What follows belongs to an exercise in optimizing a design on an open flow for small area, a short achievable clock period and few clock cycles; a production flow would make more cautious choices. At most, simulation tests tie the RTL to the original design; equivalence was not proved. Some runs may be left out. An edit can pass the tests and still lose a function that they never use. Function not checked in run 7: the RTL went through the layout flow alone.

<file path="design/flow/constraint.sdc">
create_clock -name core_clock -period 32.0 [get_ports {clk}]
set_input_delay 6.4000 -clock core_clock [delete_from_list [all_inputs] [get_ports {clk}]]
set_output_delay 6.4000 -clock core_clock [all_outputs]
set_load 0.01 [all_outputs]
</file>
<file path="design/flow/run.sh">
#!/bin/bash
# synth_recipe.tcl (not shown) runs the flow's synth.tcl, then flattens the netlist and writes it again
# the make line also repeats each setting of config.mk as NAME=value (left out here)
make -C /OpenROAD-flow-scripts/flow DESIGN_CONFIG=/design/flow/config.mk WORK_HOME=/design/flow/orfs CLKGATE_MAP_FILE= SYNTH_SCRIPT=/design/flow/synth_recipe.tcl finish
</file>
<file path="design/flow/config.mk">
export PLATFORM = sky130hd
export DESIGN_NAME = kmeans_top
export DESIGN_NICKNAME = kmeans_top
export VERILOG_FILES = /design/flow/design.v
export SDC_FILE = /design/flow/constraint.sdc
export NUM_CORES = 4
export LEC_CHECK = 0
export CAP_MARGIN = 20
export CORE_MARGIN = 2
export CORE_UTILIZATION = 40
export SLEW_MARGIN = 20
</file>
<file path="design/flow/design.v">
module kmeans_distance_unit (
    input  [7:0] x1, y1, z1,
    input  [7:0] x2, y2, z2,
    output [17:0] dist2
);
    wire [8:0] dx = (x1 > x2) ? (x1 - x2) : (x2 - x1);
    wire [8:0] dy = (y1 > y2) ? (y1 - y2) : (y2 - y1);
    wire [8:0] dz = (z1 > z2) ? (z1 - z2) : (z2 - z1);
    assign dist2 = dx*dx + dy*dy + dz*dz;
endmodule
module kmeans_point_memory #(
    parameter N = 32
)(
    input clk,
    input  [4:0] raddr,
    output [7:0] x, y, z,
    output [1:0] label,
    input        pwe,
    input  [4:0] paddr,
    input  [7:0] px, py, pz,
    input        we,
    input  [4:0] waddr,
    input  [1:0] wlabel,
    output [2*N-1:0] labels
);
    reg [7:0] x_mem [0:N-1];
    reg [7:0] y_mem [0:N-1];
    reg [7:0] z_mem [0:N-1];
    reg [1:0] label_mem [0:N-1];
    assign x = x_mem[raddr];
    assign y = y_mem[raddr];
    assign z = z_mem[raddr];
    assign label = label_mem[raddr];
    genvar g;
    generate
        for (g = 0; g < N; g = g + 1) begin : g_lab
            assign labels[2*g+1:2*g] = label_mem[g];
        end
    endgenerate
    always @(posedge clk) begin
        if (pwe) begin
            x_mem[paddr] <= px;
            y_mem[paddr] <= py;
            z_mem[paddr] <= pz;
        end
        if (we)
            label_mem[waddr] <= wlabel;
    end
endmodule
module kmeans_fsm #(
    parameter N = 32,
    parameter ITER = 10
)(
    input clk,
    input rst,
    input start,
    input ld,
    input [17:0] d0, d1, d2,
    input [7:0]  x, y, z,
    input [1:0]  mem_label,
    output [4:0] idx,
    output        we,
    output [4:0]  waddr,
    output reg [1:0] wlabel,
    output reg [15:0] sumx0, sumx1, sumx2,
    output reg [15:0] sumy0, sumy1, sumy2,
    output reg [15:0] sumz0, sumz1, sumz2,
    output reg [5:0]  cnt0,  cnt1,  cnt2,
    output init_centroids,
    output update_centroids,
    output busy,
    output reg done
);
    localparam IDLE   = 2'd3,
               ASSIGN = 2'd0,
               ACCUM  = 2'd1,
               UPDATE = 2'd2;
    reg [1:0] phase;
    reg [4:0] i;
    reg [3:0] iter;
    assign busy = (phase != IDLE);
    assign idx = i;
    assign we = (phase == ASSIGN);
    assign waddr = i;
    assign init_centroids = (phase == IDLE) && start;
    assign update_centroids = (phase == UPDATE);
    always @(*) begin
        if (d0 <= d1 && d0 <= d2) wlabel = 2'd0;
        else if (d1 <= d2)        wlabel = 2'd1;
        else                      wlabel = 2'd2;
    end
    always @(posedge clk or posedge rst) begin
        if (rst) begin
            phase <= IDLE;
            i <= 0;
            iter <= 0;
            done <= 0;
            sumx0 <= 0; sumx1 <= 0; sumx2 <= 0;
            sumy0 <= 0; sumy1 <= 0; sumy2 <= 0;
            sumz0 <= 0; sumz1 <= 0; sumz2 <= 0;
            cnt0  <= 0; cnt1  <= 0; cnt2  <= 0;
        end else begin
            case (phase)
            IDLE: begin
                if (start) begin
                    phase <= ASSIGN;
                    i <= 0;
                    iter <= 0;
                    done <= 0;
                end else if (ld)
                    done <= 0;
            end
            ASSIGN: begin
                if (i == N-1) begin
                    i <= 0;
                    phase <= ACCUM;
                end else
                    i <= i + 1;
            end
            ACCUM: begin
                case (mem_label)
                    2'd0: begin
                        sumx0 <= sumx0 + x;
                        sumy0 <= sumy0 + y;
                        sumz0 <= sumz0 + z;
                        cnt0  <= cnt0 + 1;
                    end
                    2'd1: begin
                        sumx1 <= sumx1 + x;
                        sumy1 <= sumy1 + y;
                        sumz1 <= sumz1 + z;
                        cnt1  <= cnt1 + 1;
                    end
                    2'd2: begin
                        sumx2 <= sumx2 + x;
                        sumy2 <= sumy2 + y;
                        sumz2 <= sumz2 + z;
                        cnt2  <= cnt2 + 1;
                    end
                    default: ;
                endcase
                if (i == N-1) begin
                    i <= 0;
                    phase <= UPDATE;
                end else
                    i <= i + 1;
            end
            UPDATE: begin
                sumx0 <= 0; sumx1 <= 0; sumx2 <= 0;
                sumy0 <= 0; sumy1 <= 0; sumy2 <= 0;
                sumz0 <= 0; sumz1 <= 0; sumz2 <= 0;
                cnt0  <= 0; cnt1  <= 0; cnt2  <= 0;
                if (iter == ITER-1) begin
                    done <= 1;
                    phase <= IDLE;
                end else begin
                    iter <= iter + 1;
                    phase <= ASSIGN;
                end
            end
            endcase
        end
    end
endmodule
module kmeans_top #(
    parameter N    = 32,
    parameter ITER = 10
)(
    input clk,
    input rst,
    input        ld_valid,
    input  [4:0] ld_addr,
    input  [7:0] ld_x,
    input  [7:0] ld_y,
    input  [7:0] ld_z,
    input  start,
    output busy,
    output done,
    output [2*N-1:0] labels,
    output [71:0]    centroids
);
    wire [4:0] idx;
    wire [7:0] x, y, z;
    wire [1:0] mem_label;
    wire        we;
    wire [4:0]  waddr;
    wire [1:0]  wlabel;
    reg [7:0] cx0, cy0, cz0;
    reg [7:0] cx1, cy1, cz1;
    reg [7:0] cx2, cy2, cz2;
    wire [17:0] d0, d1, d2;
    wire [15:0] sumx0, sumx1, sumx2;
    wire [15:0] sumy0, sumy1, sumy2;
    wire [15:0] sumz0, sumz1, sumz2;
    wire [5:0]  cnt0,  cnt1,  cnt2;
    wire init_centroids;
    wire update_centroids;
    wire ld = ld_valid && !busy;
    assign centroids = {cz2, cy2, cx2, cz1, cy1, cx1, cz0, cy0, cx0};
    kmeans_point_memory #(N) PM (
        .clk(clk),
        .raddr(idx),
        .x(x), .y(y), .z(z),
        .label(mem_label),
        .pwe(ld),
        .paddr(ld_addr),
        .px(ld_x), .py(ld_y), .pz(ld_z),
        .we(we),
        .waddr(waddr),
        .wlabel(wlabel),
        .labels(labels)
    );
    kmeans_distance_unit DU0(x,y,z, cx0,cy0,cz0, d0);
    kmeans_distance_unit DU1(x,y,z, cx1,cy1,cz1, d1);
    kmeans_distance_unit DU2(x,y,z, cx2,cy2,cz2, d2);
    kmeans_fsm #(N,ITER) FSM (
        clk, rst,
        start, ld,
        d0,d1,d2,
        x,y,z,
        mem_label,
        idx,
        we, waddr, wlabel,
        sumx0,sumx1,sumx2,
        sumy0,sumy1,sumy2,
        sumz0,sumz1,sumz2,
        cnt0,cnt1,cnt2,
        init_centroids,
        update_centroids,
        busy,
        done
    );
    always @(posedge clk or posedge rst) begin
        if (rst) begin
            cx0 <= 12; cy0 <= 50; cz0 <= 10;
            cx1 <= 50; cy1 <= 50; cz1 <= 51;
            cx2 <= 90; cy2 <= 21; cz2 <= 71;
        end else if (init_centroids) begin
            cx0 <= 12; cy0 <= 50; cz0 <= 10;
            cx1 <= 50; cy1 <= 50; cz1 <= 51;
            cx2 <= 90; cy2 <= 21; cz2 <= 71;
        end else if (update_centroids) begin
            if (cnt0 != 0) begin
                cx0 <= sumx0 / cnt0;
                cy0 <= sumy0 / cnt0;
                cz0 <= sumz0 / cnt0;
            end
            if (cnt1 != 0) begin
                cx1 <= sumx1 / cnt1;
                cy1 <= sumy1 / cnt1;
                cz1 <= sumz1 / cnt1;
            end
            if (cnt2 != 0) begin
                cx2 <= sumx2 / cnt2;
                cy2 <= sumy2 / cnt2;
                cz2 <= sumz2 / cnt2;
            end
        end
    end
endmodule
</file>
==> run_1/met2.png <==
(1 px per µm)
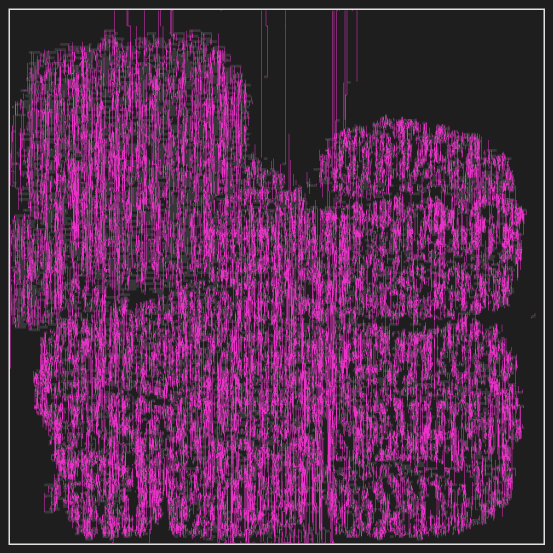
The longest straight run is 171 µm. The wires run mostly vertical. The layer carries 158 mm of wire. 11,962 nets have wire on it. The layer holds 47% of the routed length.
via count: 91,257
met2 Use GR: 38.68%
overall routed net length: 336,100 µm

==> run_1/hierarchy.png <==
(1 px per µm)
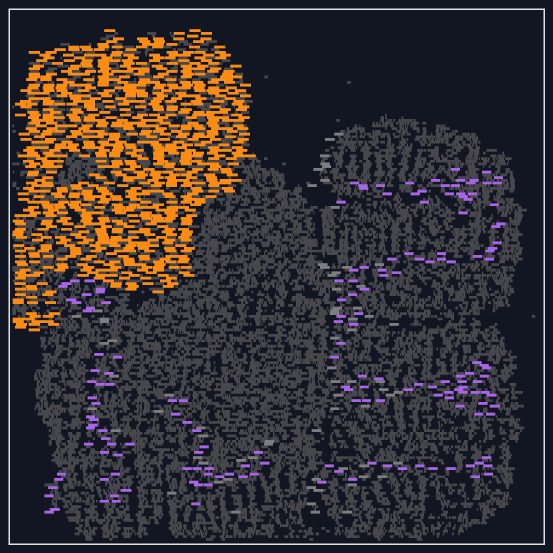
FSM: shown in purple, sequential cells 174. PM: shown in orange, sequential cells 832.
Another 72 sequential cells are not coloured.
post-layout util: 45.10%
die area: 0.2845 mm²

==> results_dict.tcl, run 1 <==
set metrics [dict create \
    outcome "complete, no violations" \
    critPathArrivalTime_ns 30.69 \
    io_pins 171 \
    hold_ws_ns 0.5423 \
    htree_levels 3 \
    finalSetupViolCount 0 \
    ff2ff_setup_slack_ns 1.96 \
    die-width_um 533.4 \
    synth_top_area_cell "edfxtp_1" \
    synth_cell_types 132 \
    gp_congestion 0.9138 \
    drt-vias-per-instance 5.774 \
    crit_path_end_kind "flop" \
    numClockSinks 1078 \
    hold_path.startpoint "FSM.done$_DFFE_PP0P_" \
    hold_viol_final 0 \
    postSynthAreaPerCell_um2 9.575 \
    yosys_warnings 3 \
    r2r_cells 141 \
    start_kind "flop" \
    area_growth_pct 12.29 \
    synth.area.top_cells "edfxtp_1, ha_1, fa_1, dfrtp_1, mux4_2" \
    gr-total-overflow 0 \
    fp.coreArea_mm2 0.2791 \
    worstMarginPinSlew_ns 1.178 \
    holdPathStages 2 \
    cts_tree "done" \
    rows 194 \
    seq_area_frac_synth_pct 27.81 \
    cp_slowest_cell "dfrtp_4" \
    drtIter0Drc 6326 \
    grt_pass1_vias 91247 \
    crit_top_cell "o21a_1" \
]
Testbench counts for the RTL of run 1, summed over its fixed seeds: cycles 87,424.
==> run_1/final_routing.png <==
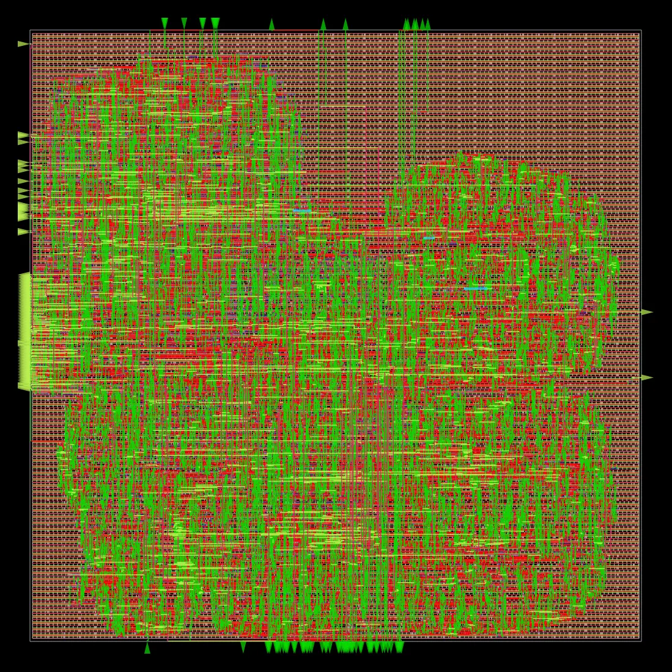
metal2 WL: 158,000 µm
wire length on met3: 19,220 µm
drt wl/cell: 21.27 µm

run 1: worst max path at each step:
stage          cells past startpoint                    start  slack (ns)            endpoint
6_report                         141  FSM.cnt2[5]$_DFFE_PP0P_        1.96  cx2[0]$_DFFE_PP0P_
3_5_place_dp                     136  FSM.cnt1[5]$_DFFE_PP0P_       -0.59  cx1[0]$_DFFE_PP0P_
2_1_floorplan                    137  FSM.cnt2[0]$_DFFE_PP0P_        1.96  cx2[0]$_DFFE_PP0P_
4_1_cts                          137  FSM.cnt1[5]$_DFFE_PP0P_        0.03  cx1[0]$_DFFE_PP0P_
3_3_place_gp                     137  FSM.cnt2[5]$_DFFE_PP0P_        0.04  cy2[0]$_DFFE_PP1P_
5_1_grt                          140  FSM.cnt1[5]$_DFFE_PP0P_       -0.15  cx1[0]$_DFFE_PP0P_
run 1: cells in the final DEF, fill, tap and decap left out, types with 40 or more instances in the layout:
cell             count
a31oi_1             62
o21ai_0            455
nand2b_1           118
mux4_2             208
o31ai_1            134
ha_1              1262
mux2i_1            171
edfxtp_1           832
a21oi_1            542
nor3_1             422
a21oi_2             48
o211a_1             40
and2_1              69
or3_1              100
dfrtp_1            210
a211o_1             45
o21bai_1            93
a21o_1             210
nand3_1            255
inv_1             1098
nand4_1            104
o22ai_1             43
a22o_1              80
or2_2              151
clkbuf_16          120
fa_1               498
o211ai_1           114
nor2_1            1036
o21a_1             379
nand2_1            664
xor2_1             174
xnor2_1            373
buf_4              325
mux2_2             174
nor2b_1             88
a211oi_1            98
and3_1              70
clkdlybuf4s50_1    164
run 1: registers in the layout, indices dropped and copies added, names as in the netlist, 16 cells and up:
| register | flops |
|---|---|
| PM.label_mem | 64 |
| FSM.sumy1 | 16 |
| FSM.sumx0 | 16 |
| PM.x_mem | 256 |
| FSM.sumz2 | 16 |
| PM.z_mem | 256 |
| FSM.sumx1 | 16 |
| FSM.sumz1 | 16 |
| FSM.sumy0 | 16 |
| FSM.sumy2 | 16 |
| FSM.sumz0 | 16 |
| FSM.sumx2 | 16 |
| PM.y_mem | 256 |
run 1: cell families (layout without fill, tap and decap cells):
kind of cell / Yosys count / after routing / share of synthesized area [%]
AOI/OAI and AO/OA: 2821 / 2822 / 17.27
xor gates and xnor gates: 549 / 549 / 4.312
adders and majority gates: 1762 / 1762 / 23.00
buffers and inverters: 1489 / 1853 / 5.061
DFF: 1078 / 1078 / 27.81
muxes: 574 / 574 / 7.662
other: 0 / 7 / 0
and+or+nand+nor: 3435 / 3435 / 14.89
run 1: layer usage:
layer	global-route usage, %	part of all wire (%)	vias to the layer above
met1	30.49	44	45359
li1	-	-	43222
met5	0	0.012	-
met2	38.68	47	2241
met4	7.104	3.2	6
met3	3.484	5.7	429
run 1: stage by stage:
| step | instance area (µm²) | setup WS (ns) | setup TNS (ns) | cells |
|---|---|---|---|---|
| 6_report | 125900 | 1.958 | 0 | 15804 |
| 5_1_grt | 125900 | -0.1500 | -0.5370 | 15798 |
| 4_1_cts | 124100 | 0.02897 | 0 | 15718 |
| 3_5_place_dp | 119600 | -0.5867 | -1.522 | 15489 |
| 3_3_place_gp | 119400 | 0.04174 | 0 | 15482 |
| 2_1_floorplan | 112100 | 1.962 | 0 | 11708 |
run 1: final cells by class:
class | instances | area, µm²
Sequential cell | 1078 | 31190
Clock buffer | 140 | 3098
Tap cell | 3724 | 4659
Multi-Input combinational cell | 9142 | 76980
Inverter | 1116 | 4197
Clock inverter | 89 | 1374
Fill cell | 26252 | 153300
Timing Repair Buffer | 508 | 4367
Antenna cell | 7 | 17.52
run 1: worst max-delay path, delay by kind of cell, from the launching register on:
kind | cells | cell delay (ns)
AOI/OAI and AO/OA | 70 | 13.11
adders and majority gates | 15 | 4.39
buffers and inverters | 8 | 1.12
DFF | 1 | 0.58
muxes | 7 | 2.09
and+or+nand+nor | 41 | 8.60
run 1: repair_timing:
action	CTS	global route
gates resized for setup	18	285
buffers inserted	0	77
gates cloned	0	1
hold endpoints to repair	0	0
endpoints found under the setup margin	4	17
pin swaps	0	38
## Run 2: files that changed since run 1, shown whole
==> design/flow/design.v <==
module kmeans_distance_unit (
    input  [7:0] px, py, pz,
    input  [7:0] qx, qy, qz,
    output [17:0] dist2
);
    wire [8:0] tx = {1'b0, px} - {1'b0, qx};
    wire [8:0] ty = {1'b0, py} - {1'b0, qy};
    wire [8:0] tz = {1'b0, pz} - {1'b0, qz};
    wire w1, w2, w3, w4, w5, w6, w7, w8, w9, w10, w11, w12, w13, w14, w15, w16, w17, w18, w19, w20, w21, w22, w23, w24, w25, w26, w27, w28, w29, w30, w31, w32, w33, w34, w35, w36, w37, w38, w39, w40, w41, w42, w43, w44, w45, w46, w47, w48, w49, w50, w51, w52, w53, w54, w55, w56, w57, w58, w59, w60, w61, w62, w63, w64, w65, w66, w67, w68, w69, w70, w71, w72, w73, w74, w75, w76, w77, w78, w79, w80, w81, w82, w83, w84, w85, w86, w87, w88, w89, w90, w91, w92, w93, w94, w95, w96, w97, w98, w99, w100, w101, w102, w103, w104, w105, w106, w107, w108, w109, w110, w111, w112, w113, w114, w115, w116, w117, w118, w119, w120, w121, w122, w123, w124, w125, w126, w127, w128, w129, w130, w131, w132, w133, w134, w135, w136, w137, w138, w139, w140, w141, w142, w143, w144, w145, w146, w147, w148, w149, w150, w151, w152, w153, w154, w155, w156, w157, w158, w159, w160, w161, w162, w163, w164, w165, w166, w167, w168, w169, w170, w171, w172, w173, w174, w175, w176, w177, w178, w179, w180, w181, w182, w183, w184, w185, w186, w187, w188, w189, w190, w191, w192, w193, w194, w195, w196, w197, w198, w199, w200, w201, w202, w203, w204, w205, w206, w207, w208, w209, w210, w211, w212, w213, w214, w215, w216, w217, w218, w219, w220, w221, w222, w223, w224;
    assign w1 = (tx[0] & tx[7]) ^ (tx[1] & tx[6]) ^ (tx[2] & tx[5]);
    assign w2 = ((tx[0] & tx[7]) & (tx[1] & tx[6])) | ((tx[0] & tx[7]) & (tx[2] & tx[5])) | ((tx[1] & tx[6]) & (tx[2] & tx[5]));
    assign w3 = (tx[1] & tx[7]) ^ (tx[2] & tx[6]);
    assign w4 = (tx[1] & tx[7]) & (tx[2] & tx[6]);
    assign w5 = (tx[2] & tx[7]) ^ (tx[3] & tx[6]) ^ (tx[4] & tx[5]);
    assign w6 = ((tx[2] & tx[7]) & (tx[3] & tx[6])) | ((tx[2] & tx[7]) & (tx[4] & tx[5])) | ((tx[3] & tx[6]) & (tx[4] & tx[5]));
    assign w7 = tx[5] ^ ~(tx[8] & tx[1]) ^ (ty[2] & ty[7]);
    assign w8 = (tx[5] & ~(tx[8] & tx[1])) | (tx[5] & (ty[2] & ty[7])) | (~(tx[8] & tx[1]) & (ty[2] & ty[7]));
    assign w9 = (tx[0] & tx[5]) ^ (tx[1] & tx[4]) ^ (tx[2] & tx[3]);
    assign w10 = ((tx[0] & tx[5]) & (tx[1] & tx[4])) | ((tx[0] & tx[5]) & (tx[2] & tx[3])) | ((tx[1] & tx[4]) & (tx[2] & tx[3]));
    assign w11 = tx[3] ^ (ty[0] & ty[5]);
    assign w12 = tx[3] & (ty[0] & ty[5]);
    assign w13 = (tx[0] & tx[6]) ^ (tx[1] & tx[5]) ^ (tx[2] & tx[4]);
    assign w14 = ((tx[0] & tx[6]) & (tx[1] & tx[5])) | ((tx[0] & tx[6]) & (tx[2] & tx[4])) | ((tx[1] & tx[5]) & (tx[2] & tx[4]));
    assign w15 = (tx[3] & tx[4]) ^ tx[4] ^ (ty[0] & ty[7]);
    assign w16 = ((tx[3] & tx[4]) & tx[4]) | ((tx[3] & tx[4]) & (ty[0] & ty[7])) | (tx[4] & (ty[0] & ty[7]));
    assign w17 = (ty[1] & ty[6]) ^ (ty[2] & ty[5]) ^ (ty[3] & ty[4]);
    assign w18 = ((ty[1] & ty[6]) & (ty[2] & ty[5])) | ((ty[1] & ty[6]) & (ty[3] & ty[4])) | ((ty[2] & ty[5]) & (ty[3] & ty[4]));
    assign w19 = ty[4] ^ (tz[0] & tz[7]);
    assign w20 = ty[4] & (tz[0] & tz[7]);
    assign w21 = (tx[3] & tx[5]) ^ ~(tx[8] & tx[0]) ^ (ty[1] & ty[7]);
    assign w22 = ((tx[3] & tx[5]) & ~(tx[8] & tx[0])) | ((tx[3] & tx[5]) & (ty[1] & ty[7])) | (~(tx[8] & tx[0]) & (ty[1] & ty[7]));
    assign w23 = (ty[2] & ty[6]) ^ (ty[3] & ty[5]) ^ ~(ty[8] & ty[0]);
    assign w24 = ((ty[2] & ty[6]) & (ty[3] & ty[5])) | ((ty[2] & ty[6]) & ~(ty[8] & ty[0])) | ((ty[3] & ty[5]) & ~(ty[8] & ty[0]));
    assign w25 = (tz[1] & tz[7]) ^ (tz[2] & tz[6]) ^ (tz[3] & tz[5]);
    assign w26 = ((tz[1] & tz[7]) & (tz[2] & tz[6])) | ((tz[1] & tz[7]) & (tz[3] & tz[5])) | ((tz[2] & tz[6]) & (tz[3] & tz[5]));
    assign w27 = ~(tz[8] & tz[0]) ^ 1'b1;
    assign w28 = ~(tz[8] & tz[0]) & 1'b1;
    assign w29 = (ty[3] & ty[6]) ^ (ty[4] & ty[5]) ^ ty[5];
    assign w30 = ((ty[3] & ty[6]) & (ty[4] & ty[5])) | ((ty[3] & ty[6]) & ty[5]) | ((ty[4] & ty[5]) & ty[5]);
    assign w31 = ~(ty[8] & ty[1]) ^ (tz[2] & tz[7]) ^ (tz[3] & tz[6]);
    assign w32 = (~(ty[8] & ty[1]) & (tz[2] & tz[7])) | (~(ty[8] & ty[1]) & (tz[3] & tz[6])) | ((tz[2] & tz[7]) & (tz[3] & tz[6]));
    assign w33 = (tz[4] & tz[5]) ^ tz[5] ^ ~(tz[8] & tz[1]);
    assign w34 = ((tz[4] & tz[5]) & tz[5]) | ((tz[4] & tz[5]) & ~(tz[8] & tz[1])) | (tz[5] & ~(tz[8] & tz[1]));
    assign w35 = 1'b1 ^ w5 ^ w7;
    assign w36 = (1'b1 & w5) | (1'b1 & w7) | (w5 & w7);
    assign w37 = (tx[3] & tx[7]) ^ (tx[4] & tx[6]) ^ ~(tx[8] & tx[2]);
    assign w38 = ((tx[3] & tx[7]) & (tx[4] & tx[6])) | ((tx[3] & tx[7]) & ~(tx[8] & tx[2])) | ((tx[4] & tx[6]) & ~(tx[8] & tx[2]));
    assign w39 = (ty[3] & ty[7]) ^ (ty[4] & ty[6]) ^ ~(ty[8] & ty[2]);
    assign w40 = ((ty[3] & ty[7]) & (ty[4] & ty[6])) | ((ty[3] & ty[7]) & ~(ty[8] & ty[2])) | ((ty[4] & ty[6]) & ~(ty[8] & ty[2]));
    assign w41 = (tz[3] & tz[7]) ^ (tz[4] & tz[6]) ^ ~(tz[8] & tz[2]);
    assign w42 = ((tz[3] & tz[7]) & (tz[4] & tz[6])) | ((tz[3] & tz[7]) & ~(tz[8] & tz[2])) | ((tz[4] & tz[6]) & ~(tz[8] & tz[2]));
    assign w43 = (tx[4] & tx[7]) ^ (tx[5] & tx[6]) ^ tx[6];
    assign w44 = ((tx[4] & tx[7]) & (tx[5] & tx[6])) | ((tx[4] & tx[7]) & tx[6]) | ((tx[5] & tx[6]) & tx[6]);
    assign w45 = ~(tx[8] & tx[3]) ^ (ty[4] & ty[7]) ^ (ty[5] & ty[6]);
    assign w46 = (~(tx[8] & tx[3]) & (ty[4] & ty[7])) | (~(tx[8] & tx[3]) & (ty[5] & ty[6])) | ((ty[4] & ty[7]) & (ty[5] & ty[6]));
    assign w47 = ty[6] ^ ~(ty[8] & ty[3]) ^ (tz[4] & tz[7]);
    assign w48 = (ty[6] & ~(ty[8] & ty[3])) | (ty[6] & (tz[4] & tz[7])) | (~(ty[8] & ty[3]) & (tz[4] & tz[7]));
    assign w49 = (tx[0] & tx[3]) ^ (tx[1] & tx[2]) ^ tx[2];
    assign w50 = ((tx[0] & tx[3]) & (tx[1] & tx[2])) | ((tx[0] & tx[3]) & tx[2]) | ((tx[1] & tx[2]) & tx[2]);
    assign w51 = (ty[0] & ty[3]) ^ (ty[1] & ty[2]);
    assign w52 = (ty[0] & ty[3]) & (ty[1] & ty[2]);
    assign w53 = (tx[0] & tx[4]) ^ (tx[1] & tx[3]) ^ (ty[0] & ty[4]);
    assign w54 = ((tx[0] & tx[4]) & (tx[1] & tx[3])) | ((tx[0] & tx[4]) & (ty[0] & ty[4])) | ((tx[1] & tx[3]) & (ty[0] & ty[4]));
    assign w55 = (ty[1] & ty[4]) ^ (ty[2] & ty[3]) ^ ty[3];
    assign w56 = ((ty[1] & ty[4]) & (ty[2] & ty[3])) | ((ty[1] & ty[4]) & ty[3]) | ((ty[2] & ty[3]) & ty[3]);
    assign w57 = (tz[0] & tz[5]) ^ (tz[1] & tz[4]) ^ (tz[2] & tz[3]);
    assign w58 = ((tz[0] & tz[5]) & (tz[1] & tz[4])) | ((tz[0] & tz[5]) & (tz[2] & tz[3])) | ((tz[1] & tz[4]) & (tz[2] & tz[3]));
    assign w59 = (ty[0] & ty[6]) ^ (ty[1] & ty[5]) ^ (ty[2] & ty[4]);
    assign w60 = ((ty[0] & ty[6]) & (ty[1] & ty[5])) | ((ty[0] & ty[6]) & (ty[2] & ty[4])) | ((ty[1] & ty[5]) & (ty[2] & ty[4]));
    assign w61 = (tz[0] & tz[6]) ^ (tz[1] & tz[5]) ^ (tz[2] & tz[4]);
    assign w62 = ((tz[0] & tz[6]) & (tz[1] & tz[5])) | ((tz[0] & tz[6]) & (tz[2] & tz[4])) | ((tz[1] & tz[5]) & (tz[2] & tz[4]));
    assign w63 = w13 ^ w10;
    assign w64 = w13 & w10;
    assign w65 = (tz[1] & tz[6]) ^ (tz[2] & tz[5]) ^ (tz[3] & tz[4]);
    assign w66 = ((tz[1] & tz[6]) & (tz[2] & tz[5])) | ((tz[1] & tz[6]) & (tz[3] & tz[4])) | ((tz[2] & tz[5]) & (tz[3] & tz[4]));
    assign w67 = tz[4] ^ w1 ^ w15;
    assign w68 = (tz[4] & w1) | (tz[4] & w15) | (w1 & w15);
    assign w69 = w17 ^ w19 ^ w14;
    assign w70 = (w17 & w19) | (w17 & w14) | (w19 & w14);
    assign w71 = w3 ^ w2 ^ w21;
    assign w72 = (w3 & w2) | (w3 & w21) | (w2 & w21);
    assign w73 = w23 ^ w25 ^ w27;
    assign w74 = (w23 & w25) | (w23 & w27) | (w25 & w27);
    assign w75 = w16 ^ w18 ^ w20;
    assign w76 = (w16 & w18) | (w16 & w20) | (w18 & w20);
    assign w77 = w4 ^ w29 ^ w31;
    assign w78 = (w4 & w29) | (w4 & w31) | (w29 & w31);
    assign w79 = w33 ^ w35 ^ w22;
    assign w80 = (w33 & w35) | (w33 & w22) | (w35 & w22);
    assign w81 = w24 ^ w26 ^ w28;
    assign w82 = (w24 & w26) | (w24 & w28) | (w26 & w28);
    assign w83 = w6 ^ w8 ^ w37;
    assign w84 = (w6 & w8) | (w6 & w37) | (w8 & w37);
    assign w85 = w39 ^ w41 ^ w30;
    assign w86 = (w39 & w41) | (w39 & w30) | (w41 & w30);
    assign w87 = w32 ^ w34 ^ w36;
    assign w88 = (w32 & w34) | (w32 & w36) | (w34 & w36);
    assign w89 = (tz[5] & tz[6]) ^ tz[6] ^ ~(tz[8] & tz[3]);
    assign w90 = ((tz[5] & tz[6]) & tz[6]) | ((tz[5] & tz[6]) & ~(tz[8] & tz[3])) | (tz[6] & ~(tz[8] & tz[3]));
    assign w91 = w43 ^ w45 ^ w47;
    assign w92 = (w43 & w45) | (w43 & w47) | (w45 & w47);
    assign w93 = w38 ^ w40 ^ w42;
    assign w94 = (w38 & w40) | (w38 & w42) | (w40 & w42);
    assign w95 = (tx[5] & tx[7]) ^ ~(tx[8] & tx[4]) ^ (ty[5] & ty[7]);
    assign w96 = ((tx[5] & tx[7]) & ~(tx[8] & tx[4])) | ((tx[5] & tx[7]) & (ty[5] & ty[7])) | (~(tx[8] & tx[4]) & (ty[5] & ty[7]));
    assign w97 = ~(ty[8] & ty[4]) ^ (tz[5] & tz[7]) ^ ~(tz[8] & tz[4]);
    assign w98 = (~(ty[8] & ty[4]) & (tz[5] & tz[7])) | (~(ty[8] & ty[4]) & ~(tz[8] & tz[4])) | ((tz[5] & tz[7]) & ~(tz[8] & tz[4]));
    assign w99 = w44 ^ w46 ^ w48;
    assign w100 = (w44 & w46) | (w44 & w48) | (w46 & w48);
    assign w101 = (tx[6] & tx[7]) ^ tx[7] ^ ~(tx[8] & tx[5]);
    assign w102 = ((tx[6] & tx[7]) & tx[7]) | ((tx[6] & tx[7]) & ~(tx[8] & tx[5])) | (tx[7] & ~(tx[8] & tx[5]));
    assign w103 = (ty[6] & ty[7]) ^ ty[7] ^ ~(ty[8] & ty[5]);
    assign w104 = ((ty[6] & ty[7]) & ty[7]) | ((ty[6] & ty[7]) & ~(ty[8] & ty[5])) | (ty[7] & ~(ty[8] & ty[5]));
    assign w105 = (tz[6] & tz[7]) ^ tz[7] ^ ~(tz[8] & tz[5]);
    assign w106 = ((tz[6] & tz[7]) & tz[7]) | ((tz[6] & tz[7]) & ~(tz[8] & tz[5])) | (tz[7] & ~(tz[8] & tz[5]));
    assign w107 = (tx[0] & tx[1]) ^ tx[1] ^ (ty[0] & ty[1]);
    assign w108 = ((tx[0] & tx[1]) & tx[1]) | ((tx[0] & tx[1]) & (ty[0] & ty[1])) | (tx[1] & (ty[0] & ty[1]));
    assign w109 = ty[2] ^ (tz[0] & tz[3]) ^ (tz[1] & tz[2]);
    assign w110 = (ty[2] & (tz[0] & tz[3])) | (ty[2] & (tz[1] & tz[2])) | ((tz[0] & tz[3]) & (tz[1] & tz[2]));
    assign w111 = (ty[1] & ty[3]) ^ (tz[0] & tz[4]) ^ (tz[1] & tz[3]);
    assign w112 = ((ty[1] & ty[3]) & (tz[0] & tz[4])) | ((ty[1] & ty[3]) & (tz[1] & tz[3])) | ((tz[0] & tz[4]) & (tz[1] & tz[3]));
    assign w113 = w53 ^ w50;
    assign w114 = w53 & w50;
    assign w115 = tz[3] ^ w9 ^ w11;
    assign w116 = (tz[3] & w9) | (tz[3] & w11) | (w9 & w11);
    assign w117 = w55 ^ w57 ^ w54;
    assign w118 = (w55 & w57) | (w55 & w54) | (w57 & w54);
    assign w119 = w12 ^ w59 ^ w61;
    assign w120 = (w12 & w59) | (w12 & w61) | (w59 & w61);
    assign w121 = w63 ^ w56 ^ w58;
    assign w122 = (w63 & w56) | (w63 & w58) | (w56 & w58);
    assign w123 = w65 ^ w67 ^ w69;
    assign w124 = (w65 & w67) | (w65 & w69) | (w67 & w69);
    assign w125 = w60 ^ w62 ^ w64;
    assign w126 = (w60 & w62) | (w60 & w64) | (w62 & w64);
    assign w127 = w71 ^ w73 ^ w75;
    assign w128 = (w71 & w73) | (w71 & w75) | (w73 & w75);
    assign w129 = w66 ^ w68 ^ w70;
    assign w130 = (w66 & w68) | (w66 & w70) | (w68 & w70);
    assign w131 = w77 ^ w79 ^ w81;
    assign w132 = (w77 & w79) | (w77 & w81) | (w79 & w81);
    assign w133 = w72 ^ w74 ^ w76;
    assign w134 = (w72 & w74) | (w72 & w76) | (w74 & w76);
    assign w135 = w83 ^ w85 ^ w87;
    assign w136 = (w83 & w85) | (w83 & w87) | (w85 & w87);
    assign w137 = w78 ^ w80 ^ w82;
    assign w138 = (w78 & w80) | (w78 & w82) | (w80 & w82);
    assign w139 = w89 ^ w91 ^ w93;
    assign w140 = (w89 & w91) | (w89 & w93) | (w91 & w93);
    assign w141 = w84 ^ w86 ^ w88;
    assign w142 = (w84 & w86) | (w84 & w88) | (w86 & w88);
    assign w143 = w95 ^ w97 ^ w99;
    assign w144 = (w95 & w97) | (w95 & w99) | (w97 & w99);
    assign w145 = w90 ^ w92 ^ w94;
    assign w146 = (w90 & w92) | (w90 & w94) | (w92 & w94);
    assign w147 = w101 ^ w103 ^ w105;
    assign w148 = (w101 & w103) | (w101 & w105) | (w103 & w105);
    assign w149 = w96 ^ w98 ^ w100;
    assign w150 = (w96 & w98) | (w96 & w100) | (w98 & w100);
    assign w151 = ~(tx[8] & tx[6]) ^ ~(ty[8] & ty[6]) ^ ~(tz[8] & tz[6]);
    assign w152 = (~(tx[8] & tx[6]) & ~(ty[8] & ty[6])) | (~(tx[8] & tx[6]) & ~(tz[8] & tz[6])) | (~(ty[8] & ty[6]) & ~(tz[8] & tz[6]));
    assign w153 = w102 ^ w104 ^ w106;
    assign w154 = (w102 & w104) | (w102 & w106) | (w104 & w106);
    assign w155 = tx[8] ^ ~(tx[8] & tx[7]) ^ ty[8];
    assign w156 = (tx[8] & ~(tx[8] & tx[7])) | (tx[8] & ty[8]) | (~(tx[8] & tx[7]) & ty[8]);
    assign w157 = ~(ty[8] & ty[7]) ^ tz[8] ^ ~(tz[8] & tz[7]);
    assign w158 = (~(ty[8] & ty[7]) & tz[8]) | (~(ty[8] & ty[7]) & ~(tz[8] & tz[7])) | (tz[8] & ~(tz[8] & tz[7]));
    assign w159 = ty[1] ^ (tz[0] & tz[1]);
    assign w160 = ty[1] & (tz[0] & tz[1]);
    assign w161 = (tx[0] & tx[2]) ^ (ty[0] & ty[2]) ^ (tz[0] & tz[2]);
    assign w162 = ((tx[0] & tx[2]) & (ty[0] & ty[2])) | ((tx[0] & tx[2]) & (tz[0] & tz[2])) | ((ty[0] & ty[2]) & (tz[0] & tz[2]));
    assign w163 = tz[2] ^ w49 ^ w51;
    assign w164 = (tz[2] & w49) | (tz[2] & w51) | (w49 & w51);
    assign w165 = w52 ^ w111 ^ w113;
    assign w166 = (w52 & w111) | (w52 & w113) | (w111 & w113);
    assign w167 = w115 ^ w117 ^ w112;
    assign w168 = (w115 & w117) | (w115 & w112) | (w117 & w112);
    assign w169 = w119 ^ w121 ^ w116;
    assign w170 = (w119 & w121) | (w119 & w116) | (w121 & w116);
    assign w171 = w123 ^ w125 ^ w120;
    assign w172 = (w123 & w125) | (w123 & w120) | (w125 & w120);
    assign w173 = w127 ^ w129 ^ w124;
    assign w174 = (w127 & w129) | (w127 & w124) | (w129 & w124);
    assign w175 = w131 ^ w133 ^ w128;
    assign w176 = (w131 & w133) | (w131 & w128) | (w133 & w128);
    assign w177 = w135 ^ w137 ^ w132;
    assign w178 = (w135 & w137) | (w135 & w132) | (w137 & w132);
    assign w179 = w139 ^ w141 ^ w136;
    assign w180 = (w139 & w141) | (w139 & w136) | (w141 & w136);
    assign w181 = w143 ^ w145 ^ w140;
    assign w182 = (w143 & w145) | (w143 & w140) | (w145 & w140);
    assign w183 = w147 ^ w149 ^ w144;
    assign w184 = (w147 & w149) | (w147 & w144) | (w149 & w144);
    assign w185 = w151 ^ w153 ^ w148;
    assign w186 = (w151 & w153) | (w151 & w148) | (w153 & w148);
    assign w187 = w155 ^ w157 ^ w152;
    assign w188 = (w155 & w157) | (w155 & w152) | (w157 & w152);
    assign w189 = 1'b1 ^ w156;
    assign w190 = 1'b1 & w156;
    assign w191 = tx[0] ^ ty[0];
    assign w192 = tx[0] & ty[0];
    assign w193 = tz[1] ^ w107;
    assign w194 = tz[1] & w107;
    assign w195 = w108 ^ w161 ^ w160;
    assign w196 = (w108 & w161) | (w108 & w160) | (w161 & w160);
    assign w197 = w109 ^ w163 ^ w162;
    assign w198 = (w109 & w163) | (w109 & w162) | (w163 & w162);
    assign w199 = w110 ^ w165 ^ w164;
    assign w200 = (w110 & w165) | (w110 & w164) | (w165 & w164);
    assign w201 = w114 ^ w167 ^ w166;
    assign w202 = (w114 & w167) | (w114 & w166) | (w167 & w166);
    assign w203 = w118 ^ w169 ^ w168;
    assign w204 = (w118 & w169) | (w118 & w168) | (w169 & w168);
    assign w205 = w122 ^ w171 ^ w170;
    assign w206 = (w122 & w171) | (w122 & w170) | (w171 & w170);
    assign w207 = w126 ^ w173 ^ w172;
    assign w208 = (w126 & w173) | (w126 & w172) | (w173 & w172);
    assign w209 = w130 ^ w175 ^ w174;
    assign w210 = (w130 & w175) | (w130 & w174) | (w175 & w174);
    assign w211 = w134 ^ w177 ^ w176;
    assign w212 = (w134 & w177) | (w134 & w176) | (w177 & w176);
    assign w213 = w138 ^ w179 ^ w178;
    assign w214 = (w138 & w179) | (w138 & w178) | (w179 & w178);
    assign w215 = w142 ^ w181 ^ w180;
    assign w216 = (w142 & w181) | (w142 & w180) | (w181 & w180);
    assign w217 = w146 ^ w183 ^ w182;
    assign w218 = (w146 & w183) | (w146 & w182) | (w183 & w182);
    assign w219 = w150 ^ w185 ^ w184;
    assign w220 = (w150 & w185) | (w150 & w184) | (w185 & w184);
    assign w221 = w154 ^ w187 ^ w186;
    assign w222 = (w154 & w187) | (w154 & w186) | (w187 & w186);
    assign w223 = w158 ^ w189 ^ w188;
    assign w224 = (w158 & w189) | (w158 & w188) | (w189 & w188);
    wire [17:0] ra = {w223, w221, w219, w217, w215, w213, w211, w209, w207, w205, w203, w201, w199, w197, w195, w159, w192, tz[0]};
    wire [17:0] rb = {w222, w220, w218, w216, w214, w212, w210, w208, w206, w204, w202, w200, w198, w196, w194, w193, 1'b0, w191};
    assign dist2 = ra + rb;
endmodule
module kmeans_dist3 (
    input  [23:0] p,
    input  [71:0] c,
    output [53:0] d
);
    kmeans_distance_unit DU0(p[7:0], p[15:8], p[23:16], c[7:0],   c[15:8],  c[23:16], d[17:0]);
    kmeans_distance_unit DU1(p[7:0], p[15:8], p[23:16], c[31:24], c[39:32], c[47:40], d[35:18]);
    kmeans_distance_unit DU2(p[7:0], p[15:8], p[23:16], c[55:48], c[63:56], c[71:64], d[53:36]);
endmodule
module kmeans_argmin3 (
    input  [53:0] d,
    output [1:0]  label
);
    wire [17:0] d0 = d[17:0], d1 = d[35:18], d2 = d[53:36];
    wire le01 = d0 <= d1;
    wire le02 = d0 <= d2;
    wire le12 = d1 <= d2;
    assign label = (le01 && le02) ? 2'd0 : (le12 ? 2'd1 : 2'd2);
endmodule
module kmeans_point_memory #(
    parameter P = 4,
    parameter R = 8
)(
    input clk,
    input shift,
    output [24*P-1:0] head,
    output [24*P-1:0] tail,
    input         pwe,
    input  [4:0]  paddr,
    input  [23:0] pdata
);
    genvar b, r;
    generate
        for (b = 0; b < P; b = b + 1) begin : g_bank
            wire [24*R-1:0] rows;
            for (r = 0; r < R; r = r + 1) begin : g_row
                reg [23:0] q;
                always @(posedge clk) begin
                    if (shift)
                        q <= rows[24*((r + 1) % R) +: 24];
                    else if (pwe && paddr == r * P + b)
                        q <= pdata;
                end
                assign rows[24*r +: 24] = q;
            end
            assign head[24*b +: 24] = rows[0 +: 24];
            assign tail[24*b +: 24] = rows[24*(R-1) +: 24];
        end
    endgenerate
endmodule
module kmeans_acc_div (
    input clk,
    input acc,
    input first,
    input [9:0] add,
    input div,
    input [5:0] n,
    output [3:0] q
);
    reg [12:0] sum;
    wire [12:0] r7 = sum;
    wire [6:0]  t7 = {1'b0, r7[12:7]} - {1'b0, n};
    wire [12:0] r6 = t7[6] ? r7 : {t7[5:0], r7[6:0]};
    wire [6:0]  t6 = {1'b0, r6[11:6]} - {1'b0, n};
    wire [12:0] r5 = t6[6] ? r6 : {1'b0, t6[5:0], r6[5:0]};
    wire [6:0]  t5 = {1'b0, r5[10:5]} - {1'b0, n};
    wire [12:0] r4 = t5[6] ? r5 : {2'b0, t5[5:0], r5[4:0]};
    wire [6:0]  t4 = {1'b0, r4[9:4]} - {1'b0, n};
    wire [12:0] r3 = t4[6] ? r4 : {3'b0, t4[5:0], r4[3:0]};
    assign q = {~t7[6], ~t6[6], ~t5[6], ~t4[6]};
    always @(posedge clk) begin
        if (acc)
            sum <= (first ? 13'd0 : sum) + {3'b0, add};
        else if (div)
            sum <= {r3[8:0], 4'b0};
    end
endmodule
module kmeans_top #(
    parameter N    = 32,
    parameter ITER = 10
)(
    input clk,
    input rst,
    input        ld_valid,
    input  [4:0] ld_addr,
    input  [7:0] ld_x,
    input  [7:0] ld_y,
    input  [7:0] ld_z,
    input  start,
    output busy,
    output done,
    output [2*N-1:0] labels,
    output [71:0]    centroids
);
    localparam P  = 4;           
    localparam R  = N / P;       
    reg busy_r, done_r;
    reg s1;                      
    reg [2:0] row;
    reg v2, first2, last2;       
    reg d1, d2;                  
    reg [3:0] iter;
    assign busy = busy_r;
    assign done = done_r;
    wire ld = ld_valid && !busy_r;
    wire go = start && !busy_r;
    reg        ldv_q;
    reg [4:0]  lda_q;
    reg [23:0] ldd_q;
    always @(posedge clk or posedge rst)
        if (rst) ldv_q <= 1'b0;
        else     ldv_q <= ld;
    always @(posedge clk)
        if (ld) begin
            lda_q <= ld_addr;
            ldd_q <= {ld_z, ld_y, ld_x};
        end
    wire [24*P-1:0] head, tail;
    kmeans_point_memory #(.P(P), .R(R)) PM (
        .clk(clk), .shift(s1), .head(head), .tail(tail),
        .pwe(ldv_q), .paddr(lda_q), .pdata(ldd_q)
    );
    wire [71:0] cvec;
    assign centroids = cvec;
    wire [2*P-1:0] lab;          
    wire [2*P-1:0] lab_prev;     
    genvar l, r;
    generate
        for (l = 0; l < P; l = l + 1) begin : g_lane
            wire [53:0] d;
            reg  [53:0] d_q;
            kmeans_dist3 DU (.p(head[24*l +: 24]), .c(cvec), .d(d));
            always @(posedge clk)
                if (s1) d_q <= d;
            kmeans_argmin3 AM (.d(d_q), .label(lab[2*l +: 2]));
            wire [2*R-1:0] lrows;
            for (r = 0; r < R; r = r + 1) begin : g_lrow
                reg [1:0] q;
                always @(posedge clk)
                    if (v2) q <= (r == R - 1) ? lab[2*l +: 2] : lrows[2*(r + 1) +: 2];
                assign lrows[2*r +: 2] = q;
                assign labels[2*(r*P + l) +: 2] = q;
            end
            assign lab_prev[2*l +: 2] = lrows[1:0];
        end
    endgenerate
    genvar k, c;
    wire [8:0] cdiff;
    generate
        for (k = 0; k < 3; k = k + 1) begin : g_cl
            wire [P-1:0] m;
            for (l = 0; l < P; l = l + 1) begin : g_m
                assign m[l] = (lab[2*l +: 2] == k);
            end
            reg [2:0] pc;
            integer j;
            always @(*) begin
                pc = 0;
                for (j = 0; j < P; j = j + 1) pc = pc + m[j];
            end
            reg [5:0] cnt;
            always @(posedge clk)
                if (v2) cnt <= (first2 ? 6'd0 : cnt) + pc;
            for (c = 0; c < 3; c = c + 1) begin : g_co
                reg [9:0] s;
                integer jj;
                always @(*) begin
                    s = 0;
                    for (jj = 0; jj < P; jj = jj + 1)
                        s = s + (m[jj] ? tail[24*jj + 8*c +: 8] : 8'd0);
                end
                wire [3:0] q;
                kmeans_acc_div AD (
                    .clk(clk), .acc(v2), .first(first2), .add(s),
                    .div(d1), .n(cnt), .q(q)
                );
                localparam [71:0] INIT = {8'd71, 8'd21, 8'd90, 8'd51, 8'd50, 8'd50, 8'd10, 8'd50, 8'd12};
                wire upd = (d1 || d2) && cnt != 0;
                reg [7:0] cr;
                always @(posedge clk) begin
                    if (go)
                        cr <= INIT[24*k + 8*c +: 8];
                    else if (upd) begin
                        if (d1) cr[7:4] <= q;
                        else    cr[3:0] <= q;
                    end
                end
                assign cvec[24*k + 8*c +: 8] = cr;
                assign cdiff[3*k + c] = upd && (q != (d1 ? cr[7:4] : cr[3:0]));
            end
        end
    endgenerate
    wire lab_chg_row = (lab != lab_prev);
    reg  lab_chg, cen_chg;
    wire lab_chg_all = lab_chg || lab_chg_row || iter == 0;
    wire pass_end = v2 && last2;
    wire fin_lab = pass_end && !lab_chg_all;
    wire cen_chg_all = cen_chg || (cdiff != 0);
    wire fin_div = d2 && (!cen_chg_all || iter == ITER - 1);
    always @(posedge clk) begin
        if (v2) lab_chg <= (first2 ? 1'b0 : lab_chg) || lab_chg_row;
        cen_chg <= d1 && (cdiff != 0);
    end
    always @(posedge clk or posedge rst) begin
        if (rst) begin
            busy_r <= 1'b0;
            done_r <= 1'b0;
            s1 <= 1'b0;
            row <= 0;
            v2 <= 1'b0;
            first2 <= 1'b0;
            last2 <= 1'b0;
            d1 <= 1'b0;
            d2 <= 1'b0;
            iter <= 4'd0;
        end else begin
            v2 <= s1;
            first2 <= (row == 0);
            last2 <= (row == R - 1);
            d1 <= pass_end && !fin_lab;
            d2 <= d1;
            if (go) begin
                busy_r <= 1'b1;
                done_r <= 1'b0;
                s1 <= 1'b1;
                row <= 0;
                iter <= 4'd0;
            end else if (ld) begin
                done_r <= 1'b0;
            end
            if (s1) begin
                row <= row + 1'b1;
                if (row == R - 1) s1 <= 1'b0;
            end
            if (fin_lab) begin
                busy_r <= 1'b0;
                done_r <= 1'b1;
            end
            if (d2) begin
                if (fin_div) begin
                    busy_r <= 1'b0;
                    done_r <= 1'b1;
                end else begin
                    iter <= iter + 1'b1;
                    s1 <= 1'b1;
                    row <= 0;
                end
            end
        end
    end
endmodule
==> run 2 against run 1 <==
Global-route usage grew 3.8 points. Design area grew 13%. Flip-flop and latch count grew 224. Critical path depth shrank 108. Cell count grew 15%. First-iteration DRC count grew 60%. Utilization shrank 0.88 points. Synthesized area grew 15%. Routed wire length grew 31%. Worst setup slack gained 21 ns.
==> results_dict.tcl, run 2 <==
set metrics [dict create \
    outcome "complete, no violations" \
    required_ns 32.71 \
    drt-vias-per-instance 5.369 \
    area_growth_pct 10.13 \
    mostFrequentLayoutCell "nand2_1" \
    hold_path.startpoint "g_lane[0].g_lrow[7].q[0]$_DFFE_PP_" \
    post-cts-setup-buffers 0 \
    gp_congestion 1.021 \
    r2r-start "g_cl[1].cnt[2]$_DFFE_PP_" \
    cts_tree "done" \
    largest_reg_flops 768 \
    multi_input_area_mm2 0.08255 \
    drtIter0Drc 10140 \
    numClockSinks 1302 \
    cts_resized 0 \
    worstMarginPinSlew_ns 1.180 \
    grtUsageMet1_pct 36.51 \
    die-width_um 571.3 \
    vias 97175 \
    postSynthAreaPerCell_um2 9.591 \
    hold_viol_final 0 \
    synth.area.top_cells "edfxtp_1, fa_1, ha_1, nand2_1, inv_1" \
    yosys_warnings 3 \
    largest_registers "PM.g_bank.g_row.q: 768 flops, g_lane.d_q: 216 flops, g_cl.g_co.AD.sum: 117 flops" \
    finalSetupTns_ns 0 \
    io_pins 171 \
    start_kind "flop" \
    worst-path-buf-inv 3 \
    top_register "PM.g_bank.g_row.q" \
    fin_ws_ns 22.80 \
    hold_ws_ns 0.4416 \
    mostFrequentLayoutCells "nand2_1, inv_1, fa_1" \
    seq_area_frac_synth_pct 29.74 \
    startpoint "g_cl[1].cnt[2]$_DFFE_PP_" \
    finalSetupViolCount 0 \
    fill_cells 30886 \
    track_usage_pct 26.87 \
    grt_busiest_layer "met2" \
    use_met2_pct 39.18 \
    synth_cell_types 87 \
    final-seq-area_mm2 0.03830 \
    crit_path_end_kind "flop" \
    met3_usage_pct 7.034 \
    htree_levels 4 \
    cp_top_family "compound AO/OA/AOI/OAI gates" \
]
Testbench counts for the RTL of run 2, summed over its fixed seeds: cycles 8,852.
[run 2: worst reg2reg max path: cells and delay by family (launching register included)]
| kind | cells | cell delay [ns] |
|---|---|---|
| DFF | 1 | 0.42 |
| adders and majority gates | 4 | 1.76 |
| buffers and inverters | 3 | 0.88 |
| AOI/OAI and AO/OA | 15 | 3.56 |
| xor gates and xnor gates | 1 | 0.20 |
| muxes | 2 | 0.59 |
| and+or+nand+nor | 8 | 1.67 |
[run 2: cell type report]
cell class | instances | area share [%]
multi-input cells | 9945 | 58.23
flip-flops and latches | 1302 | 27.02
inverters | 1861 | 4.928
well taps | 4305 | 3.800
clock buffers | 197 | 3.018
repair buffers | 376 | 2.327
clock inverters | 86 | 0.6320
diodes | 27 | 0.04766
[run 2: final timing paths]
check                                                      to  slack, ns  cells past startpoint
max                                         iter[1]$_DFF_PP0_      22.80                     33
min                        g_lane[0].g_lrow[6].q[0]$_DFFE_PP_       0.44                      0
max reg2reg                                 iter[1]$_DFF_PP0_      22.80                     33
min reg2reg                g_lane[0].g_lrow[6].q[0]$_DFFE_PP_       0.44                      0
max in group asynchronous                        s1$_DFF_PP0_      25.23                      2
min in group asynchronous                     ldv_q$_DFF_PP0_       6.08                      2
[run 2: routing by layer]
metal	share of wire, %	wire [µm]
met5	0.0057	25
met1	42	183100
met2	42	184700
met3	10	45020
met4	6.0	26270
[run 2: through the flow]
stage | std cells | instance area (µm²)
2_1_floorplan | 13421 | 128700
3_3_place_gp | 17789 | 136500
3_5_place_dp | 17789 | 136500
4_1_cts | 18072 | 141700
5_1_grt | 18073 | 141700
6_report | 18099 | 141800
[run 2: logic make-up after synthesis]
| kind of cell | count (synthesis) | share of synthesized area (%) |
|---|---|---|
| DFF | 1302 | 29.74 |
| xor gates and xnor gates | 817 | 5.559 |
| buffers and inverters | 2174 | 6.365 |
| adders and majority gates | 2570 | 32.75 |
| and+or+nand+nor | 4696 | 15.59 |
| AOI/OAI and AO/OA | 1673 | 8.405 |
| muxes | 189 | 1.588 |
==> run_2/hierarchy.png <==
(1 px per µm)
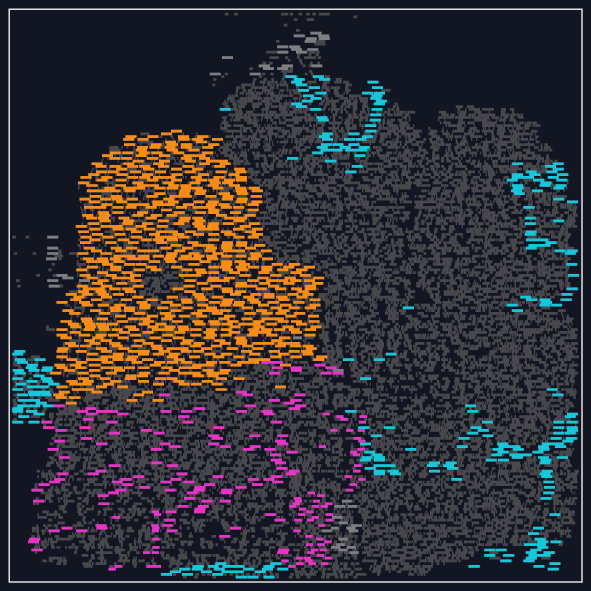
PM: shown in orange, sequential cells 768. g_cl: shown in magenta, sequential cells 207. g_lane: shown in cyan, sequential cells 280, where all over the die.
die area: 0.3263 mm²
post-layout util: 44.21%
Finished Layout Cells: 18,099

==> run_2/final_routing.png <==
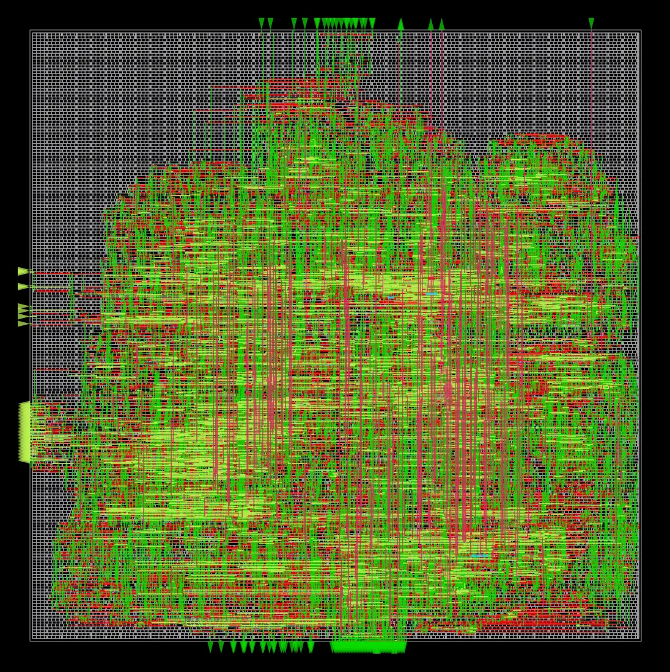
wire length on met3: 45,020 µm
M1 WL: 183,100 µm
overall routed net length: 439,100 µm
drt wl/cell: 24.26 µm

==> run_2/density.png <==
(0.5 px per µm) The die is cut into 29 by 29 equal tiles; black is low, pale yellow is high, 0 to 100% covered.
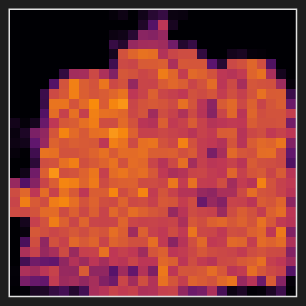
The emptiest ninth of the die: upper left. 19% of the tiles are nearly empty. 0.40% of the tiles are over 75% full. The fullest tile reaches 77%.
initial core utilization: 40.15%
Placeable Area: 0.3206 mm²

==> run_2/cell_classes.png <==
(1 px per µm) Fill, decap, tap and diode cells in grey.
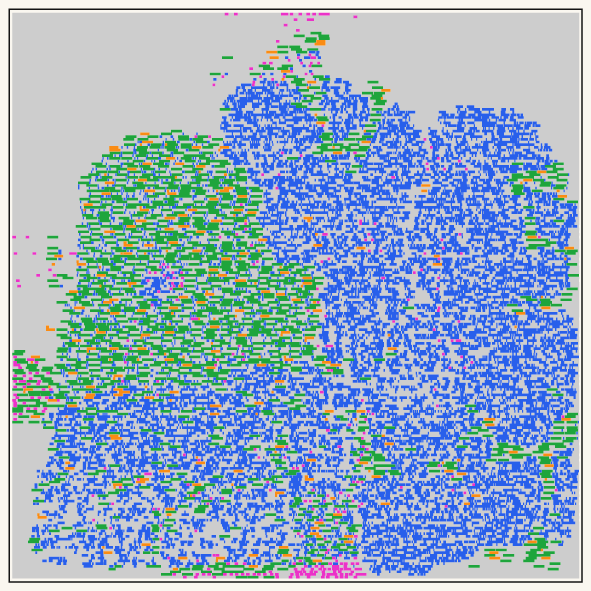
clock drivers and dummy loads: shown in orange, cells 283. all other logic: shown in blue, cells 11,806. flip-flops: shown in green, cells 1,302. other buffers and delay cells: shown in magenta, cells 376.
row cnt: 208
design area: 0.1418 mm²

--- run 3 (diff from run 2) ---
--- a/design/flow/design.v
+++ b/design/flow/design.v
@@ -337,4 +337,5 @@
     reg v2, first2, last2;       
     reg d1, d2;                  
+    reg pw;                      
     reg [3:0] iter;
     assign busy = busy_r;
@@ -353,4 +354,35 @@
             ldd_q <= {ld_z, ld_y, ld_x};
         end
+    reg        pv2;              
+    reg [4:0]  lda_q2;
+    reg [23:0] ldd_q2;
+    reg        pre_first;        
+    reg [N-1:0] loaded;
+    reg        dup;
+    always @(posedge clk or posedge rst)
+        if (rst) pv2 <= 1'b0;
+        else     pv2 <= ldv_q;
+    always @(posedge clk)
+        if (ldv_q) begin
+            lda_q2 <= lda_q;
+            ldd_q2 <= ldd_q;
+        end
+    always @(posedge clk or posedge rst)
+        if (rst) begin
+            loaded <= 0;
+            dup <= 1'b0;
+            pre_first <= 1'b1;
+        end else begin
+            if (go) begin
+                loaded <= 0;
+                dup <= 1'b0;
+            end else if (ld) begin
+                loaded[ld_addr] <= 1'b1;
+                if (loaded[ld_addr]) dup <= 1'b1;
+            end
+            if (s1 || d1) pre_first <= 1'b1;
+            else if (pv2) pre_first <= 1'b0;
+        end
+    wire use_pre = (&loaded) && !dup;
     wire [24*P-1:0] head, tail;
     kmeans_point_memory #(.P(P), .R(R)) PM (
@@ -367,7 +399,13 @@
             wire [53:0] d;
             reg  [53:0] d_q;
-            kmeans_dist3 DU (.p(head[24*l +: 24]), .c(cvec), .d(d));
+            wire [23:0] pin;
+            if (l == 0) begin : g_pin
+                assign pin = busy_r ? head[23:0] : ldd_q;
+            end else begin : g_pin
+                assign pin = head[24*l +: 24];
+            end
+            kmeans_dist3 DU (.p(pin), .c(cvec), .d(d));
             always @(posedge clk)
-                if (s1) d_q <= d;
+                if (s1 || (l == 0 && ldv_q)) d_q <= d;
             kmeans_argmin3 AM (.d(d_q), .label(lab[2*l +: 2]));
             wire [2*R-1:0] lrows;
@@ -376,4 +414,5 @@
                 always @(posedge clk)
                     if (v2) q <= (r == R - 1) ? lab[2*l +: 2] : lrows[2*(r + 1) +: 2];
+                    else if (pv2 && lda_q2 == r * P + l) q <= lab[1:0];
                 assign lrows[2*r +: 2] = q;
                 assign labels[2*(r*P + l) +: 2] = q;
@@ -383,10 +422,11 @@
     endgenerate
     genvar k, c;
-    wire [8:0] cdiff;
+    wire acc = v2 || pv2;
+    wire first = v2 ? first2 : pre_first;
     generate
         for (k = 0; k < 3; k = k + 1) begin : g_cl
             wire [P-1:0] m;
             for (l = 0; l < P; l = l + 1) begin : g_m
-                assign m[l] = (lab[2*l +: 2] == k);
+                assign m[l] = (lab[2*l +: 2] == k) && (v2 || (l == 0 && pv2));
             end
             reg [2:0] pc;
@@ -398,5 +438,5 @@
             reg [5:0] cnt;
             always @(posedge clk)
-                if (v2) cnt <= (first2 ? 6'd0 : cnt) + pc;
+                if (acc) cnt <= (first ? 6'd0 : cnt) + pc;
             for (c = 0; c < 3; c = c + 1) begin : g_co
                 reg [9:0] s;
@@ -405,9 +445,9 @@
                     s = 0;
                     for (jj = 0; jj < P; jj = jj + 1)
-                        s = s + (m[jj] ? tail[24*jj + 8*c +: 8] : 8'd0);
+                        s = s + (m[jj] ? ((jj == 0 && !v2) ? ldd_q2[8*c +: 8] : tail[24*jj + 8*c +: 8]) : 8'd0);
                 end
                 wire [3:0] q;
                 kmeans_acc_div AD (
-                    .clk(clk), .acc(v2), .first(first2), .add(s),
+                    .clk(clk), .acc(acc), .first(first), .add(s),
                     .div(d1), .n(cnt), .q(q)
                 );
@@ -416,5 +456,5 @@
                 reg [7:0] cr;
                 always @(posedge clk) begin
-                    if (go)
+                    if (go || ld)
                         cr <= INIT[24*k + 8*c +: 8];
                     else if (upd) begin
@@ -424,18 +464,15 @@
                 end
                 assign cvec[24*k + 8*c +: 8] = cr;
-                assign cdiff[3*k + c] = upd && (q != (d1 ? cr[7:4] : cr[3:0]));
             end
         end
     endgenerate
     wire lab_chg_row = (lab != lab_prev);
-    reg  lab_chg, cen_chg;
+    reg  lab_chg;
     wire lab_chg_all = lab_chg || lab_chg_row || iter == 0;
     wire pass_end = v2 && last2;
     wire fin_lab = pass_end && !lab_chg_all;
-    wire cen_chg_all = cen_chg || (cdiff != 0);
-    wire fin_div = d2 && (!cen_chg_all || iter == ITER - 1);
+    wire fin_div = d2 && iter == ITER - 1;
     always @(posedge clk) begin
         if (v2) lab_chg <= (first2 ? 1'b0 : lab_chg) || lab_chg_row;
-        cen_chg <= d1 && (cdiff != 0);
     end
     always @(posedge clk or posedge rst) begin
@@ -450,4 +487,5 @@
             d1 <= 1'b0;
             d2 <= 1'b0;
+            pw <= 1'b0;
             iter <= 4'd0;
         end else begin
@@ -455,10 +493,11 @@
             first2 <= (row == 0);
             last2 <= (row == R - 1);
-            d1 <= pass_end && !fin_lab;
+            pw <= go && use_pre;
+            d1 <= (pass_end && !fin_lab) || pw;
             d2 <= d1;
             if (go) begin
                 busy_r <= 1'b1;
                 done_r <= 1'b0;
-                s1 <= 1'b1;
+                s1 <= !use_pre;
                 row <= 0;
                 iter <= 4'd0;
==> run 3 against run 2 <==
Synthesized cell count rose by 3.6%. Highest routed layer unchanged. Design area rose by 2.9%. Worst setup slack got worse by 0.051 ns. Clock-buffer cell count rose by 12. Via count rose by 1.4%. Sequential share of layout area rose by 0.43 points. Fmax fell by 0.55%. Clock skew rose by 0.017 ns.
==> results_dict.tcl, run 3 <==
set metrics [dict create \
    finalSetupViolCount 0 \
    start_kind "flop" \
    r2r-start "g_cl[2].cnt[1]$_DFFE_PN_" \
    post-cts-setup-buffers 0 \
    holdPathStages 2 \
    grt_busiest_layer "met2" \
    largest_reg_flops 768 \
    hold_viol_final 0 \
    postSynthAreaPerCell_um2 9.559 \
    die-width_um 580.3 \
    synth_cell_types 95 \
    area_growth_pct 9.848 \
    seq_area_frac_synth_pct 30.14 \
    largest_registers "PM.g_bank.g_row.q: 768 flops, g_lane.d_q: 216 flops, g_cl.g_co.AD.sum: 117 flops" \
    top_register "PM.g_bank.g_row.q" \
    finalSetupTns_ns 0 \
    outcome "complete, no violations" \
    ff2ff_setup_slack_ns 23.36 \
    numClockSinks 1366 \
    io_pins 171 \
    met3_usage_pct 4.190 \
    htree_levels 4 \
    worst-path-buf-inv 1 \
    drtIter0Drc 8317 \
    crit_path_end_kind "primary output" \
    routedWlPerCell_um 23.16 \
    rr_endpoint "g_cl[2].g_co[0].AD.sum[11]$_DFFE_PP_" \
    hold_path.startpoint "PM.g_bank[1].g_row[1].q[22]$_DFFE_PP_" \
    die_area_mm2 0.3367 \
    fill_cells 31873 \
    mostFrequentLayoutCell "nand2_1" \
]
Testbench counts for the RTL of run 3, summed over its fixed seeds: cycles 7,828.
-- run 3: cell type report --
class	instances	area [µm²]	share of cell area, %
flip-flops and latches	1366	40050	27.45
clock inverters	82	848.3	0.5813
inverters	1953	7336	5.027
multi-input cells	10233	84540	57.93
clock buffers	209	4504	3.087
diodes	29	72.57	0.04973
repair buffers	358	3117	2.136
well taps	4366	5463	3.743
-- run 3: how the worst max path moves through the flow --
stage                                                  start                                  end  slack (ns)  cells past startpoint
after floorplan                                     ld_valid                loaded[8]$_DFFE_PP0P_       22.95                      8
after global placement                            ld_addr[1]               loaded[13]$_DFFE_PP0P_       23.25                      8
after detailed placement                          ld_addr[1]               loaded[14]$_DFFE_PP0P_       23.25                      8
after CTS                 g_cl[1].g_co[0].cr[1]$_SDFFE_PP1P_                        centroids[25]       22.76                      1
after global routing                g_cl[2].cnt[1]$_DFFE_PN_  g_cl[2].g_co[1].AD.sum[9]$_DFFE_PP_       22.58                     33
final                     g_cl[1].g_co[0].cr[1]$_SDFFE_PP1P_                        centroids[25]       22.75                      1
-- run 3: routing by layer --
layer | share of wire (%) | wire, µm
met1 | 42 | 180600
met3 | 7.3 | 31410
met5 | 0.0046 | 20
met2 | 45 | 193500
met4 | 5.9 | 25200
-- run 3: worst min-delay path, stage by stage (launching register included) --
cell and delay [ns]:
edfxtp_1 0.32, nand2_1 0.05, nand2_1 0.06
-- run 3: kinds of logic (layout without fill, tap and decap cells) --
family / Yosys count / after routing / synth area share (%)
other cells: 0 / 29 / 0
flops: 1366 / 1366 / 30.14
compound gates: 1734 / 1734 / 8.609
mux: 177 / 177 / 1.450
fa+ha+maj: 2575 / 2575 / 31.78
buf+inv: 2299 / 2602 / 6.503
xor+xnor: 821 / 821 / 5.413
simple gates: 4926 / 4926 / 16.10
-- run 3: per-stage QoR --
| step | setup slack (ns) | hold slack, ns | cells | utilization, % |
|---|---|---|---|---|
| finish | 22.75 | 0.4514 | 18596 | 44.15 |
| global route | 22.58 | 0.5001 | 18580 | 44.14 |
| CTS | 22.76 | 0.4606 | 18567 | 44.12 |
| detailed placement | 23.25 | 0.4759 | 18276 | 42.50 |
| global placement | 23.25 | 0.4742 | 18276 | 42.50 |
| floorplan | 22.95 | 0.4307 | 13898 | - |
==> run_3/final_routing.png <==
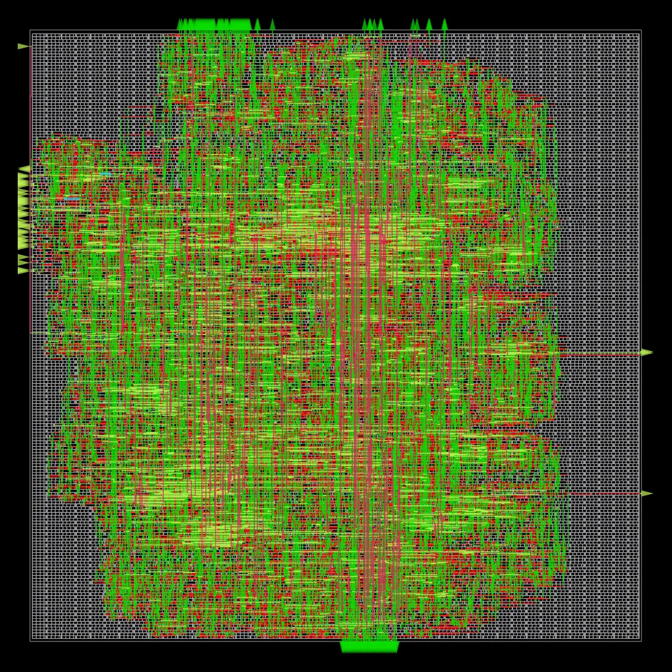
All-Layer GR Usage: 25.42%
via count: 98,548
top sig layer: met5

==> run_3/density.png <==
(0.5 px per µm) The die is cut into 29 by 29 equal tiles; black is low, pale yellow is high, 0 to 100% covered.
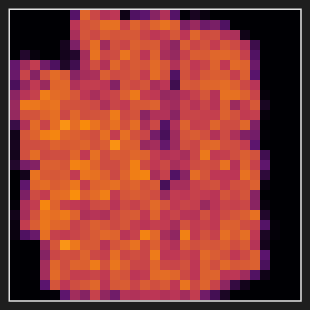
The fullest tile reaches 77%. The mean over all tiles is 42%. The emptiest ninth of the die: upper right. 20% of the tiles are nearly empty.
Placeable Area: 0.3305 mm²
post-layout util: 44.15%
initial core utilization: 40.19%

==> run_3/cell_classes.png <==
(1 px per µm) Fill, decap, tap and diode cells in grey.
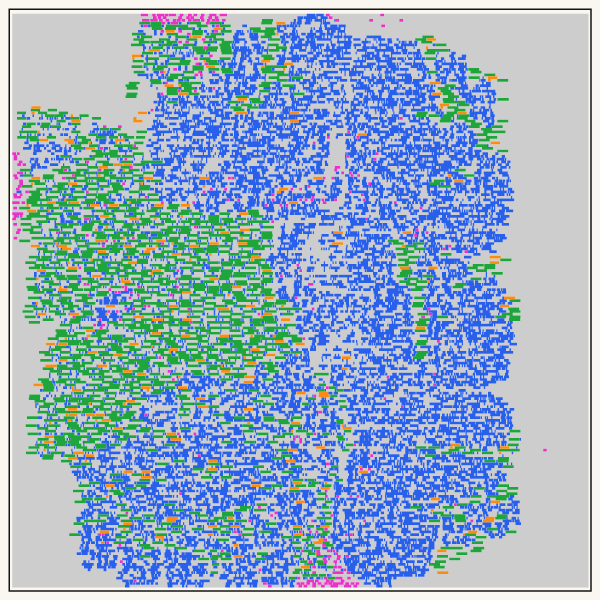
clock drivers and dummy loads: shown in orange, cells 291. flip-flops: shown in green, cells 1,366. other buffers and delay cells: shown in magenta, cells 358. all other logic: shown in blue, cells 12,186.
design area: 0.1459 mm²
Seq/total area: 27.45%
row cnt: 211

==> run_3/met2.png <==
(1 px per µm)
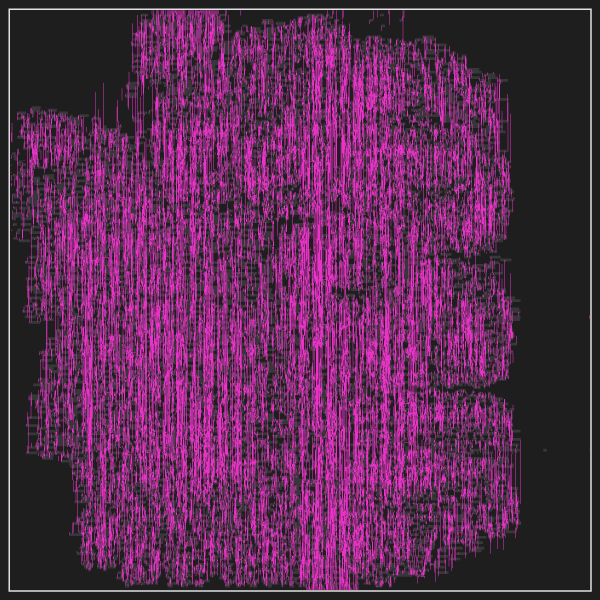
The longest straight run is 234 µm. The layer holds 45% of the routed length.
overall routed net length: 430,700 µm
met2 Use GR: 40.08%

==> run_3/hierarchy.png <==
(1 px per µm)
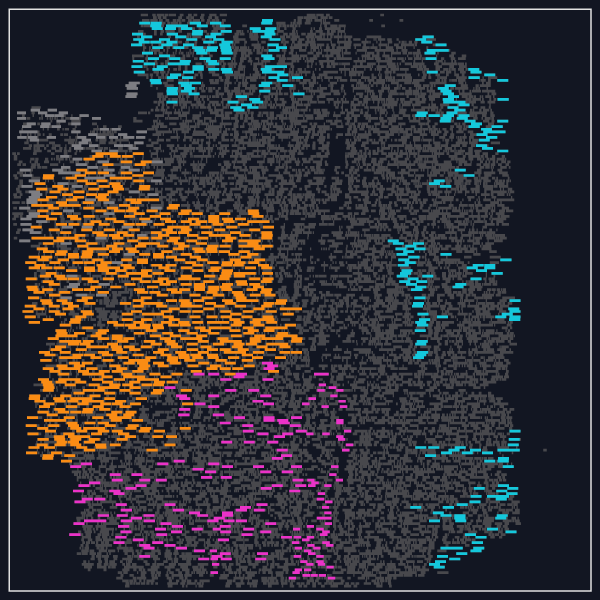

--- run 4 (diff from run 3) ---
--- a/design/flow/design.v
+++ b/design/flow/design.v
@@ -256,9 +256,10 @@
 endmodule
 module kmeans_point_memory #(
-    parameter P = 4,
-    parameter R = 8
+    parameter P  = 4,
+    parameter R  = 8,
+    parameter RW = 3
 )(
     input clk,
-    input shift,
+    input  [RW-1:0]   rot,
     output [24*P-1:0] head,
     output [24*P-1:0] tail,
@@ -267,16 +268,15 @@
     input  [23:0] pdata
 );
+    wire [RW-1:0] prow = paddr / P;
+    wire [RW-1:0] tgt  = prow - rot - 1'b1;
     genvar b, r;
     generate
         for (b = 0; b < P; b = b + 1) begin : g_bank
+            wire bwe = pwe && (paddr % P) == b;
             wire [24*R-1:0] rows;
             for (r = 0; r < R; r = r + 1) begin : g_row
                 reg [23:0] q;
-                always @(posedge clk) begin
-                    if (shift)
-                        q <= rows[24*((r + 1) % R) +: 24];
-                    else if (pwe && paddr == r * P + b)
-                        q <= pdata;
-                end
+                always @(posedge clk)
+                    q <= (bwe && tgt == r) ? pdata : rows[24*((r + 1) % R) +: 24];
                 assign rows[24*r +: 24] = q;
             end
@@ -330,9 +330,12 @@
     output [71:0]    centroids
 );
-    localparam P  = 4;           
+    localparam P  = 2;           
     localparam R  = N / P;       
+    localparam RW = (R <= 2) ? 1 : (R <= 4) ? 2 : (R <= 8) ? 3 : (R <= 16) ? 4 : 5;
     reg busy_r, done_r;
     reg s1;                      
-    reg [2:0] row;
+    reg [RW-1:0] row;            
+    reg [RW-1:0] rot;            
+    reg [RW-1:0] hrow2;          
     reg v2, first2, last2;       
     reg d1, d2;                  
@@ -349,9 +352,8 @@
         if (rst) ldv_q <= 1'b0;
         else     ldv_q <= ld;
-    always @(posedge clk)
-        if (ld) begin
-            lda_q <= ld_addr;
-            ldd_q <= {ld_z, ld_y, ld_x};
-        end
+    always @(posedge clk) begin
+        lda_q <= ld_addr;
+        ldd_q <= {ld_z, ld_y, ld_x};
+    end
     reg        pv2;              
     reg [4:0]  lda_q2;
@@ -363,9 +365,8 @@
         if (rst) pv2 <= 1'b0;
         else     pv2 <= ldv_q;
-    always @(posedge clk)
-        if (ldv_q) begin
-            lda_q2 <= lda_q;
-            ldd_q2 <= ldd_q;
-        end
+    always @(posedge clk) begin
+        lda_q2 <= lda_q;
+        ldd_q2 <= ldd_q;
+    end
     always @(posedge clk or posedge rst)
         if (rst) begin
@@ -377,15 +378,16 @@
                 loaded <= 0;
                 dup <= 1'b0;
-            end else if (ld) begin
-                loaded[ld_addr] <= 1'b1;
-                if (loaded[ld_addr]) dup <= 1'b1;
+            end else if (ldv_q) begin
+                loaded[lda_q] <= 1'b1;
+                if (loaded[lda_q]) dup <= 1'b1;
             end
             if (s1 || d1) pre_first <= 1'b1;
             else if (pv2) pre_first <= 1'b0;
         end
-    wire use_pre = (&loaded) && !dup;
+    wire [N-1:0] loaded_now = loaded | ({{(N-1){1'b0}}, ldv_q} << lda_q);
+    wire use_pre = (&loaded_now) && !dup && !(ldv_q && loaded[lda_q]);
     wire [24*P-1:0] head, tail;
-    kmeans_point_memory #(.P(P), .R(R)) PM (
-        .clk(clk), .shift(s1), .head(head), .tail(tail),
+    kmeans_point_memory #(.P(P), .R(R), .RW(RW)) PM (
+        .clk(clk), .rot(rot), .head(head), .tail(tail),
         .pwe(ldv_q), .paddr(lda_q), .pdata(ldd_q)
     );
@@ -393,5 +395,4 @@
     assign centroids = cvec;
     wire [2*P-1:0] lab;          
-    wire [2*P-1:0] lab_prev;     
     genvar l, r;
     generate
@@ -407,18 +408,22 @@
             kmeans_dist3 DU (.p(pin), .c(cvec), .d(d));
             always @(posedge clk)
-                if (s1 || (l == 0 && ldv_q)) d_q <= d;
+                d_q <= d;
             kmeans_argmin3 AM (.d(d_q), .label(lab[2*l +: 2]));
-            wire [2*R-1:0] lrows;
-            for (r = 0; r < R; r = r + 1) begin : g_lrow
+        end
+    endgenerate
+    wire [2*P-1:0] lrow [0:R-1];
+    generate
+        for (r = 0; r < R; r = r + 1) begin : g_lrow
+            for (l = 0; l < P; l = l + 1) begin : g_lcol
                 reg [1:0] q;
                 always @(posedge clk)
-                    if (v2) q <= (r == R - 1) ? lab[2*l +: 2] : lrows[2*(r + 1) +: 2];
+                    if (v2 && hrow2 == r) q <= lab[2*l +: 2];
                     else if (pv2 && lda_q2 == r * P + l) q <= lab[1:0];
-                assign lrows[2*r +: 2] = q;
+                assign lrow[r][2*l +: 2] = q;
                 assign labels[2*(r*P + l) +: 2] = q;
             end
-            assign lab_prev[2*l +: 2] = lrows[1:0];
         end
     endgenerate
+    wire [2*P-1:0] lab_prev = lrow[hrow2];    
     genvar k, c;
     wire acc = v2 || pv2;
@@ -473,7 +478,6 @@
     wire fin_lab = pass_end && !lab_chg_all;
     wire fin_div = d2 && iter == ITER - 1;
-    always @(posedge clk) begin
+    always @(posedge clk)
         if (v2) lab_chg <= (first2 ? 1'b0 : lab_chg) || lab_chg_row;
-    end
     always @(posedge clk or posedge rst) begin
         if (rst) begin
@@ -482,4 +486,6 @@
             s1 <= 1'b0;
             row <= 0;
+            rot <= 0;
+            hrow2 <= 0;
             v2 <= 1'b0;
             first2 <= 1'b0;
@@ -490,4 +496,6 @@
             iter <= 4'd0;
         end else begin
+            rot <= rot + 1'b1;
+            hrow2 <= rot;
             v2 <= s1;
             first2 <= (row == 0);
==> run_4/hierarchy.png <==
(1 px per µm)
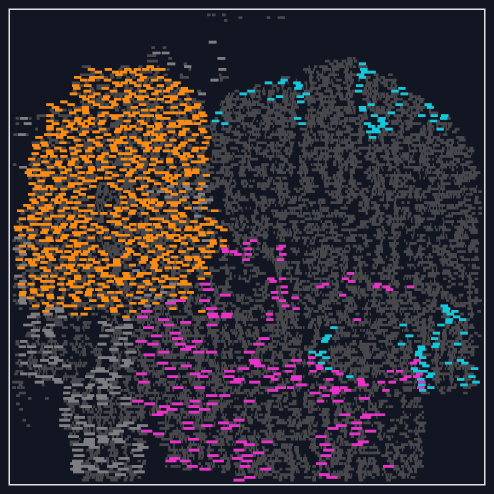
g_lane: shown in cyan, sequential cells 108. PM: shown in orange, sequential cells 768. g_cl: shown in magenta, sequential cells 207, where bottom centre.
Another 184 sequential cells are not coloured.
Finished Layout Cells: 12,144
die area: 0.2248 mm²
post-layout util: 45.04%

==> run_4/cell_classes.png <==
(1 px per µm) Fill, decap, tap and diode cells in grey.
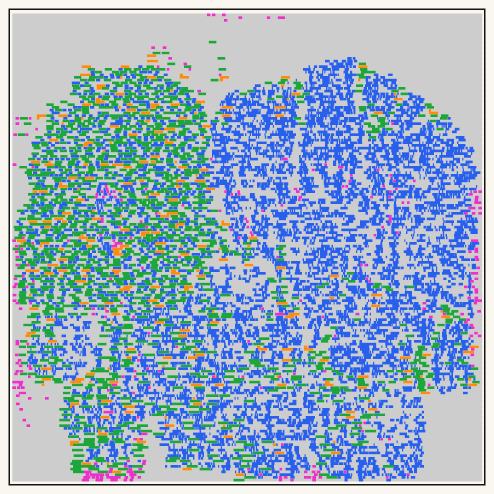
clock drivers and dummy loads: shown in orange, cells 260. all other logic: shown in blue, cells 7,338. other buffers and delay cells: shown in magenta, cells 313. flip-flops: shown in green, cells 1,267.
design area: 0.09897 mm²
Seq/total area: 27.99%

==> run 4 against run 3 <==
Highest routed layer unchanged. Still clean on timing, DRC and antenna. Register-to-register slack worse by 0.49 ns. Worst setup slack better by 0.12 ns. Cell count is 35% lower. Sequential share of layout area is 0.55 points higher. Utilization is 0.89 points higher. Routed wire length is 35% lower. Die area is 33% lower. Synthesized cell count is 36% lower. Critical path depth is 30 higher.
==> results_dict.tcl, run 4 <==
set metrics [dict create \
    synth_common_cells "inv_1, dfxtp_1, mux2_2, nor2_1, ha_1" \
    crit_type "reg -> reg" \
    mostFrequentLayoutCell "inv_1" \
    postSynthAreaPerCell_um2 9.931 \
    area_growth_pct 11.95 \
    seq_area_frac_synth_pct 31.30 \
    outcome "complete, no violations" \
    drtIter0Drc 4952 \
    hp-class "reg -> reg" \
    grt_max_degree 63 \
    rows 172 \
    die-width_um 474.1 \
    routedWlPerCell_um 22.96 \
    dr.pass1.iters 6 \
    crit_path_end_kind "flop" \
    post-route-period-util_pct 28.53 \
    ff2ff_setup_slack_ns 22.87 \
    htree_levels 4 \
    fin_ws_ns 22.87 \
    drive_above_1_share_pct 15.01 \
    post-place-ws_ns 23.09 \
    ys_async_sr_fraction_pct 4.815 \
    largest_reg_flops 768 \
    synth_top_area_cell "dfxtp_1" \
    finalSetupViolCount 0 \
    yosys_warnings 3 \
    io_pins 171 \
    track_usage_pct 24.67 \
    finalSetupTns_ns 0 \
    largest_registers "PM.g_bank.g_row.q: 768 flops, g_cl.g_co.AD.sum: 117 flops, g_lane.d_q: 108 flops" \
    grt_busiest_layer "met2" \
    synth_top_flop_cell "dfxtp_1" \
    numClockSinks 1267 \
    top_register "PM.g_bank.g_row.q" \
    post-cts-setup-buffers 0 \
    hold_viol_final 0 \
    synth_top_area_share_pct 22.78 \
    synth_cell_types 95 \
    max_stage_delay_ns 0.77 \
    met3_usage_pct 4.170 \
    start_kind "flop" \
    synth_edf_count 200 \
]
Testbench counts for the RTL of run 4, summed over its fixed seeds: cycles 10,356.
==> run_4/density.png <==
The die is cut into 24 by 24 equal tiles; black is low, pale yellow is high, 0 to 100% covered.
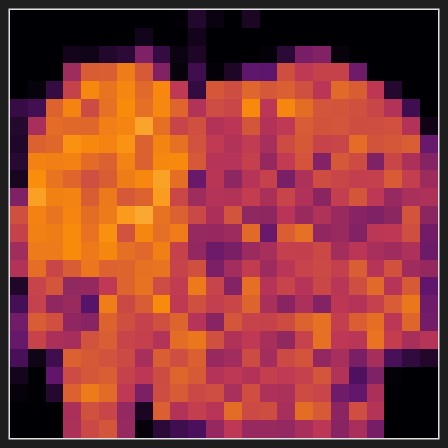
The emptiest ninth of the die: upper right. The mean over all tiles is 42%. 16% of the tiles are nearly empty. The densest ninth of the die: middle left. The fullest tile reaches 81%. 1.7% of the tiles are over 75% full.
Placeable Area: 0.2197 mm²
initial core utilization: 40.24%

==> run_4/met2.png <==
(1 px per µm)
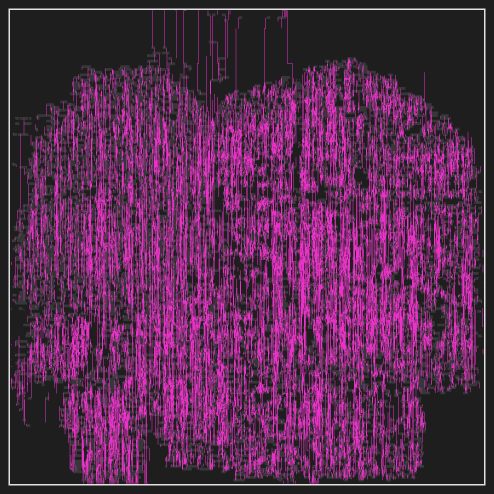
The longest straight run is 145 µm. 8,856 nets have wire on it. The layer carries 125 mm of wire. The wires run mostly vertical. The layer holds 45% of the routed length.
met2 Use GR: 39.22%
via count: 64,401
overall routed net length: 278,800 µm

## run 4: cell types whose count changed in the layout (fill, tap and decap cells not counted), sizes merged, moves of 125 or more
cell,delta
and2,-243
ha,-478
nor2,-449
dfxtp,+934
edfxtp,-1042
inv,-891
xnor2,-227
mux2,+784
xor2,-125
a21o,-138
nand2,-1798
fa,-673
## run 4: metrics by stage
stage	hold slack (ns)	cells	instance area (µm²)
after global placement	0.4269	11872	93800
after detailed placement	0.4299	11873	93830
final	0.4256	12144	98970
after global routing	0.4287	12137	98950
after floorplan	0.3540	8902	88410
after CTS	0.4186	12133	98880
## run 4: worst paths after layout
kind	from	to	depth (start not counted)
setup reg to reg	g_cl[1].cnt[0]$_DFFE_PN_	g_cl[1].g_co[0].AD.sum[10]$_DFFE_PP_	31
hold / removal	PM.g_bank[1].g_row[1].q[22]$_DFF_P_	PM.g_bank[1].g_row[0].q[22]$_DFF_P_	1
max in group asynchronous	rst	v2$_DFF_PP0_	3
setup / recovery	g_cl[1].cnt[0]$_DFFE_PN_	g_cl[1].g_co[0].AD.sum[10]$_DFFE_PP_	31
min in group asynchronous	rst	loaded[1]$_DFFE_PP0P_	3
hold reg to reg	PM.g_bank[1].g_row[1].q[22]$_DFF_P_	PM.g_bank[1].g_row[0].q[22]$_DFF_P_	1
## run 4: final cells by class
cell class                 instances  area [µm²]
clock buffer                     189        3981
clock inverter                    71        1076
timing repair buffer             313        2823
tap                             2958        3701
inverter                        1059        3978
multi-input combinational       6279       55690
antenna                            8       20.02
fill                           20807      120800
sequential                      1267       27700
## run 4: kinds of logic (layout without fill, tap and decap cells)
logic type	Yosys count	after routing	synth area share [%]
AOI/OAI and AO/OA	1294	1294	9.356
xor gates and xnor gates	470	470	4.672
adders and majority gates	1424	1424	25.75
buffers and inverters	1356	1632	5.878
DFF	1267	1267	31.30
muxes	955	955	12.10
other	0	8	0
and+or+nand+nor	2136	2136	10.95
## run 4: metal layers
metal | vias to the layer above | wire length (µm)
met5 | - | 90
met4 | 14 | 9829
met3 | 407 | 17720
met2 | 1919 | 125300
met1 | 32000 | 125900
li1 | 30061 | -
## run 4: worst max-delay path, delay by kind of cell, from the launching register on
| kind | cells | cell delay (ns) |
|---|---|---|
| AOI/OAI and AO/OA | 18 | 4.21 |
| and+or+nand+nor | 8 | 2.01 |
| adders and majority gates | 5 | 1.92 |
| DFF | 1 | 0.69 |
--- run 5 (diff from run 4) ---
==> design/flow/flow/run.sh (new file) <==
#!/bin/bash
# Standard layout, with repair_timing asked for extra setup slack so that the
# resizer shortens paths well below the clock period.
set -euo pipefail
bash standard.sh SETUP_SLACK_MARGIN=24.5 finish > flow.log 2>&1
==> design/flow/standard.sh (new file) <==
#!/bin/bash
# synth_recipe.tcl (not shown) runs the flow's synth.tcl, then flattens the netlist and writes it again
# the make line also repeats each setting of config.mk as NAME=value (left out here)
make -C /OpenROAD-flow-scripts/flow DESIGN_CONFIG=/design/flow/config.mk WORK_HOME=/design/flow/orfs CLKGATE_MAP_FILE= SYNTH_SCRIPT=/design/flow/synth_recipe.tcl "${@:-finish}"
removed: design/flow/run.sh
==> run_5/final_routing.png <==
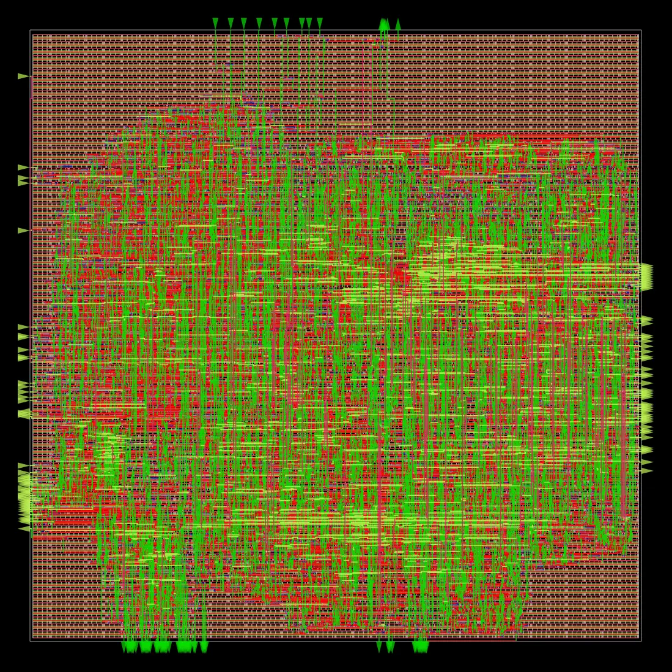
overall routed net length: 288,600 µm
wire length on met3: 19,540 µm

==> run_5/met2.png <==
(1 px per µm)
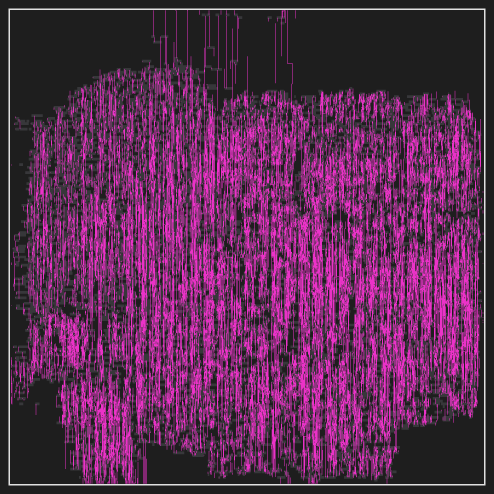
The wires run mostly vertical. The layer holds 46% of the routed length.
met2 Use GR: 40.61%
via count: 66,393

==> run_5/hierarchy.png <==
(1 px per µm)
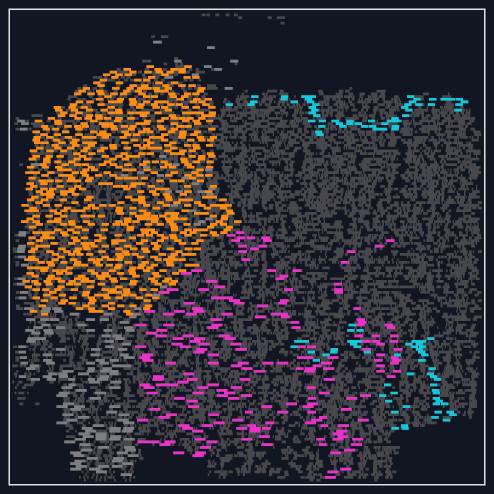
g_lane: shown in cyan, sequential cells 108. g_cl: shown in magenta, sequential cells 207. PM: shown in orange, sequential cells 768.
Another 184 sequential cells are not coloured.
post-layout util: 46.86%
Finished Layout Cells: 12,428

==> run_5/density.png <==
The die is cut into 24 by 24 equal tiles; black is low, pale yellow is high, 0 to 100% covered.
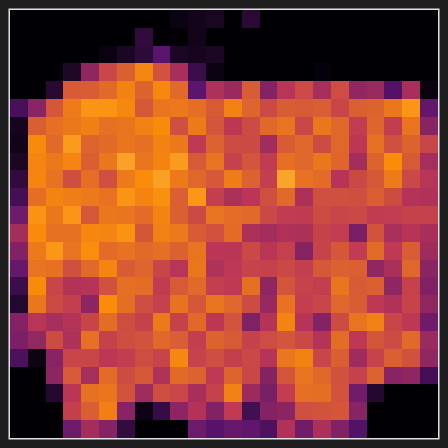
The fullest tile reaches 80%. The mean over all tiles is 44%. 17% of the tiles are nearly empty. 3.1% of the tiles are over 75% full. The emptiest ninth of the die: upper right.

==> run 5 against run 4 <==
Die area stayed put. Clock-buffer cell count shrank 1. Fmax increased by 15%. First-iteration DRC count down 5.6%. Flip-flop and latch count unchanged. Synthesized cell count unchanged. Global-route usage grew 0.50 points. Register-to-register slack improved by 1.6 ns. Clock skew is 0.0080 ns higher. Critical path type is now reg -> out. Critical endpoint is now labels[11]. Highest routed layer is now met4.
==> results_dict.tcl, run 5 <==
set metrics [dict create \
    crit_type "reg -> out" \
    die-width_um 474.1 \
    finalSetupViolCount 0 \
    max_stage_delay_ns 0.49 \
    ys_async_sr_fraction_pct 4.815 \
    synth_top_area_share_pct 22.78 \
    postSynthAreaPerCell_um2 9.931 \
    grt_max_degree 76 \
    holdPathStages 1 \
    yosys_warnings 3 \
    post-route-period-util_pct 24.72 \
    cts_tree "done" \
    start_util_pct 40.24 \
    placedCellCount 11877 \
    top_register "PM.g_bank.g_row.q" \
    die_area_mm2 0.2248 \
    fin_nets 10808 \
    max_freq_ghz 0.1264 \
    dr.pass1.iters 6 \
    io_pins 171 \
    grt_pass1_vias 66872 \
    synth_edf_count 200 \
    largest_registers "PM.g_bank.g_row.q: 768 flops, g_cl.g_co.AD.sum: 117 flops, g_lane.d_q: 108 flops" \
    area_growth_pct 16.46 \
    crit_path_end_kind "primary output" \
    hp-class "reg -> reg" \
    drtIter0Drc 4673 \
    worst-path-buf-inv 1 \
    fp.coreArea_mm2 0.2197 \
    postRouteAntennaNets 0 \
    synth_top_flop_cell "dfxtp_1" \
    start_kind "flop" \
    largest_reg_flops 768 \
    rows 172 \
    mostFrequentLayoutCell "inv_1" \
    cp_top_family "flip-flops" \
    numClockSinks 1267 \
    final-seq-area_mm2 0.02796 \
    drc 0 \
    drive_above_1_share_pct 22.17 \
    synth_cell_types 95 \
    stdcell_area_mm2 0.1030 \
    r2r_cells 33 \
    hold_viol_final 0 \
    routedWlPerCell_um 23.22 \
    fill_cells 20538 \
    track_usage_pct 25.17 \
    outcome "complete, no violations" \
    synth_top_area_cell "dfxtp_1" \
    dpl_cell_area_mm2 0.09386 \
    synth_common_cells "inv_1, dfxtp_1, mux2_2, nor2_1, ha_1" \
    finalSetupTns_ns 0 \
    seq_area_frac_synth_pct 31.30 \
    synth_seq_cells 1267 \
]
[run 5: cell types whose count changed in the layout (fill, tap and decap cells not counted), moves of 29 or more]
cell             change
a21oi_1             -48
a21oi_2             +33
buf_2               +46
buf_4              +252
buf_6               +98
clkdlybuf4s50_1    -138
dfxtp_1             -72
dfxtp_4             +65
o21ai_0             -29
[run 5: worst register-to-register path, delay by kind of cell (launching register included)]
family	cells	cell delay [ns]
XOR/XNOR	2	0.43
multiplexers	1	0.28
AO/OA/AOI/OAI	7	1.14
adder cells (fa/ha/maj)	8	3.23
AND/OR/NAND/NOR	5	0.70
buffers and inverters	10	1.15
flip-flops	1	0.43
[run 5: final cells by class]
class	instances	share of cell area, %
Antenna cell	2	0.004861
Clock buffer	188	3.796
Clock inverter	74	1.049
Inverter	1059	3.898
Multi-Input combinational cell	6283	55.55
Sequential cell	1267	27.15
Tap cell	2958	3.595
Timing Repair Buffer	596	4.945
Timing Repair inverter	1	0.004861
[run 5: cells by family after synthesis]
group / Yosys count / synth area share [%]
compound gates: 1294 / 9.356
xor+xnor: 470 / 4.672
fa+ha+maj: 1424 / 25.75
buf+inv: 1356 / 5.878
flops: 1267 / 31.30
mux: 955 / 12.10
simple gates: 2136 / 10.95
[run 5: per-stage QoR]
stage          util [%]  setup WS [ns]  hold slack, ns
2_1_floorplan         -          24.43          0.3540
3_3_place_gp      42.71          22.62          0.4248
3_5_place_dp      42.72          22.71          0.4332
4_1_cts           45.82          24.06          0.4152
5_1_grt           46.86          24.06          0.4350
6_report          46.86          24.09          0.4237
[run 5: metal layers]
metal	global-route usage, %	vias to the layer above	share of wire [%]
met4	10.30	0	4.4
met5	0	-	0
met3	4.841	472	6.8
li1	-	30666	-
met1	32.99	33264	43
met2	40.61	1991	46
[run 5: worst paths after layout]
| check | startpoint | end | slack (ns) |
|---|---|---|---|
| setup / recovery | g_lrow[2].g_lcol[1].q[1]$_DFFE_PP_ | labels[11] | 24.09 |
| hold / removal | PM.g_bank[1].g_row[4].q[1]$_DFF_P_ | PM.g_bank[1].g_row[3].q[1]$_DFF_P_ | 0.42 |
| setup reg to reg | busy_r$_DFF_PP0_ | g_lane[0].d_q[16]$_DFF_P_ | 24.51 |
| hold reg to reg | PM.g_bank[1].g_row[4].q[1]$_DFF_P_ | PM.g_bank[1].g_row[3].q[1]$_DFF_P_ | 0.42 |
| max in group asynchronous | rst | v2$_DFF_PP0_ | 25.21 |
| min in group asynchronous | rst | loaded[10]$_DFFE_PP0P_ | 6.18 |
[run 5: what timing repair did]
action	CTS	global route
setup endpoints to repair	288	258
gates cloned	3	5
pin swaps	18	97
buffers inserted	126	153
hold endpoints to repair	0	0
gates resized for setup	948	239
==> run_5/cell_classes.png <==
(1 px per µm) Fill, decap, tap and diode cells in grey.
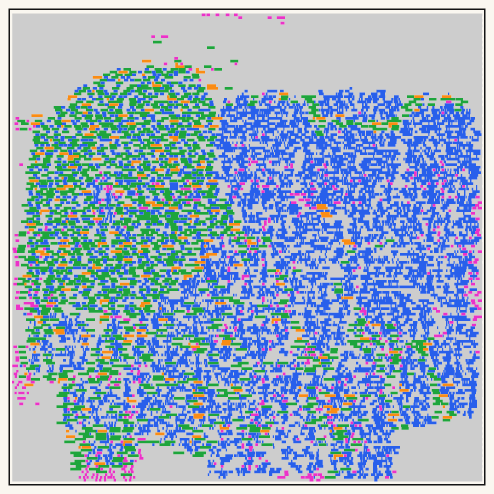

--- run 6 (diff from run 5) ---
--- a/design/flow/config.mk
+++ b/design/flow/config.mk
@@ -6,6 +6,8 @@
 export NUM_CORES = 4
 export LEC_CHECK = 0
+export ABC_AREA = 1
 export CAP_MARGIN = 20
 export CORE_MARGIN = 2
-export CORE_UTILIZATION = 40
+export CORE_UTILIZATION = 55
+export CTS_CLUSTER_SIZE = 30
 export SLEW_MARGIN = 20
==> run_6/cell_classes.png <==
(1 px per µm) Fill, decap, tap and diode cells in grey.
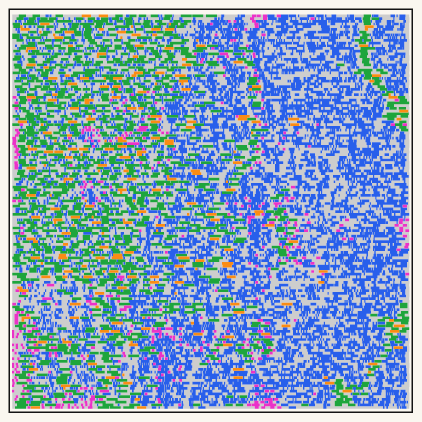
all other logic: shown in blue, cells 9,098. other buffers and delay cells: shown in magenta, cells 490. clock drivers and dummy loads: shown in orange, cells 247. flip-flops: shown in green, cells 1,267.
design area: 0.09752 mm²
row cnt: 145

==> run_6/density.png <==
(1 px per µm) The die is cut into 20 by 20 equal tiles; black is low, pale yellow is high, 0 to 100% covered.
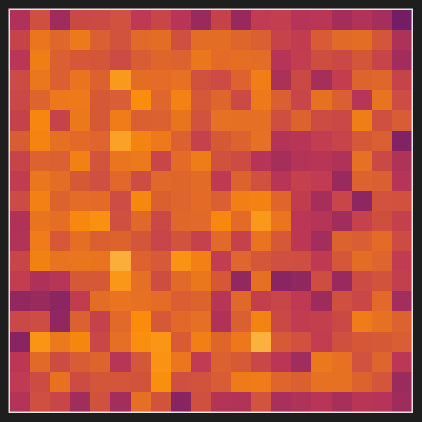
The fullest tile reaches 83%. The mean over all tiles is 59%. 3.5% of the tiles are over 75% full.
post-layout util: 62.29%
Placeable Area: 0.1566 mm²
initial core utilization: 55.53%

==> run 6 against run 5 <==
Still clean. Fmax increased by 0.72%. Critical path depth unchanged. Non-clock buffer count decreased by 106. Utilization increased by 15 points. Clock skew decreased by 0.0055 ns. Routed wire length decreased by 4.4%. Cell count increased by 5.9%. First-iteration DRC count increased by 33%. Flip-flop and latch count unchanged.
==> results_dict.tcl, run 6 <==
set metrics [dict create \
    outcome "complete, no violations" \
    fin_nets 12449 \
    crit_type "reg -> out" \
    die-width_um 401.6 \
    drtIter0Drc 6210 \
    finalSetupTns_ns 0 \
    hp-class "reg -> reg" \
    max_freq_ghz 0.1273 \
    io_pins 171 \
    grt_busiest_layer "met2" \
    dr.pass1.iters 6 \
    postSynthAreaPerCell_um2 8.104 \
    mostFrequentLayoutCell "nand2_1" \
    r2r-start "busy_r$_DFF_PP0_" \
    synth_edf_count 200 \
    post-place-ws_ns 23.50 \
    seq_area_frac_synth_pct 31.83 \
    fill_cells 13911 \
    drc 0 \
    hold_ws_ns 0.3429 \
    largest_reg_flops 768 \
    hold_viol_final 0 \
    final-seq-area_mm2 0.02791 \
    met3_usage_pct 6.927 \
    synth_top_area_cell "dfxtp_1" \
    postRouteAntennaNets 0 \
    startpoint "g_lrow[0].g_lcol[0].q[1]$_DFFE_PP_" \
]
==> run_6/met2.png <==
(1 px per µm)
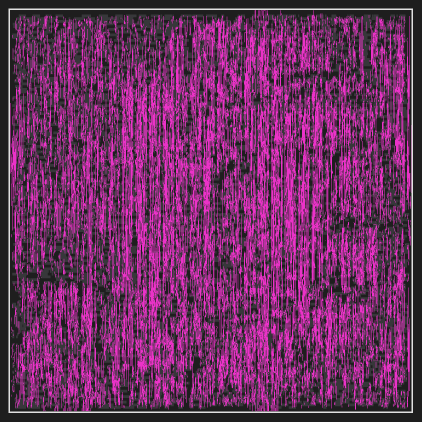
The longest straight run is 165 µm. The wires run mostly vertical. The layer carries 123 mm of wire. The layer holds 45% of the routed length.
met2 Use GR: 53.30%
overall routed net length: 276,000 µm
via count: 72,698

==> run_6/final_routing.png <==
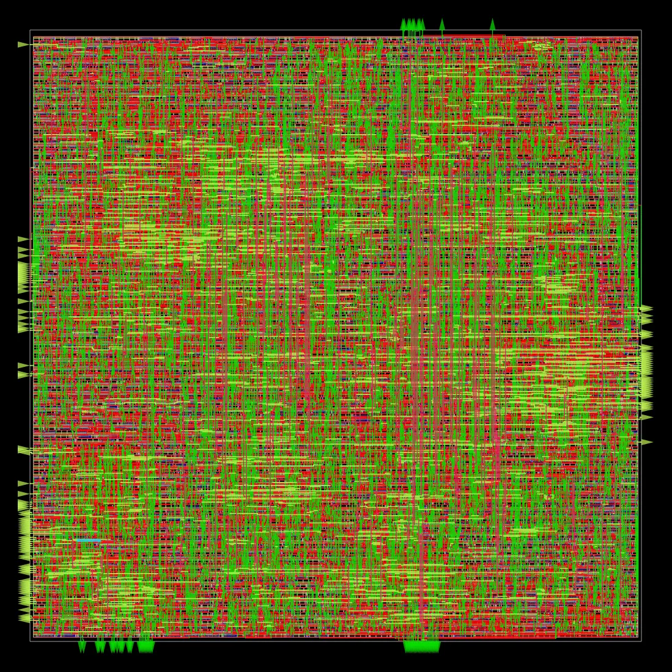
wire length on met3: 22,200 µm
metal2 WL: 123,300 µm
drt wl/cell: 20.97 µm
All-Layer GR Usage: 33.76%

==> run 6: path summary, 6_finish.rpt <==
| kind | slack, ns | cells past startpoint | endpoint |
|---|---|---|---|
| setup reg to reg | 24.67 | 24 | g_lane[0].d_q[53]$_DFF_P_ |
| hold / removal | 0.34 | 0 | ldd_q2[2]$_DFF_P_ |
| max in group asynchronous | 25.12 | 3 | busy_r$_DFF_PP0_ |
| setup / recovery | 24.15 | 1 | labels[1] |
| hold reg to reg | 0.34 | 0 | ldd_q2[2]$_DFF_P_ |
| min in group asynchronous | 6.19 | 3 | loaded[12]$_DFFE_PP0P_ |
==> run 6: logic make-up after synthesis <==
logic type | share of synthesized area, %
adders and majority gates | 26.18
muxes | 0.06908
buffers and inverters | 8.312
DFF | 31.83
xor gates and xnor gates | 4.022
and+or+nand+nor | 16.55
AOI/OAI and AO/OA | 13.04
==> run 6: final cells by class <==
cell class	instances	area share [%]
flip-flops and latches	1267	28.62
diodes	2	0.005132
clock inverters	56	0.7339
repair inverters	1	0.007698
inverters	1492	5.782
repair buffers	490	4.247
multi-input cells	7605	53.88
clock buffers	191	4.089
well taps	2058	2.640
==> run 6: repair_timing <==
action	in CTS	in global routing
pin swaps	0	8
setup buffers	100	105
gates cloned	1	4
endpoints found under the setup margin	283	228
resized for setup	841	106
==> run 6: layer usage <==
layer	part of all wire (%)	wire, µm
met1	42	116800
met2	45	123300
met3	8.0	22200
met4	4.9	13620
met5	0.0047	13
==> run 6: stage by stage <==
stage / instances / cell area, µm² / utilization (%)
2_1_floorplan: 10728 / 86950 / -
3_3_place_gp: 12702 / 90480 / 57.79
3_5_place_dp: 12702 / 90480 / 57.79
4_1_cts: 13050 / 96130 / 61.40
5_1_grt: 13161 / 97520 / 62.29
6_report: 13162 / 97520 / 62.29
--- run 7 (diff from run 6) ---
--- a/design/flow/design.v
+++ b/design/flow/design.v
@@ -332,5 +332,5 @@
     localparam P  = 2;           
     localparam R  = N / P;       
-    localparam RW = (R <= 2) ? 1 : (R <= 4) ? 2 : (R <= 8) ? 3 : (R <= 16) ? 4 : 5;
+    localparam RW = $clog2(R);
     reg busy_r, done_r;
     reg s1;                      
@@ -435,5 +435,5 @@
                 assign m[l] = (lab[2*l +: 2] == k) && (v2 || (l == 0 && pv2));
             end
-            reg [2:0] pc;
+            reg [$clog2(P+1)-1:0] pc;
             integer j;
             always @(*) begin
==> design/flow/flow/run.sh (replaced) <==
#!/bin/bash
# Standard layout, with repair_timing asked for extra setup slack so that the
# resizer shortens paths well below the clock period.
set -euo pipefail
bash standard.sh SETUP_SLACK_MARGIN=24 finish > flow.log 2>&1
--- a/design/flow/config.mk
+++ b/design/flow/config.mk
@@ -6,8 +6,6 @@
 export NUM_CORES = 4
 export LEC_CHECK = 0
-export ABC_AREA = 1
 export CAP_MARGIN = 20
 export CORE_MARGIN = 2
-export CORE_UTILIZATION = 55
-export CTS_CLUSTER_SIZE = 30
+export CORE_UTILIZATION = 40
 export SLEW_MARGIN = 20
==> run_7/hierarchy.png <==
(1 px per µm)
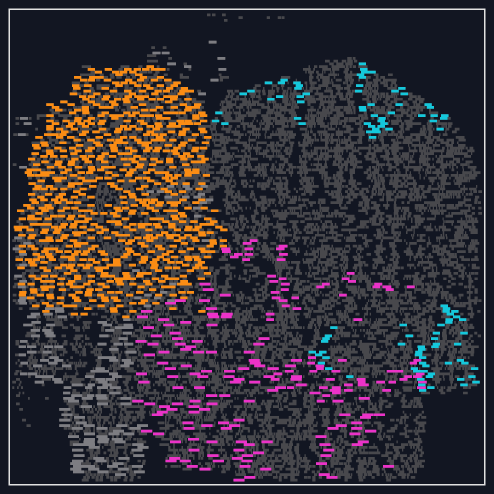
g_lane: shown in cyan, sequential cells 108. PM: shown in orange, sequential cells 768. g_cl: shown in magenta, sequential cells 207, where bottom centre.
Another 184 sequential cells are not coloured.
post-layout util: 45.60%
Finished Layout Cells: 12,237

==> run_7/final_routing.png <==
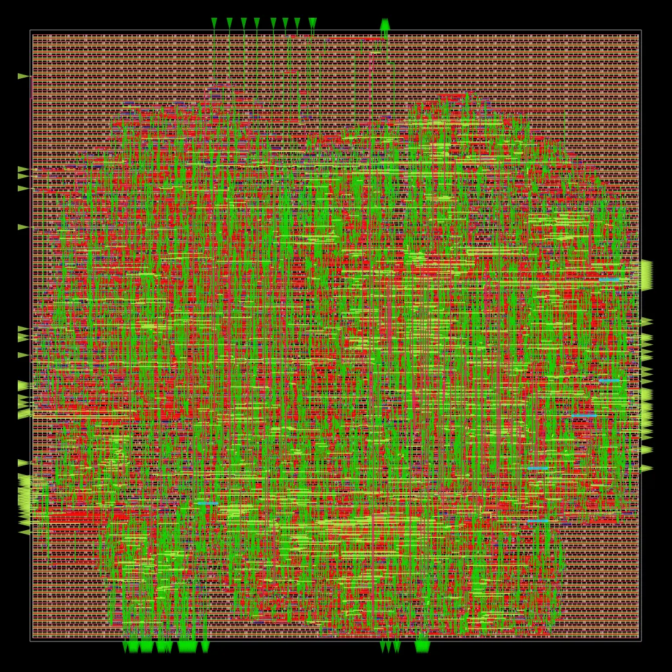
overall routed net length: 281,500 µm
wire length on met3: 18,030 µm
metal2 WL: 127,000 µm
via count: 65,013
drt wl/cell: 23.00 µm

==> run 7 against run 6 <==
Still clean on timing, DRC and antenna. Die area rose by 39%. Design area is 2.7% higher. Worst hold slack improved by 0.082 ns. Cell count shrank 7.0%.
==> results_dict.tcl, run 7 <==
set metrics [dict create \
    synth.area.top_cells "dfxtp_1, fa_1, mux2_2, ha_1, edfxtp_1" \
    fin_nets 10609 \
    hpwl_um 214900 \
    start_kind "flop" \
    mostFrequentLayoutCell "inv_1" \
    rows 172 \
    holdPathStages 1 \
    postSynthAreaPerCell_um2 9.931 \
    postRouteAntennaNets 0 \
    hp-class "reg -> reg" \
    worst-path-buf-inv 2 \
    stdcell_area_mm2 0.1002 \
    critPathArrivalTime_ns 1.58 \
    io_pins 171 \
    synth_edf_count 200 \
    max_freq_ghz 0.1254 \
    synth_top_area_cell "dfxtp_1" \
    finalSetupTns_ns 0 \
    seq_area_frac_synth_pct 31.30 \
    largest_reg_flops 768 \
    crit_type "reg -> out" \
    top_register "PM.g_bank.g_row.q" \
    hold_viol_final 0 \
    track_usage_pct 24.84 \
    worstPathMaxFanout 4 \
    place.port_buffers 170 \
    largest_registers "PM.g_bank.g_row.q: 768 flops, g_cl.g_co.AD.sum: 117 flops, g_lane.d_q: 108 flops" \
    drc 0 \
    die-width_um 474.1 \
    clockBufferDepth 3 \
    outcome "complete, no violations" \
    drtIter0Drc 5087 \
    netlist_area_mm2 0.08841 \
    dr.pass1.iters 6 \
    rsz0062_at_grt "yes" \
    post-route-period-util_pct 24.93 \
    r2r_cells 26 \
    clk_pin_slew_ns 0.06 \
    gr-total-overflow 0 \
    crit_cells 2 \
    drt-vias-per-instance 5.313 \
    dpl_cell_area_mm2 0.09383 \
]
==> run_7/density.png <==
The die is cut into 24 by 24 equal tiles; black is low, pale yellow is high, 0 to 100% covered.
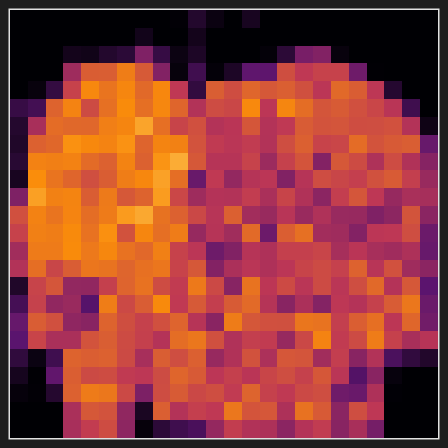
The emptiest ninth of the die: upper right. The fullest tile reaches 82%. The mean over all tiles is 43%.
Placeable Area: 0.2197 mm²
initial core utilization: 40.24%

==> run_7/met2.png <==
(1 px per µm)
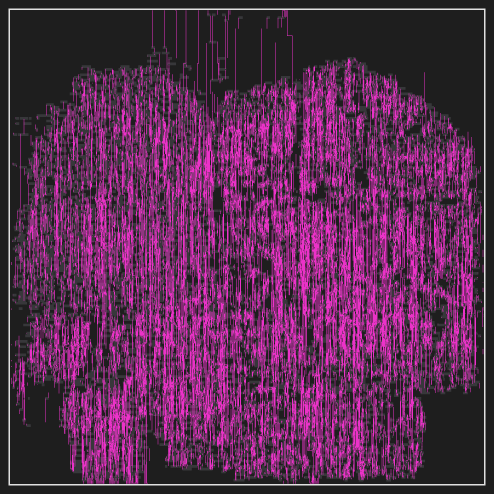
The layer carries 127 mm of wire. The longest straight run is 145 µm. The layer holds 45% of the routed length.
met2 Use GR: 39.66%

## run 7: stage by stage
stage	setup slack [ns]	cells	hold slack (ns)
final	24.02	12237	0.4251
after global routing	23.95	12228	0.4287
after CTS	24.00	12170	0.4186
after detailed placement	23.09	11873	0.4299
after global placement	23.09	11872	0.4269
after floorplan	24.09	8902	0.3540
## run 7: path summary, 6_finish.rpt
path / endpoint / from / slack (ns)
worst max-delay path: busy / busy_r$_DFF_PP0_ / 24.02
worst min-delay path: PM.g_bank[1].g_row[0].q[22]$_DFF_P_ / PM.g_bank[1].g_row[1].q[22]$_DFF_P_ / 0.43
worst max register to register: g_lane[1].d_q[52]$_DFF_P_ / PM.g_bank[1].g_row[0].q[8]$_DFF_P_ / 24.30
worst min register to register: PM.g_bank[1].g_row[0].q[22]$_DFF_P_ / PM.g_bank[1].g_row[1].q[22]$_DFF_P_ / 0.43
max in group asynchronous: busy_r$_DFF_PP0_ / rst / 25.31
min in group asynchronous: loaded[1]$_DFFE_PP0P_ / rst / 6.14
## run 7: kinds of logic (layout without fill, tap and decap cells)
kind of cell    Yosys count  count (layout)  synth area share [%]
simple gates           2136            2136                 10.95
mux                     955             955                 12.10
other cells               0              10                     0
flops                  1267            1267                 31.30
buf+inv                1356            1722                 5.878
fa+ha+maj              1424            1424                 25.75
compound gates         1294            1295                 9.356
xor+xnor                470             470                 4.672
## run 7: routing by layer
layer | GRT usage [%] | wire, µm | vias to the layer above
li1 | - | - | 30265
met1 | 33.96 | 126100 | 32376
met2 | 39.66 | 127000 | 1947
met3 | 4.101 | 18030 | 413
met4 | 8.483 | 10260 | 12
met5 | 0 | 86 | -
## run 7: timing repair
action	in CTS	in global routing
setup buffers	37	53
setup endpoints to repair	212	81
cloned	0	2
gates resized for setup	379	71
pin swaps	0	9
## run 7: layout make-up
type	count	area [µm²]
clock inverter	71	1076
fill	20786	119500
inverter	1059	4011
timing repair buffer	403	3349
multi-input combinational	6280	56150
clock buffer	189	3981
antenna	10	25.02
sequential	1267	27900
tap	2958	3701
==> run_7/cell_classes.png <==
(1 px per µm) Fill, decap, tap and diode cells in grey.
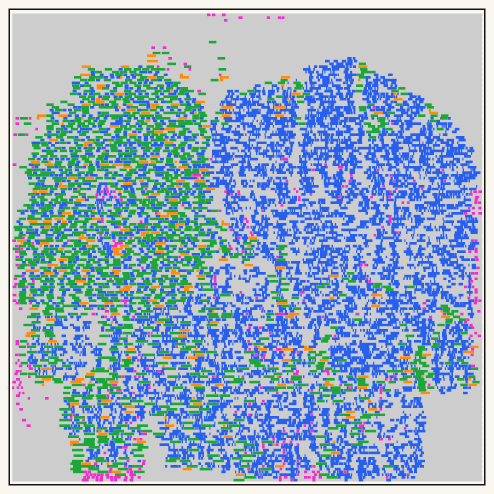

--- run 8 (diff from run 7) ---
--- a/design/flow/design.v
+++ b/design/flow/design.v
@@ -288,5 +288,4 @@
 module kmeans_acc_div (
     input clk,
-    input acc,
     input first,
     input [9:0] add,
@@ -307,8 +306,8 @@
     assign q = {~t7[6], ~t6[6], ~t5[6], ~t4[6]};
     always @(posedge clk) begin
-        if (acc)
-            sum <= (first ? 13'd0 : sum) + {3'b0, add};
-        else if (div)
+        if (div)
             sum <= {r3[8:0], 4'b0};
+        else
+            sum <= (first ? 13'd0 : sum) + {3'b0, add};
     end
 endmodule
@@ -332,5 +331,5 @@
     localparam P  = 2;           
     localparam R  = N / P;       
-    localparam RW = $clog2(R);
+    localparam RW = (R <= 2) ? 1 : (R <= 4) ? 2 : (R <= 8) ? 3 : (R <= 16) ? 4 : 5;
     reg busy_r, done_r;
     reg s1;                      
@@ -417,6 +416,7 @@
             for (l = 0; l < P; l = l + 1) begin : g_lcol
                 reg [1:0] q;
-                always @(posedge clk)
-                    if (v2 && hrow2 == r) q <= lab[2*l +: 2];
+                always @(posedge clk or posedge rst)
+                    if (rst) q <= 2'd0;
+                    else if (v2 && hrow2 == r) q <= lab[2*l +: 2];
                     else if (pv2 && lda_q2 == r * P + l) q <= lab[1:0];
                 assign lrow[r][2*l +: 2] = q;
@@ -427,6 +427,5 @@
     wire [2*P-1:0] lab_prev = lrow[hrow2];    
     genvar k, c;
-    wire acc = v2 || pv2;
-    wire first = v2 ? first2 : pre_first;
+    wire first = v2 ? first2 : (pv2 && pre_first);
     generate
         for (k = 0; k < 3; k = k + 1) begin : g_cl
@@ -435,5 +434,5 @@
                 assign m[l] = (lab[2*l +: 2] == k) && (v2 || (l == 0 && pv2));
             end
-            reg [$clog2(P+1)-1:0] pc;
+            reg [2:0] pc;
             integer j;
             always @(*) begin
@@ -443,5 +442,5 @@
             reg [5:0] cnt;
             always @(posedge clk)
-                if (acc) cnt <= (first ? 6'd0 : cnt) + pc;
+                cnt <= (first ? 6'd0 : cnt) + pc;
             for (c = 0; c < 3; c = c + 1) begin : g_co
                 reg [9:0] s;
@@ -454,5 +453,5 @@
                 wire [3:0] q;
                 kmeans_acc_div AD (
-                    .clk(clk), .acc(acc), .first(first), .add(s),
+                    .clk(clk), .first(first), .add(s),
                     .div(d1), .n(cnt), .q(q)
                 );
==> design/flow/flow/run.sh (replaced) <==
#!/bin/bash
# Standard layout, with repair_timing asked for extra setup slack so that the
# resizer shortens paths well below the clock period.
set -euo pipefail
bash standard.sh SETUP_SLACK_MARGIN=24.5 finish > flow.log 2>&1
--- a/design/flow/config.mk
+++ b/design/flow/config.mk
@@ -6,6 +6,10 @@
 export NUM_CORES = 4
 export LEC_CHECK = 0
+export ABC_AREA = 1
 export CAP_MARGIN = 20
 export CORE_MARGIN = 2
-export CORE_UTILIZATION = 40
+export CORE_UTILIZATION = 62
+export CTS_CLUSTER_DIAMETER = 120
+export CTS_CLUSTER_SIZE = 24
+export PLACE_DENSITY = 0.7
 export SLEW_MARGIN = 20
==> run_8/cell_classes.png <==
(1 px per µm) Fill, decap, tap and diode cells in grey.
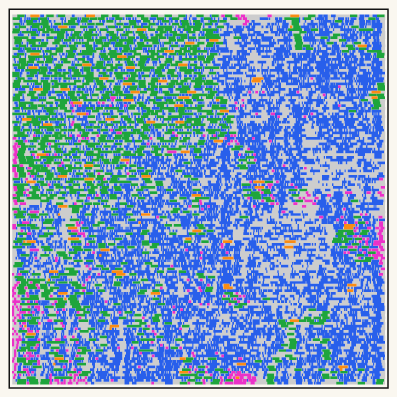
flip-flops: shown in green, cells 1,267. all other logic: shown in blue, cells 9,251. clock drivers and dummy loads: shown in orange, cells 93. other buffers and delay cells: shown in magenta, cells 470.
row cnt: 136
Placeable Area: 0.1378 mm²
post-layout util: 67.89%

==> run_8/final_routing.png <==
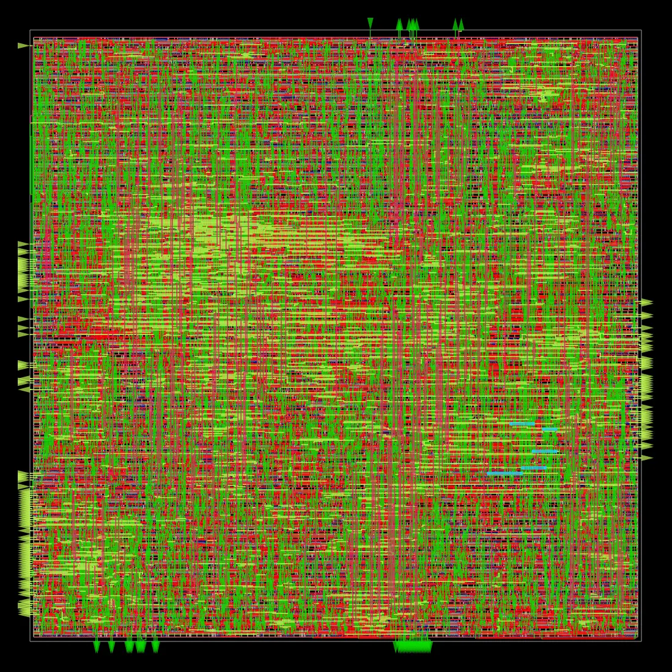
M1 WL: 106,800 µm
overall routed net length: 270,300 µm
metal2 WL: 121,200 µm
All-Layer GR Usage: 37.67%
via count: 74,655

==> run 8 against run 7 <==
Still clean. Routed wire length is 4.0% lower. Critical path depth fell by 1. Fmax increased by 2.8%. Global-route usage up 13 points. Largest cell class unchanged. Highest routed layer unchanged.
==> results_dict.tcl, run 8 <==
set metrics [dict create \
    outcome "complete, no violations" \
    crit_type "reg -> out" \
    post-route-period-util_pct 24.26 \
    rsz0062_at_grt "yes" \
    crit_chain "buf_2" \
    synth_cell_types 60 \
    final-seq-area_mm2 0.02620 \
    start_kind "flop" \
    top_register "PM.g_bank.g_row.q" \
    fin_nets 12516 \
    place.port_buffers 170 \
    hpwl_um 206100 \
    clk_pin_slew_ns 0.11 \
    max_freq_ghz 0.1288 \
    mostFrequentLayoutCell "nand2_1" \
    dr.pass1.iters 7 \
    synth_top_area_cell "dfxtp_1" \
    postRouteAntennaNets 0 \
    worstPathMaxFanout 2 \
    multi_input_area_mm2 0.05346 \
    gr-total-overflow 0 \
    largest_registers "PM.g_bank.g_row.q: 768 flops, g_cl.g_co.AD.sum: 117 flops, g_lane.d_q: 108 flops" \
    hold_viol_final 0 \
    synth_edf_count 1 \
    die-width_um 377.2 \
    routedWlPerCell_um 20.99 \
    drt-vias-per-instance 5.798 \
    synth_top_area_share_pct 26.45 \
    clockBufferDepth 3 \
    seq_area_frac_synth_pct 30.11 \
    critPathArrivalTime_ns 1.36 \
    die_h_um 377.2 \
    drc 0 \
    hp-class "reg -> reg" \
    drtIter0Drc 7017 \
    finalSetupTns_ns 0 \
    io_pins 171 \
    synth.area.top_cells "dfxtp_1, fa_1, ha_1, nand2_1, o21ai_0" \
    fill_cells 11732 \
    start_util_pct 62.66 \
    postSynthAreaPerCell_um2 7.930 \
    antennaDiodeCount 0 \
    largest_reg_flops 768 \
    worst-path-buf-inv 1 \
    cp_top_family "flip-flops" \
    netlist_area_mm2 0.08636 \
]
Testbench counts for the RTL of run 8, summed over its fixed seeds: cycles 10,356.
==> run_8/met2.png <==
(1 px per µm)
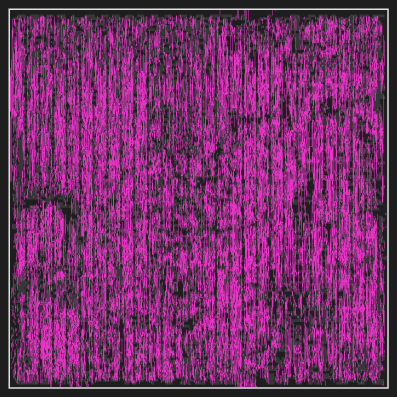
The layer holds 45% of the routed length. The longest straight run is 134 µm. The layer carries 121 mm of wire. 10,395 nets have wire on it.
met2 Use GR: 60.43%

==> run_8/hierarchy.png <==
(1 px per µm)
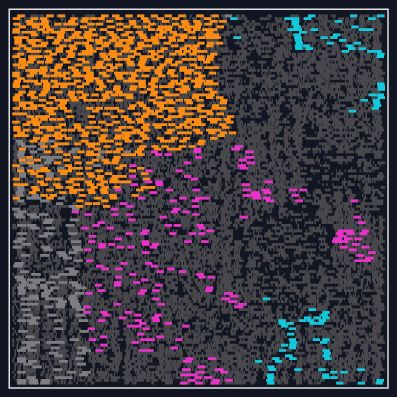
g_lane: shown in cyan, sequential cells 108. g_cl: shown in magenta, sequential cells 207. PM: shown in orange, sequential cells 768.
Another 184 sequential cells are not coloured.
die area: 0.1423 mm²
Finished Layout Cells: 12,875

-- run 8: cell types whose count changed after synthesis, sizes merged, moves of 135 or more --
| cell | delta |
|---|---|
| edfxtp | -199 |
| nand2 | +1851 |
| o21ai | +1074 |
| dfxtp | +135 |
| mux2 | -868 |
| a21oi | +182 |
| xnor2 | -178 |
| inv | +448 |
| nand3 | +156 |
-- run 8: path summary, 6_finish.rpt --
kind                                                       start                                    to  slack (ns)  cells after the start
min reg2reg                                    ldd_q[15]$_DFF_P_                    ldd_q2[15]$_DFF_P_        0.34                      0
max in group asynchronous                                    rst                          d1$_DFF_PP0_       24.69                      3
max reg2reg                                     busy_r$_DFF_PP0_             g_lane[0].d_q[17]$_DFF_P_       24.62                     32
min in group asynchronous                                    rst  g_lrow[6].g_lcol[0].q[0]$_DFFE_PP0P_        6.19                      2
min                                            ldd_q[15]$_DFF_P_                    ldd_q2[15]$_DFF_P_        0.34                      0
max                        g_lrow[10].g_lcol[1].q[0]$_DFFE_PP0P_                            labels[42]       24.24                      1
-- run 8: metrics by stage --
stage	worst slack (ns)	cell area, µm²	hold WS, ns	std cells
after CTS	24.23	92370	0.3467	12801
after global placement	23.22	89300	0.3340	12586
final	24.24	93580	0.3443	12875
after detailed placement	23.14	89300	0.3450	12586
after global routing	24.22	93580	0.3543	12875
after floorplan	24.06	86370	0.3308	10890
-- run 8: logic make-up (layout without fill, tap and decap cells) --
kind of cell / Yosys count / in the layout / synth area share (%)
AND/OR/NAND/NOR: 3731 / 3731 / 17.20
XOR/XNOR: 380 / 380 / 3.923
AO/OA/AOI/OAI: 2194 / 2194 / 13.61
buffers and inverters: 1884 / 2075 / 8.684
adder cells (fa/ha/maj): 1427 / 1427 / 26.39
flip-flops: 1267 / 1267 / 30.11
multiplexers: 7 / 7 / 0.08114
-- run 8: area by class of cell --
type,instances,share of cell area [%]
Timing Repair Buffer,470,4.161
Tap cell,1794,2.399
Inverter,1511,6.090
Multi-Input combinational cell,7739,57.13
Timing Repair inverter,1,0.008022
Sequential cell,1267,28.00
Clock inverter,19,0.4158
Clock buffer,74,1.797
-- run 8: worst reg2reg max path, delay by kind of cell (launching register included) --
kind            cells  cell delay [ns]
compound gates      6             0.91
fa+ha+maj           8             3.33
buf+inv             8             0.93
flops               1             0.38
simple gates       10             1.67
-- run 8: repair_timing --
action / in CTS / in global routing
gates resized for setup: 778 / 138
setup buffers: 121 / 70
hold buffers: 0 / 0
pin swaps: 0 / 17
cloned: 1 / 3
setup endpoints to repair: 368 / 262
hold endpoints to repair: 0 / 0
-- run 8: layer usage --
layer	global-route usage, %	part of all wire, %	up-vias
met5	0	0.026	-
met4	20.98	6.6	10
met3	7.758	9.1	777
met2	60.43	45	3089
met1	47.52	40	35816
li1	-	-	34963

port drivers added, routing unchanged:
The flow's constraints put no driver on any port. The routed layouts listed below were extracted and timed again, unchanged, in two steps. Step 1 sets driving cells, clkbuf_16 on the clock port and buf_2 on the other inputs (assumed; they add their load-dependent delay and slew). Step 2 adds t to the input delays and takes it off the output delays; t is the mean of the earliest and latest rising clock arrival at the registers after step 1. Input paths then give back, and output paths get back, about the clock's delay inside the block. Three values: ideal, step 1, step 2; two values: the first two.
run | shift t [ns] | setup slack, ns | worst hold slack (ns) | worst register clock-pin slew, ns
run 1 | 0.891 | 1.958 / 1.958 / 1.958 | 0.542 / 0.542 / 0.542 | 0.07 / 0.07
run 2 | 0.961 | 22.798 / 22.798 / 22.798 | 0.442 / 0.442 / 0.442 | 0.07 / 0.07
run 3 | 0.935 | 22.747 / 22.647 / 23.199 | 0.451 / 0.451 / 0.451 | 0.08 / 0.08
run 4 | 0.879 | 22.870 / 22.870 / 22.870 | 0.426 / 0.426 / 0.426 | 0.07 / 0.07
run 5 | 0.881 | 24.090 / 24.004 / 23.732 | 0.424 / 0.424 / 0.424 | 0.08 / 0.08
run 6 | 0.872 | 24.146 / 24.051 / 23.770 | 0.343 / 0.343 / 0.343 | 0.07 / 0.07
run 7 | 0.877 | 24.023 / 23.936 / 23.424 | 0.425 / 0.425 / 0.425 | 0.07 / 0.07
run 8 | 0.798 | 24.238 / 24.152 / 23.878 | 0.344 / 0.344 / 0.344 | 0.11 / 0.11
After both steps every run listed still meets setup and hold. The setup slack of run 7, which loses most, moves by -0.087 ns with the drivers and by -0.599 ns with both steps.
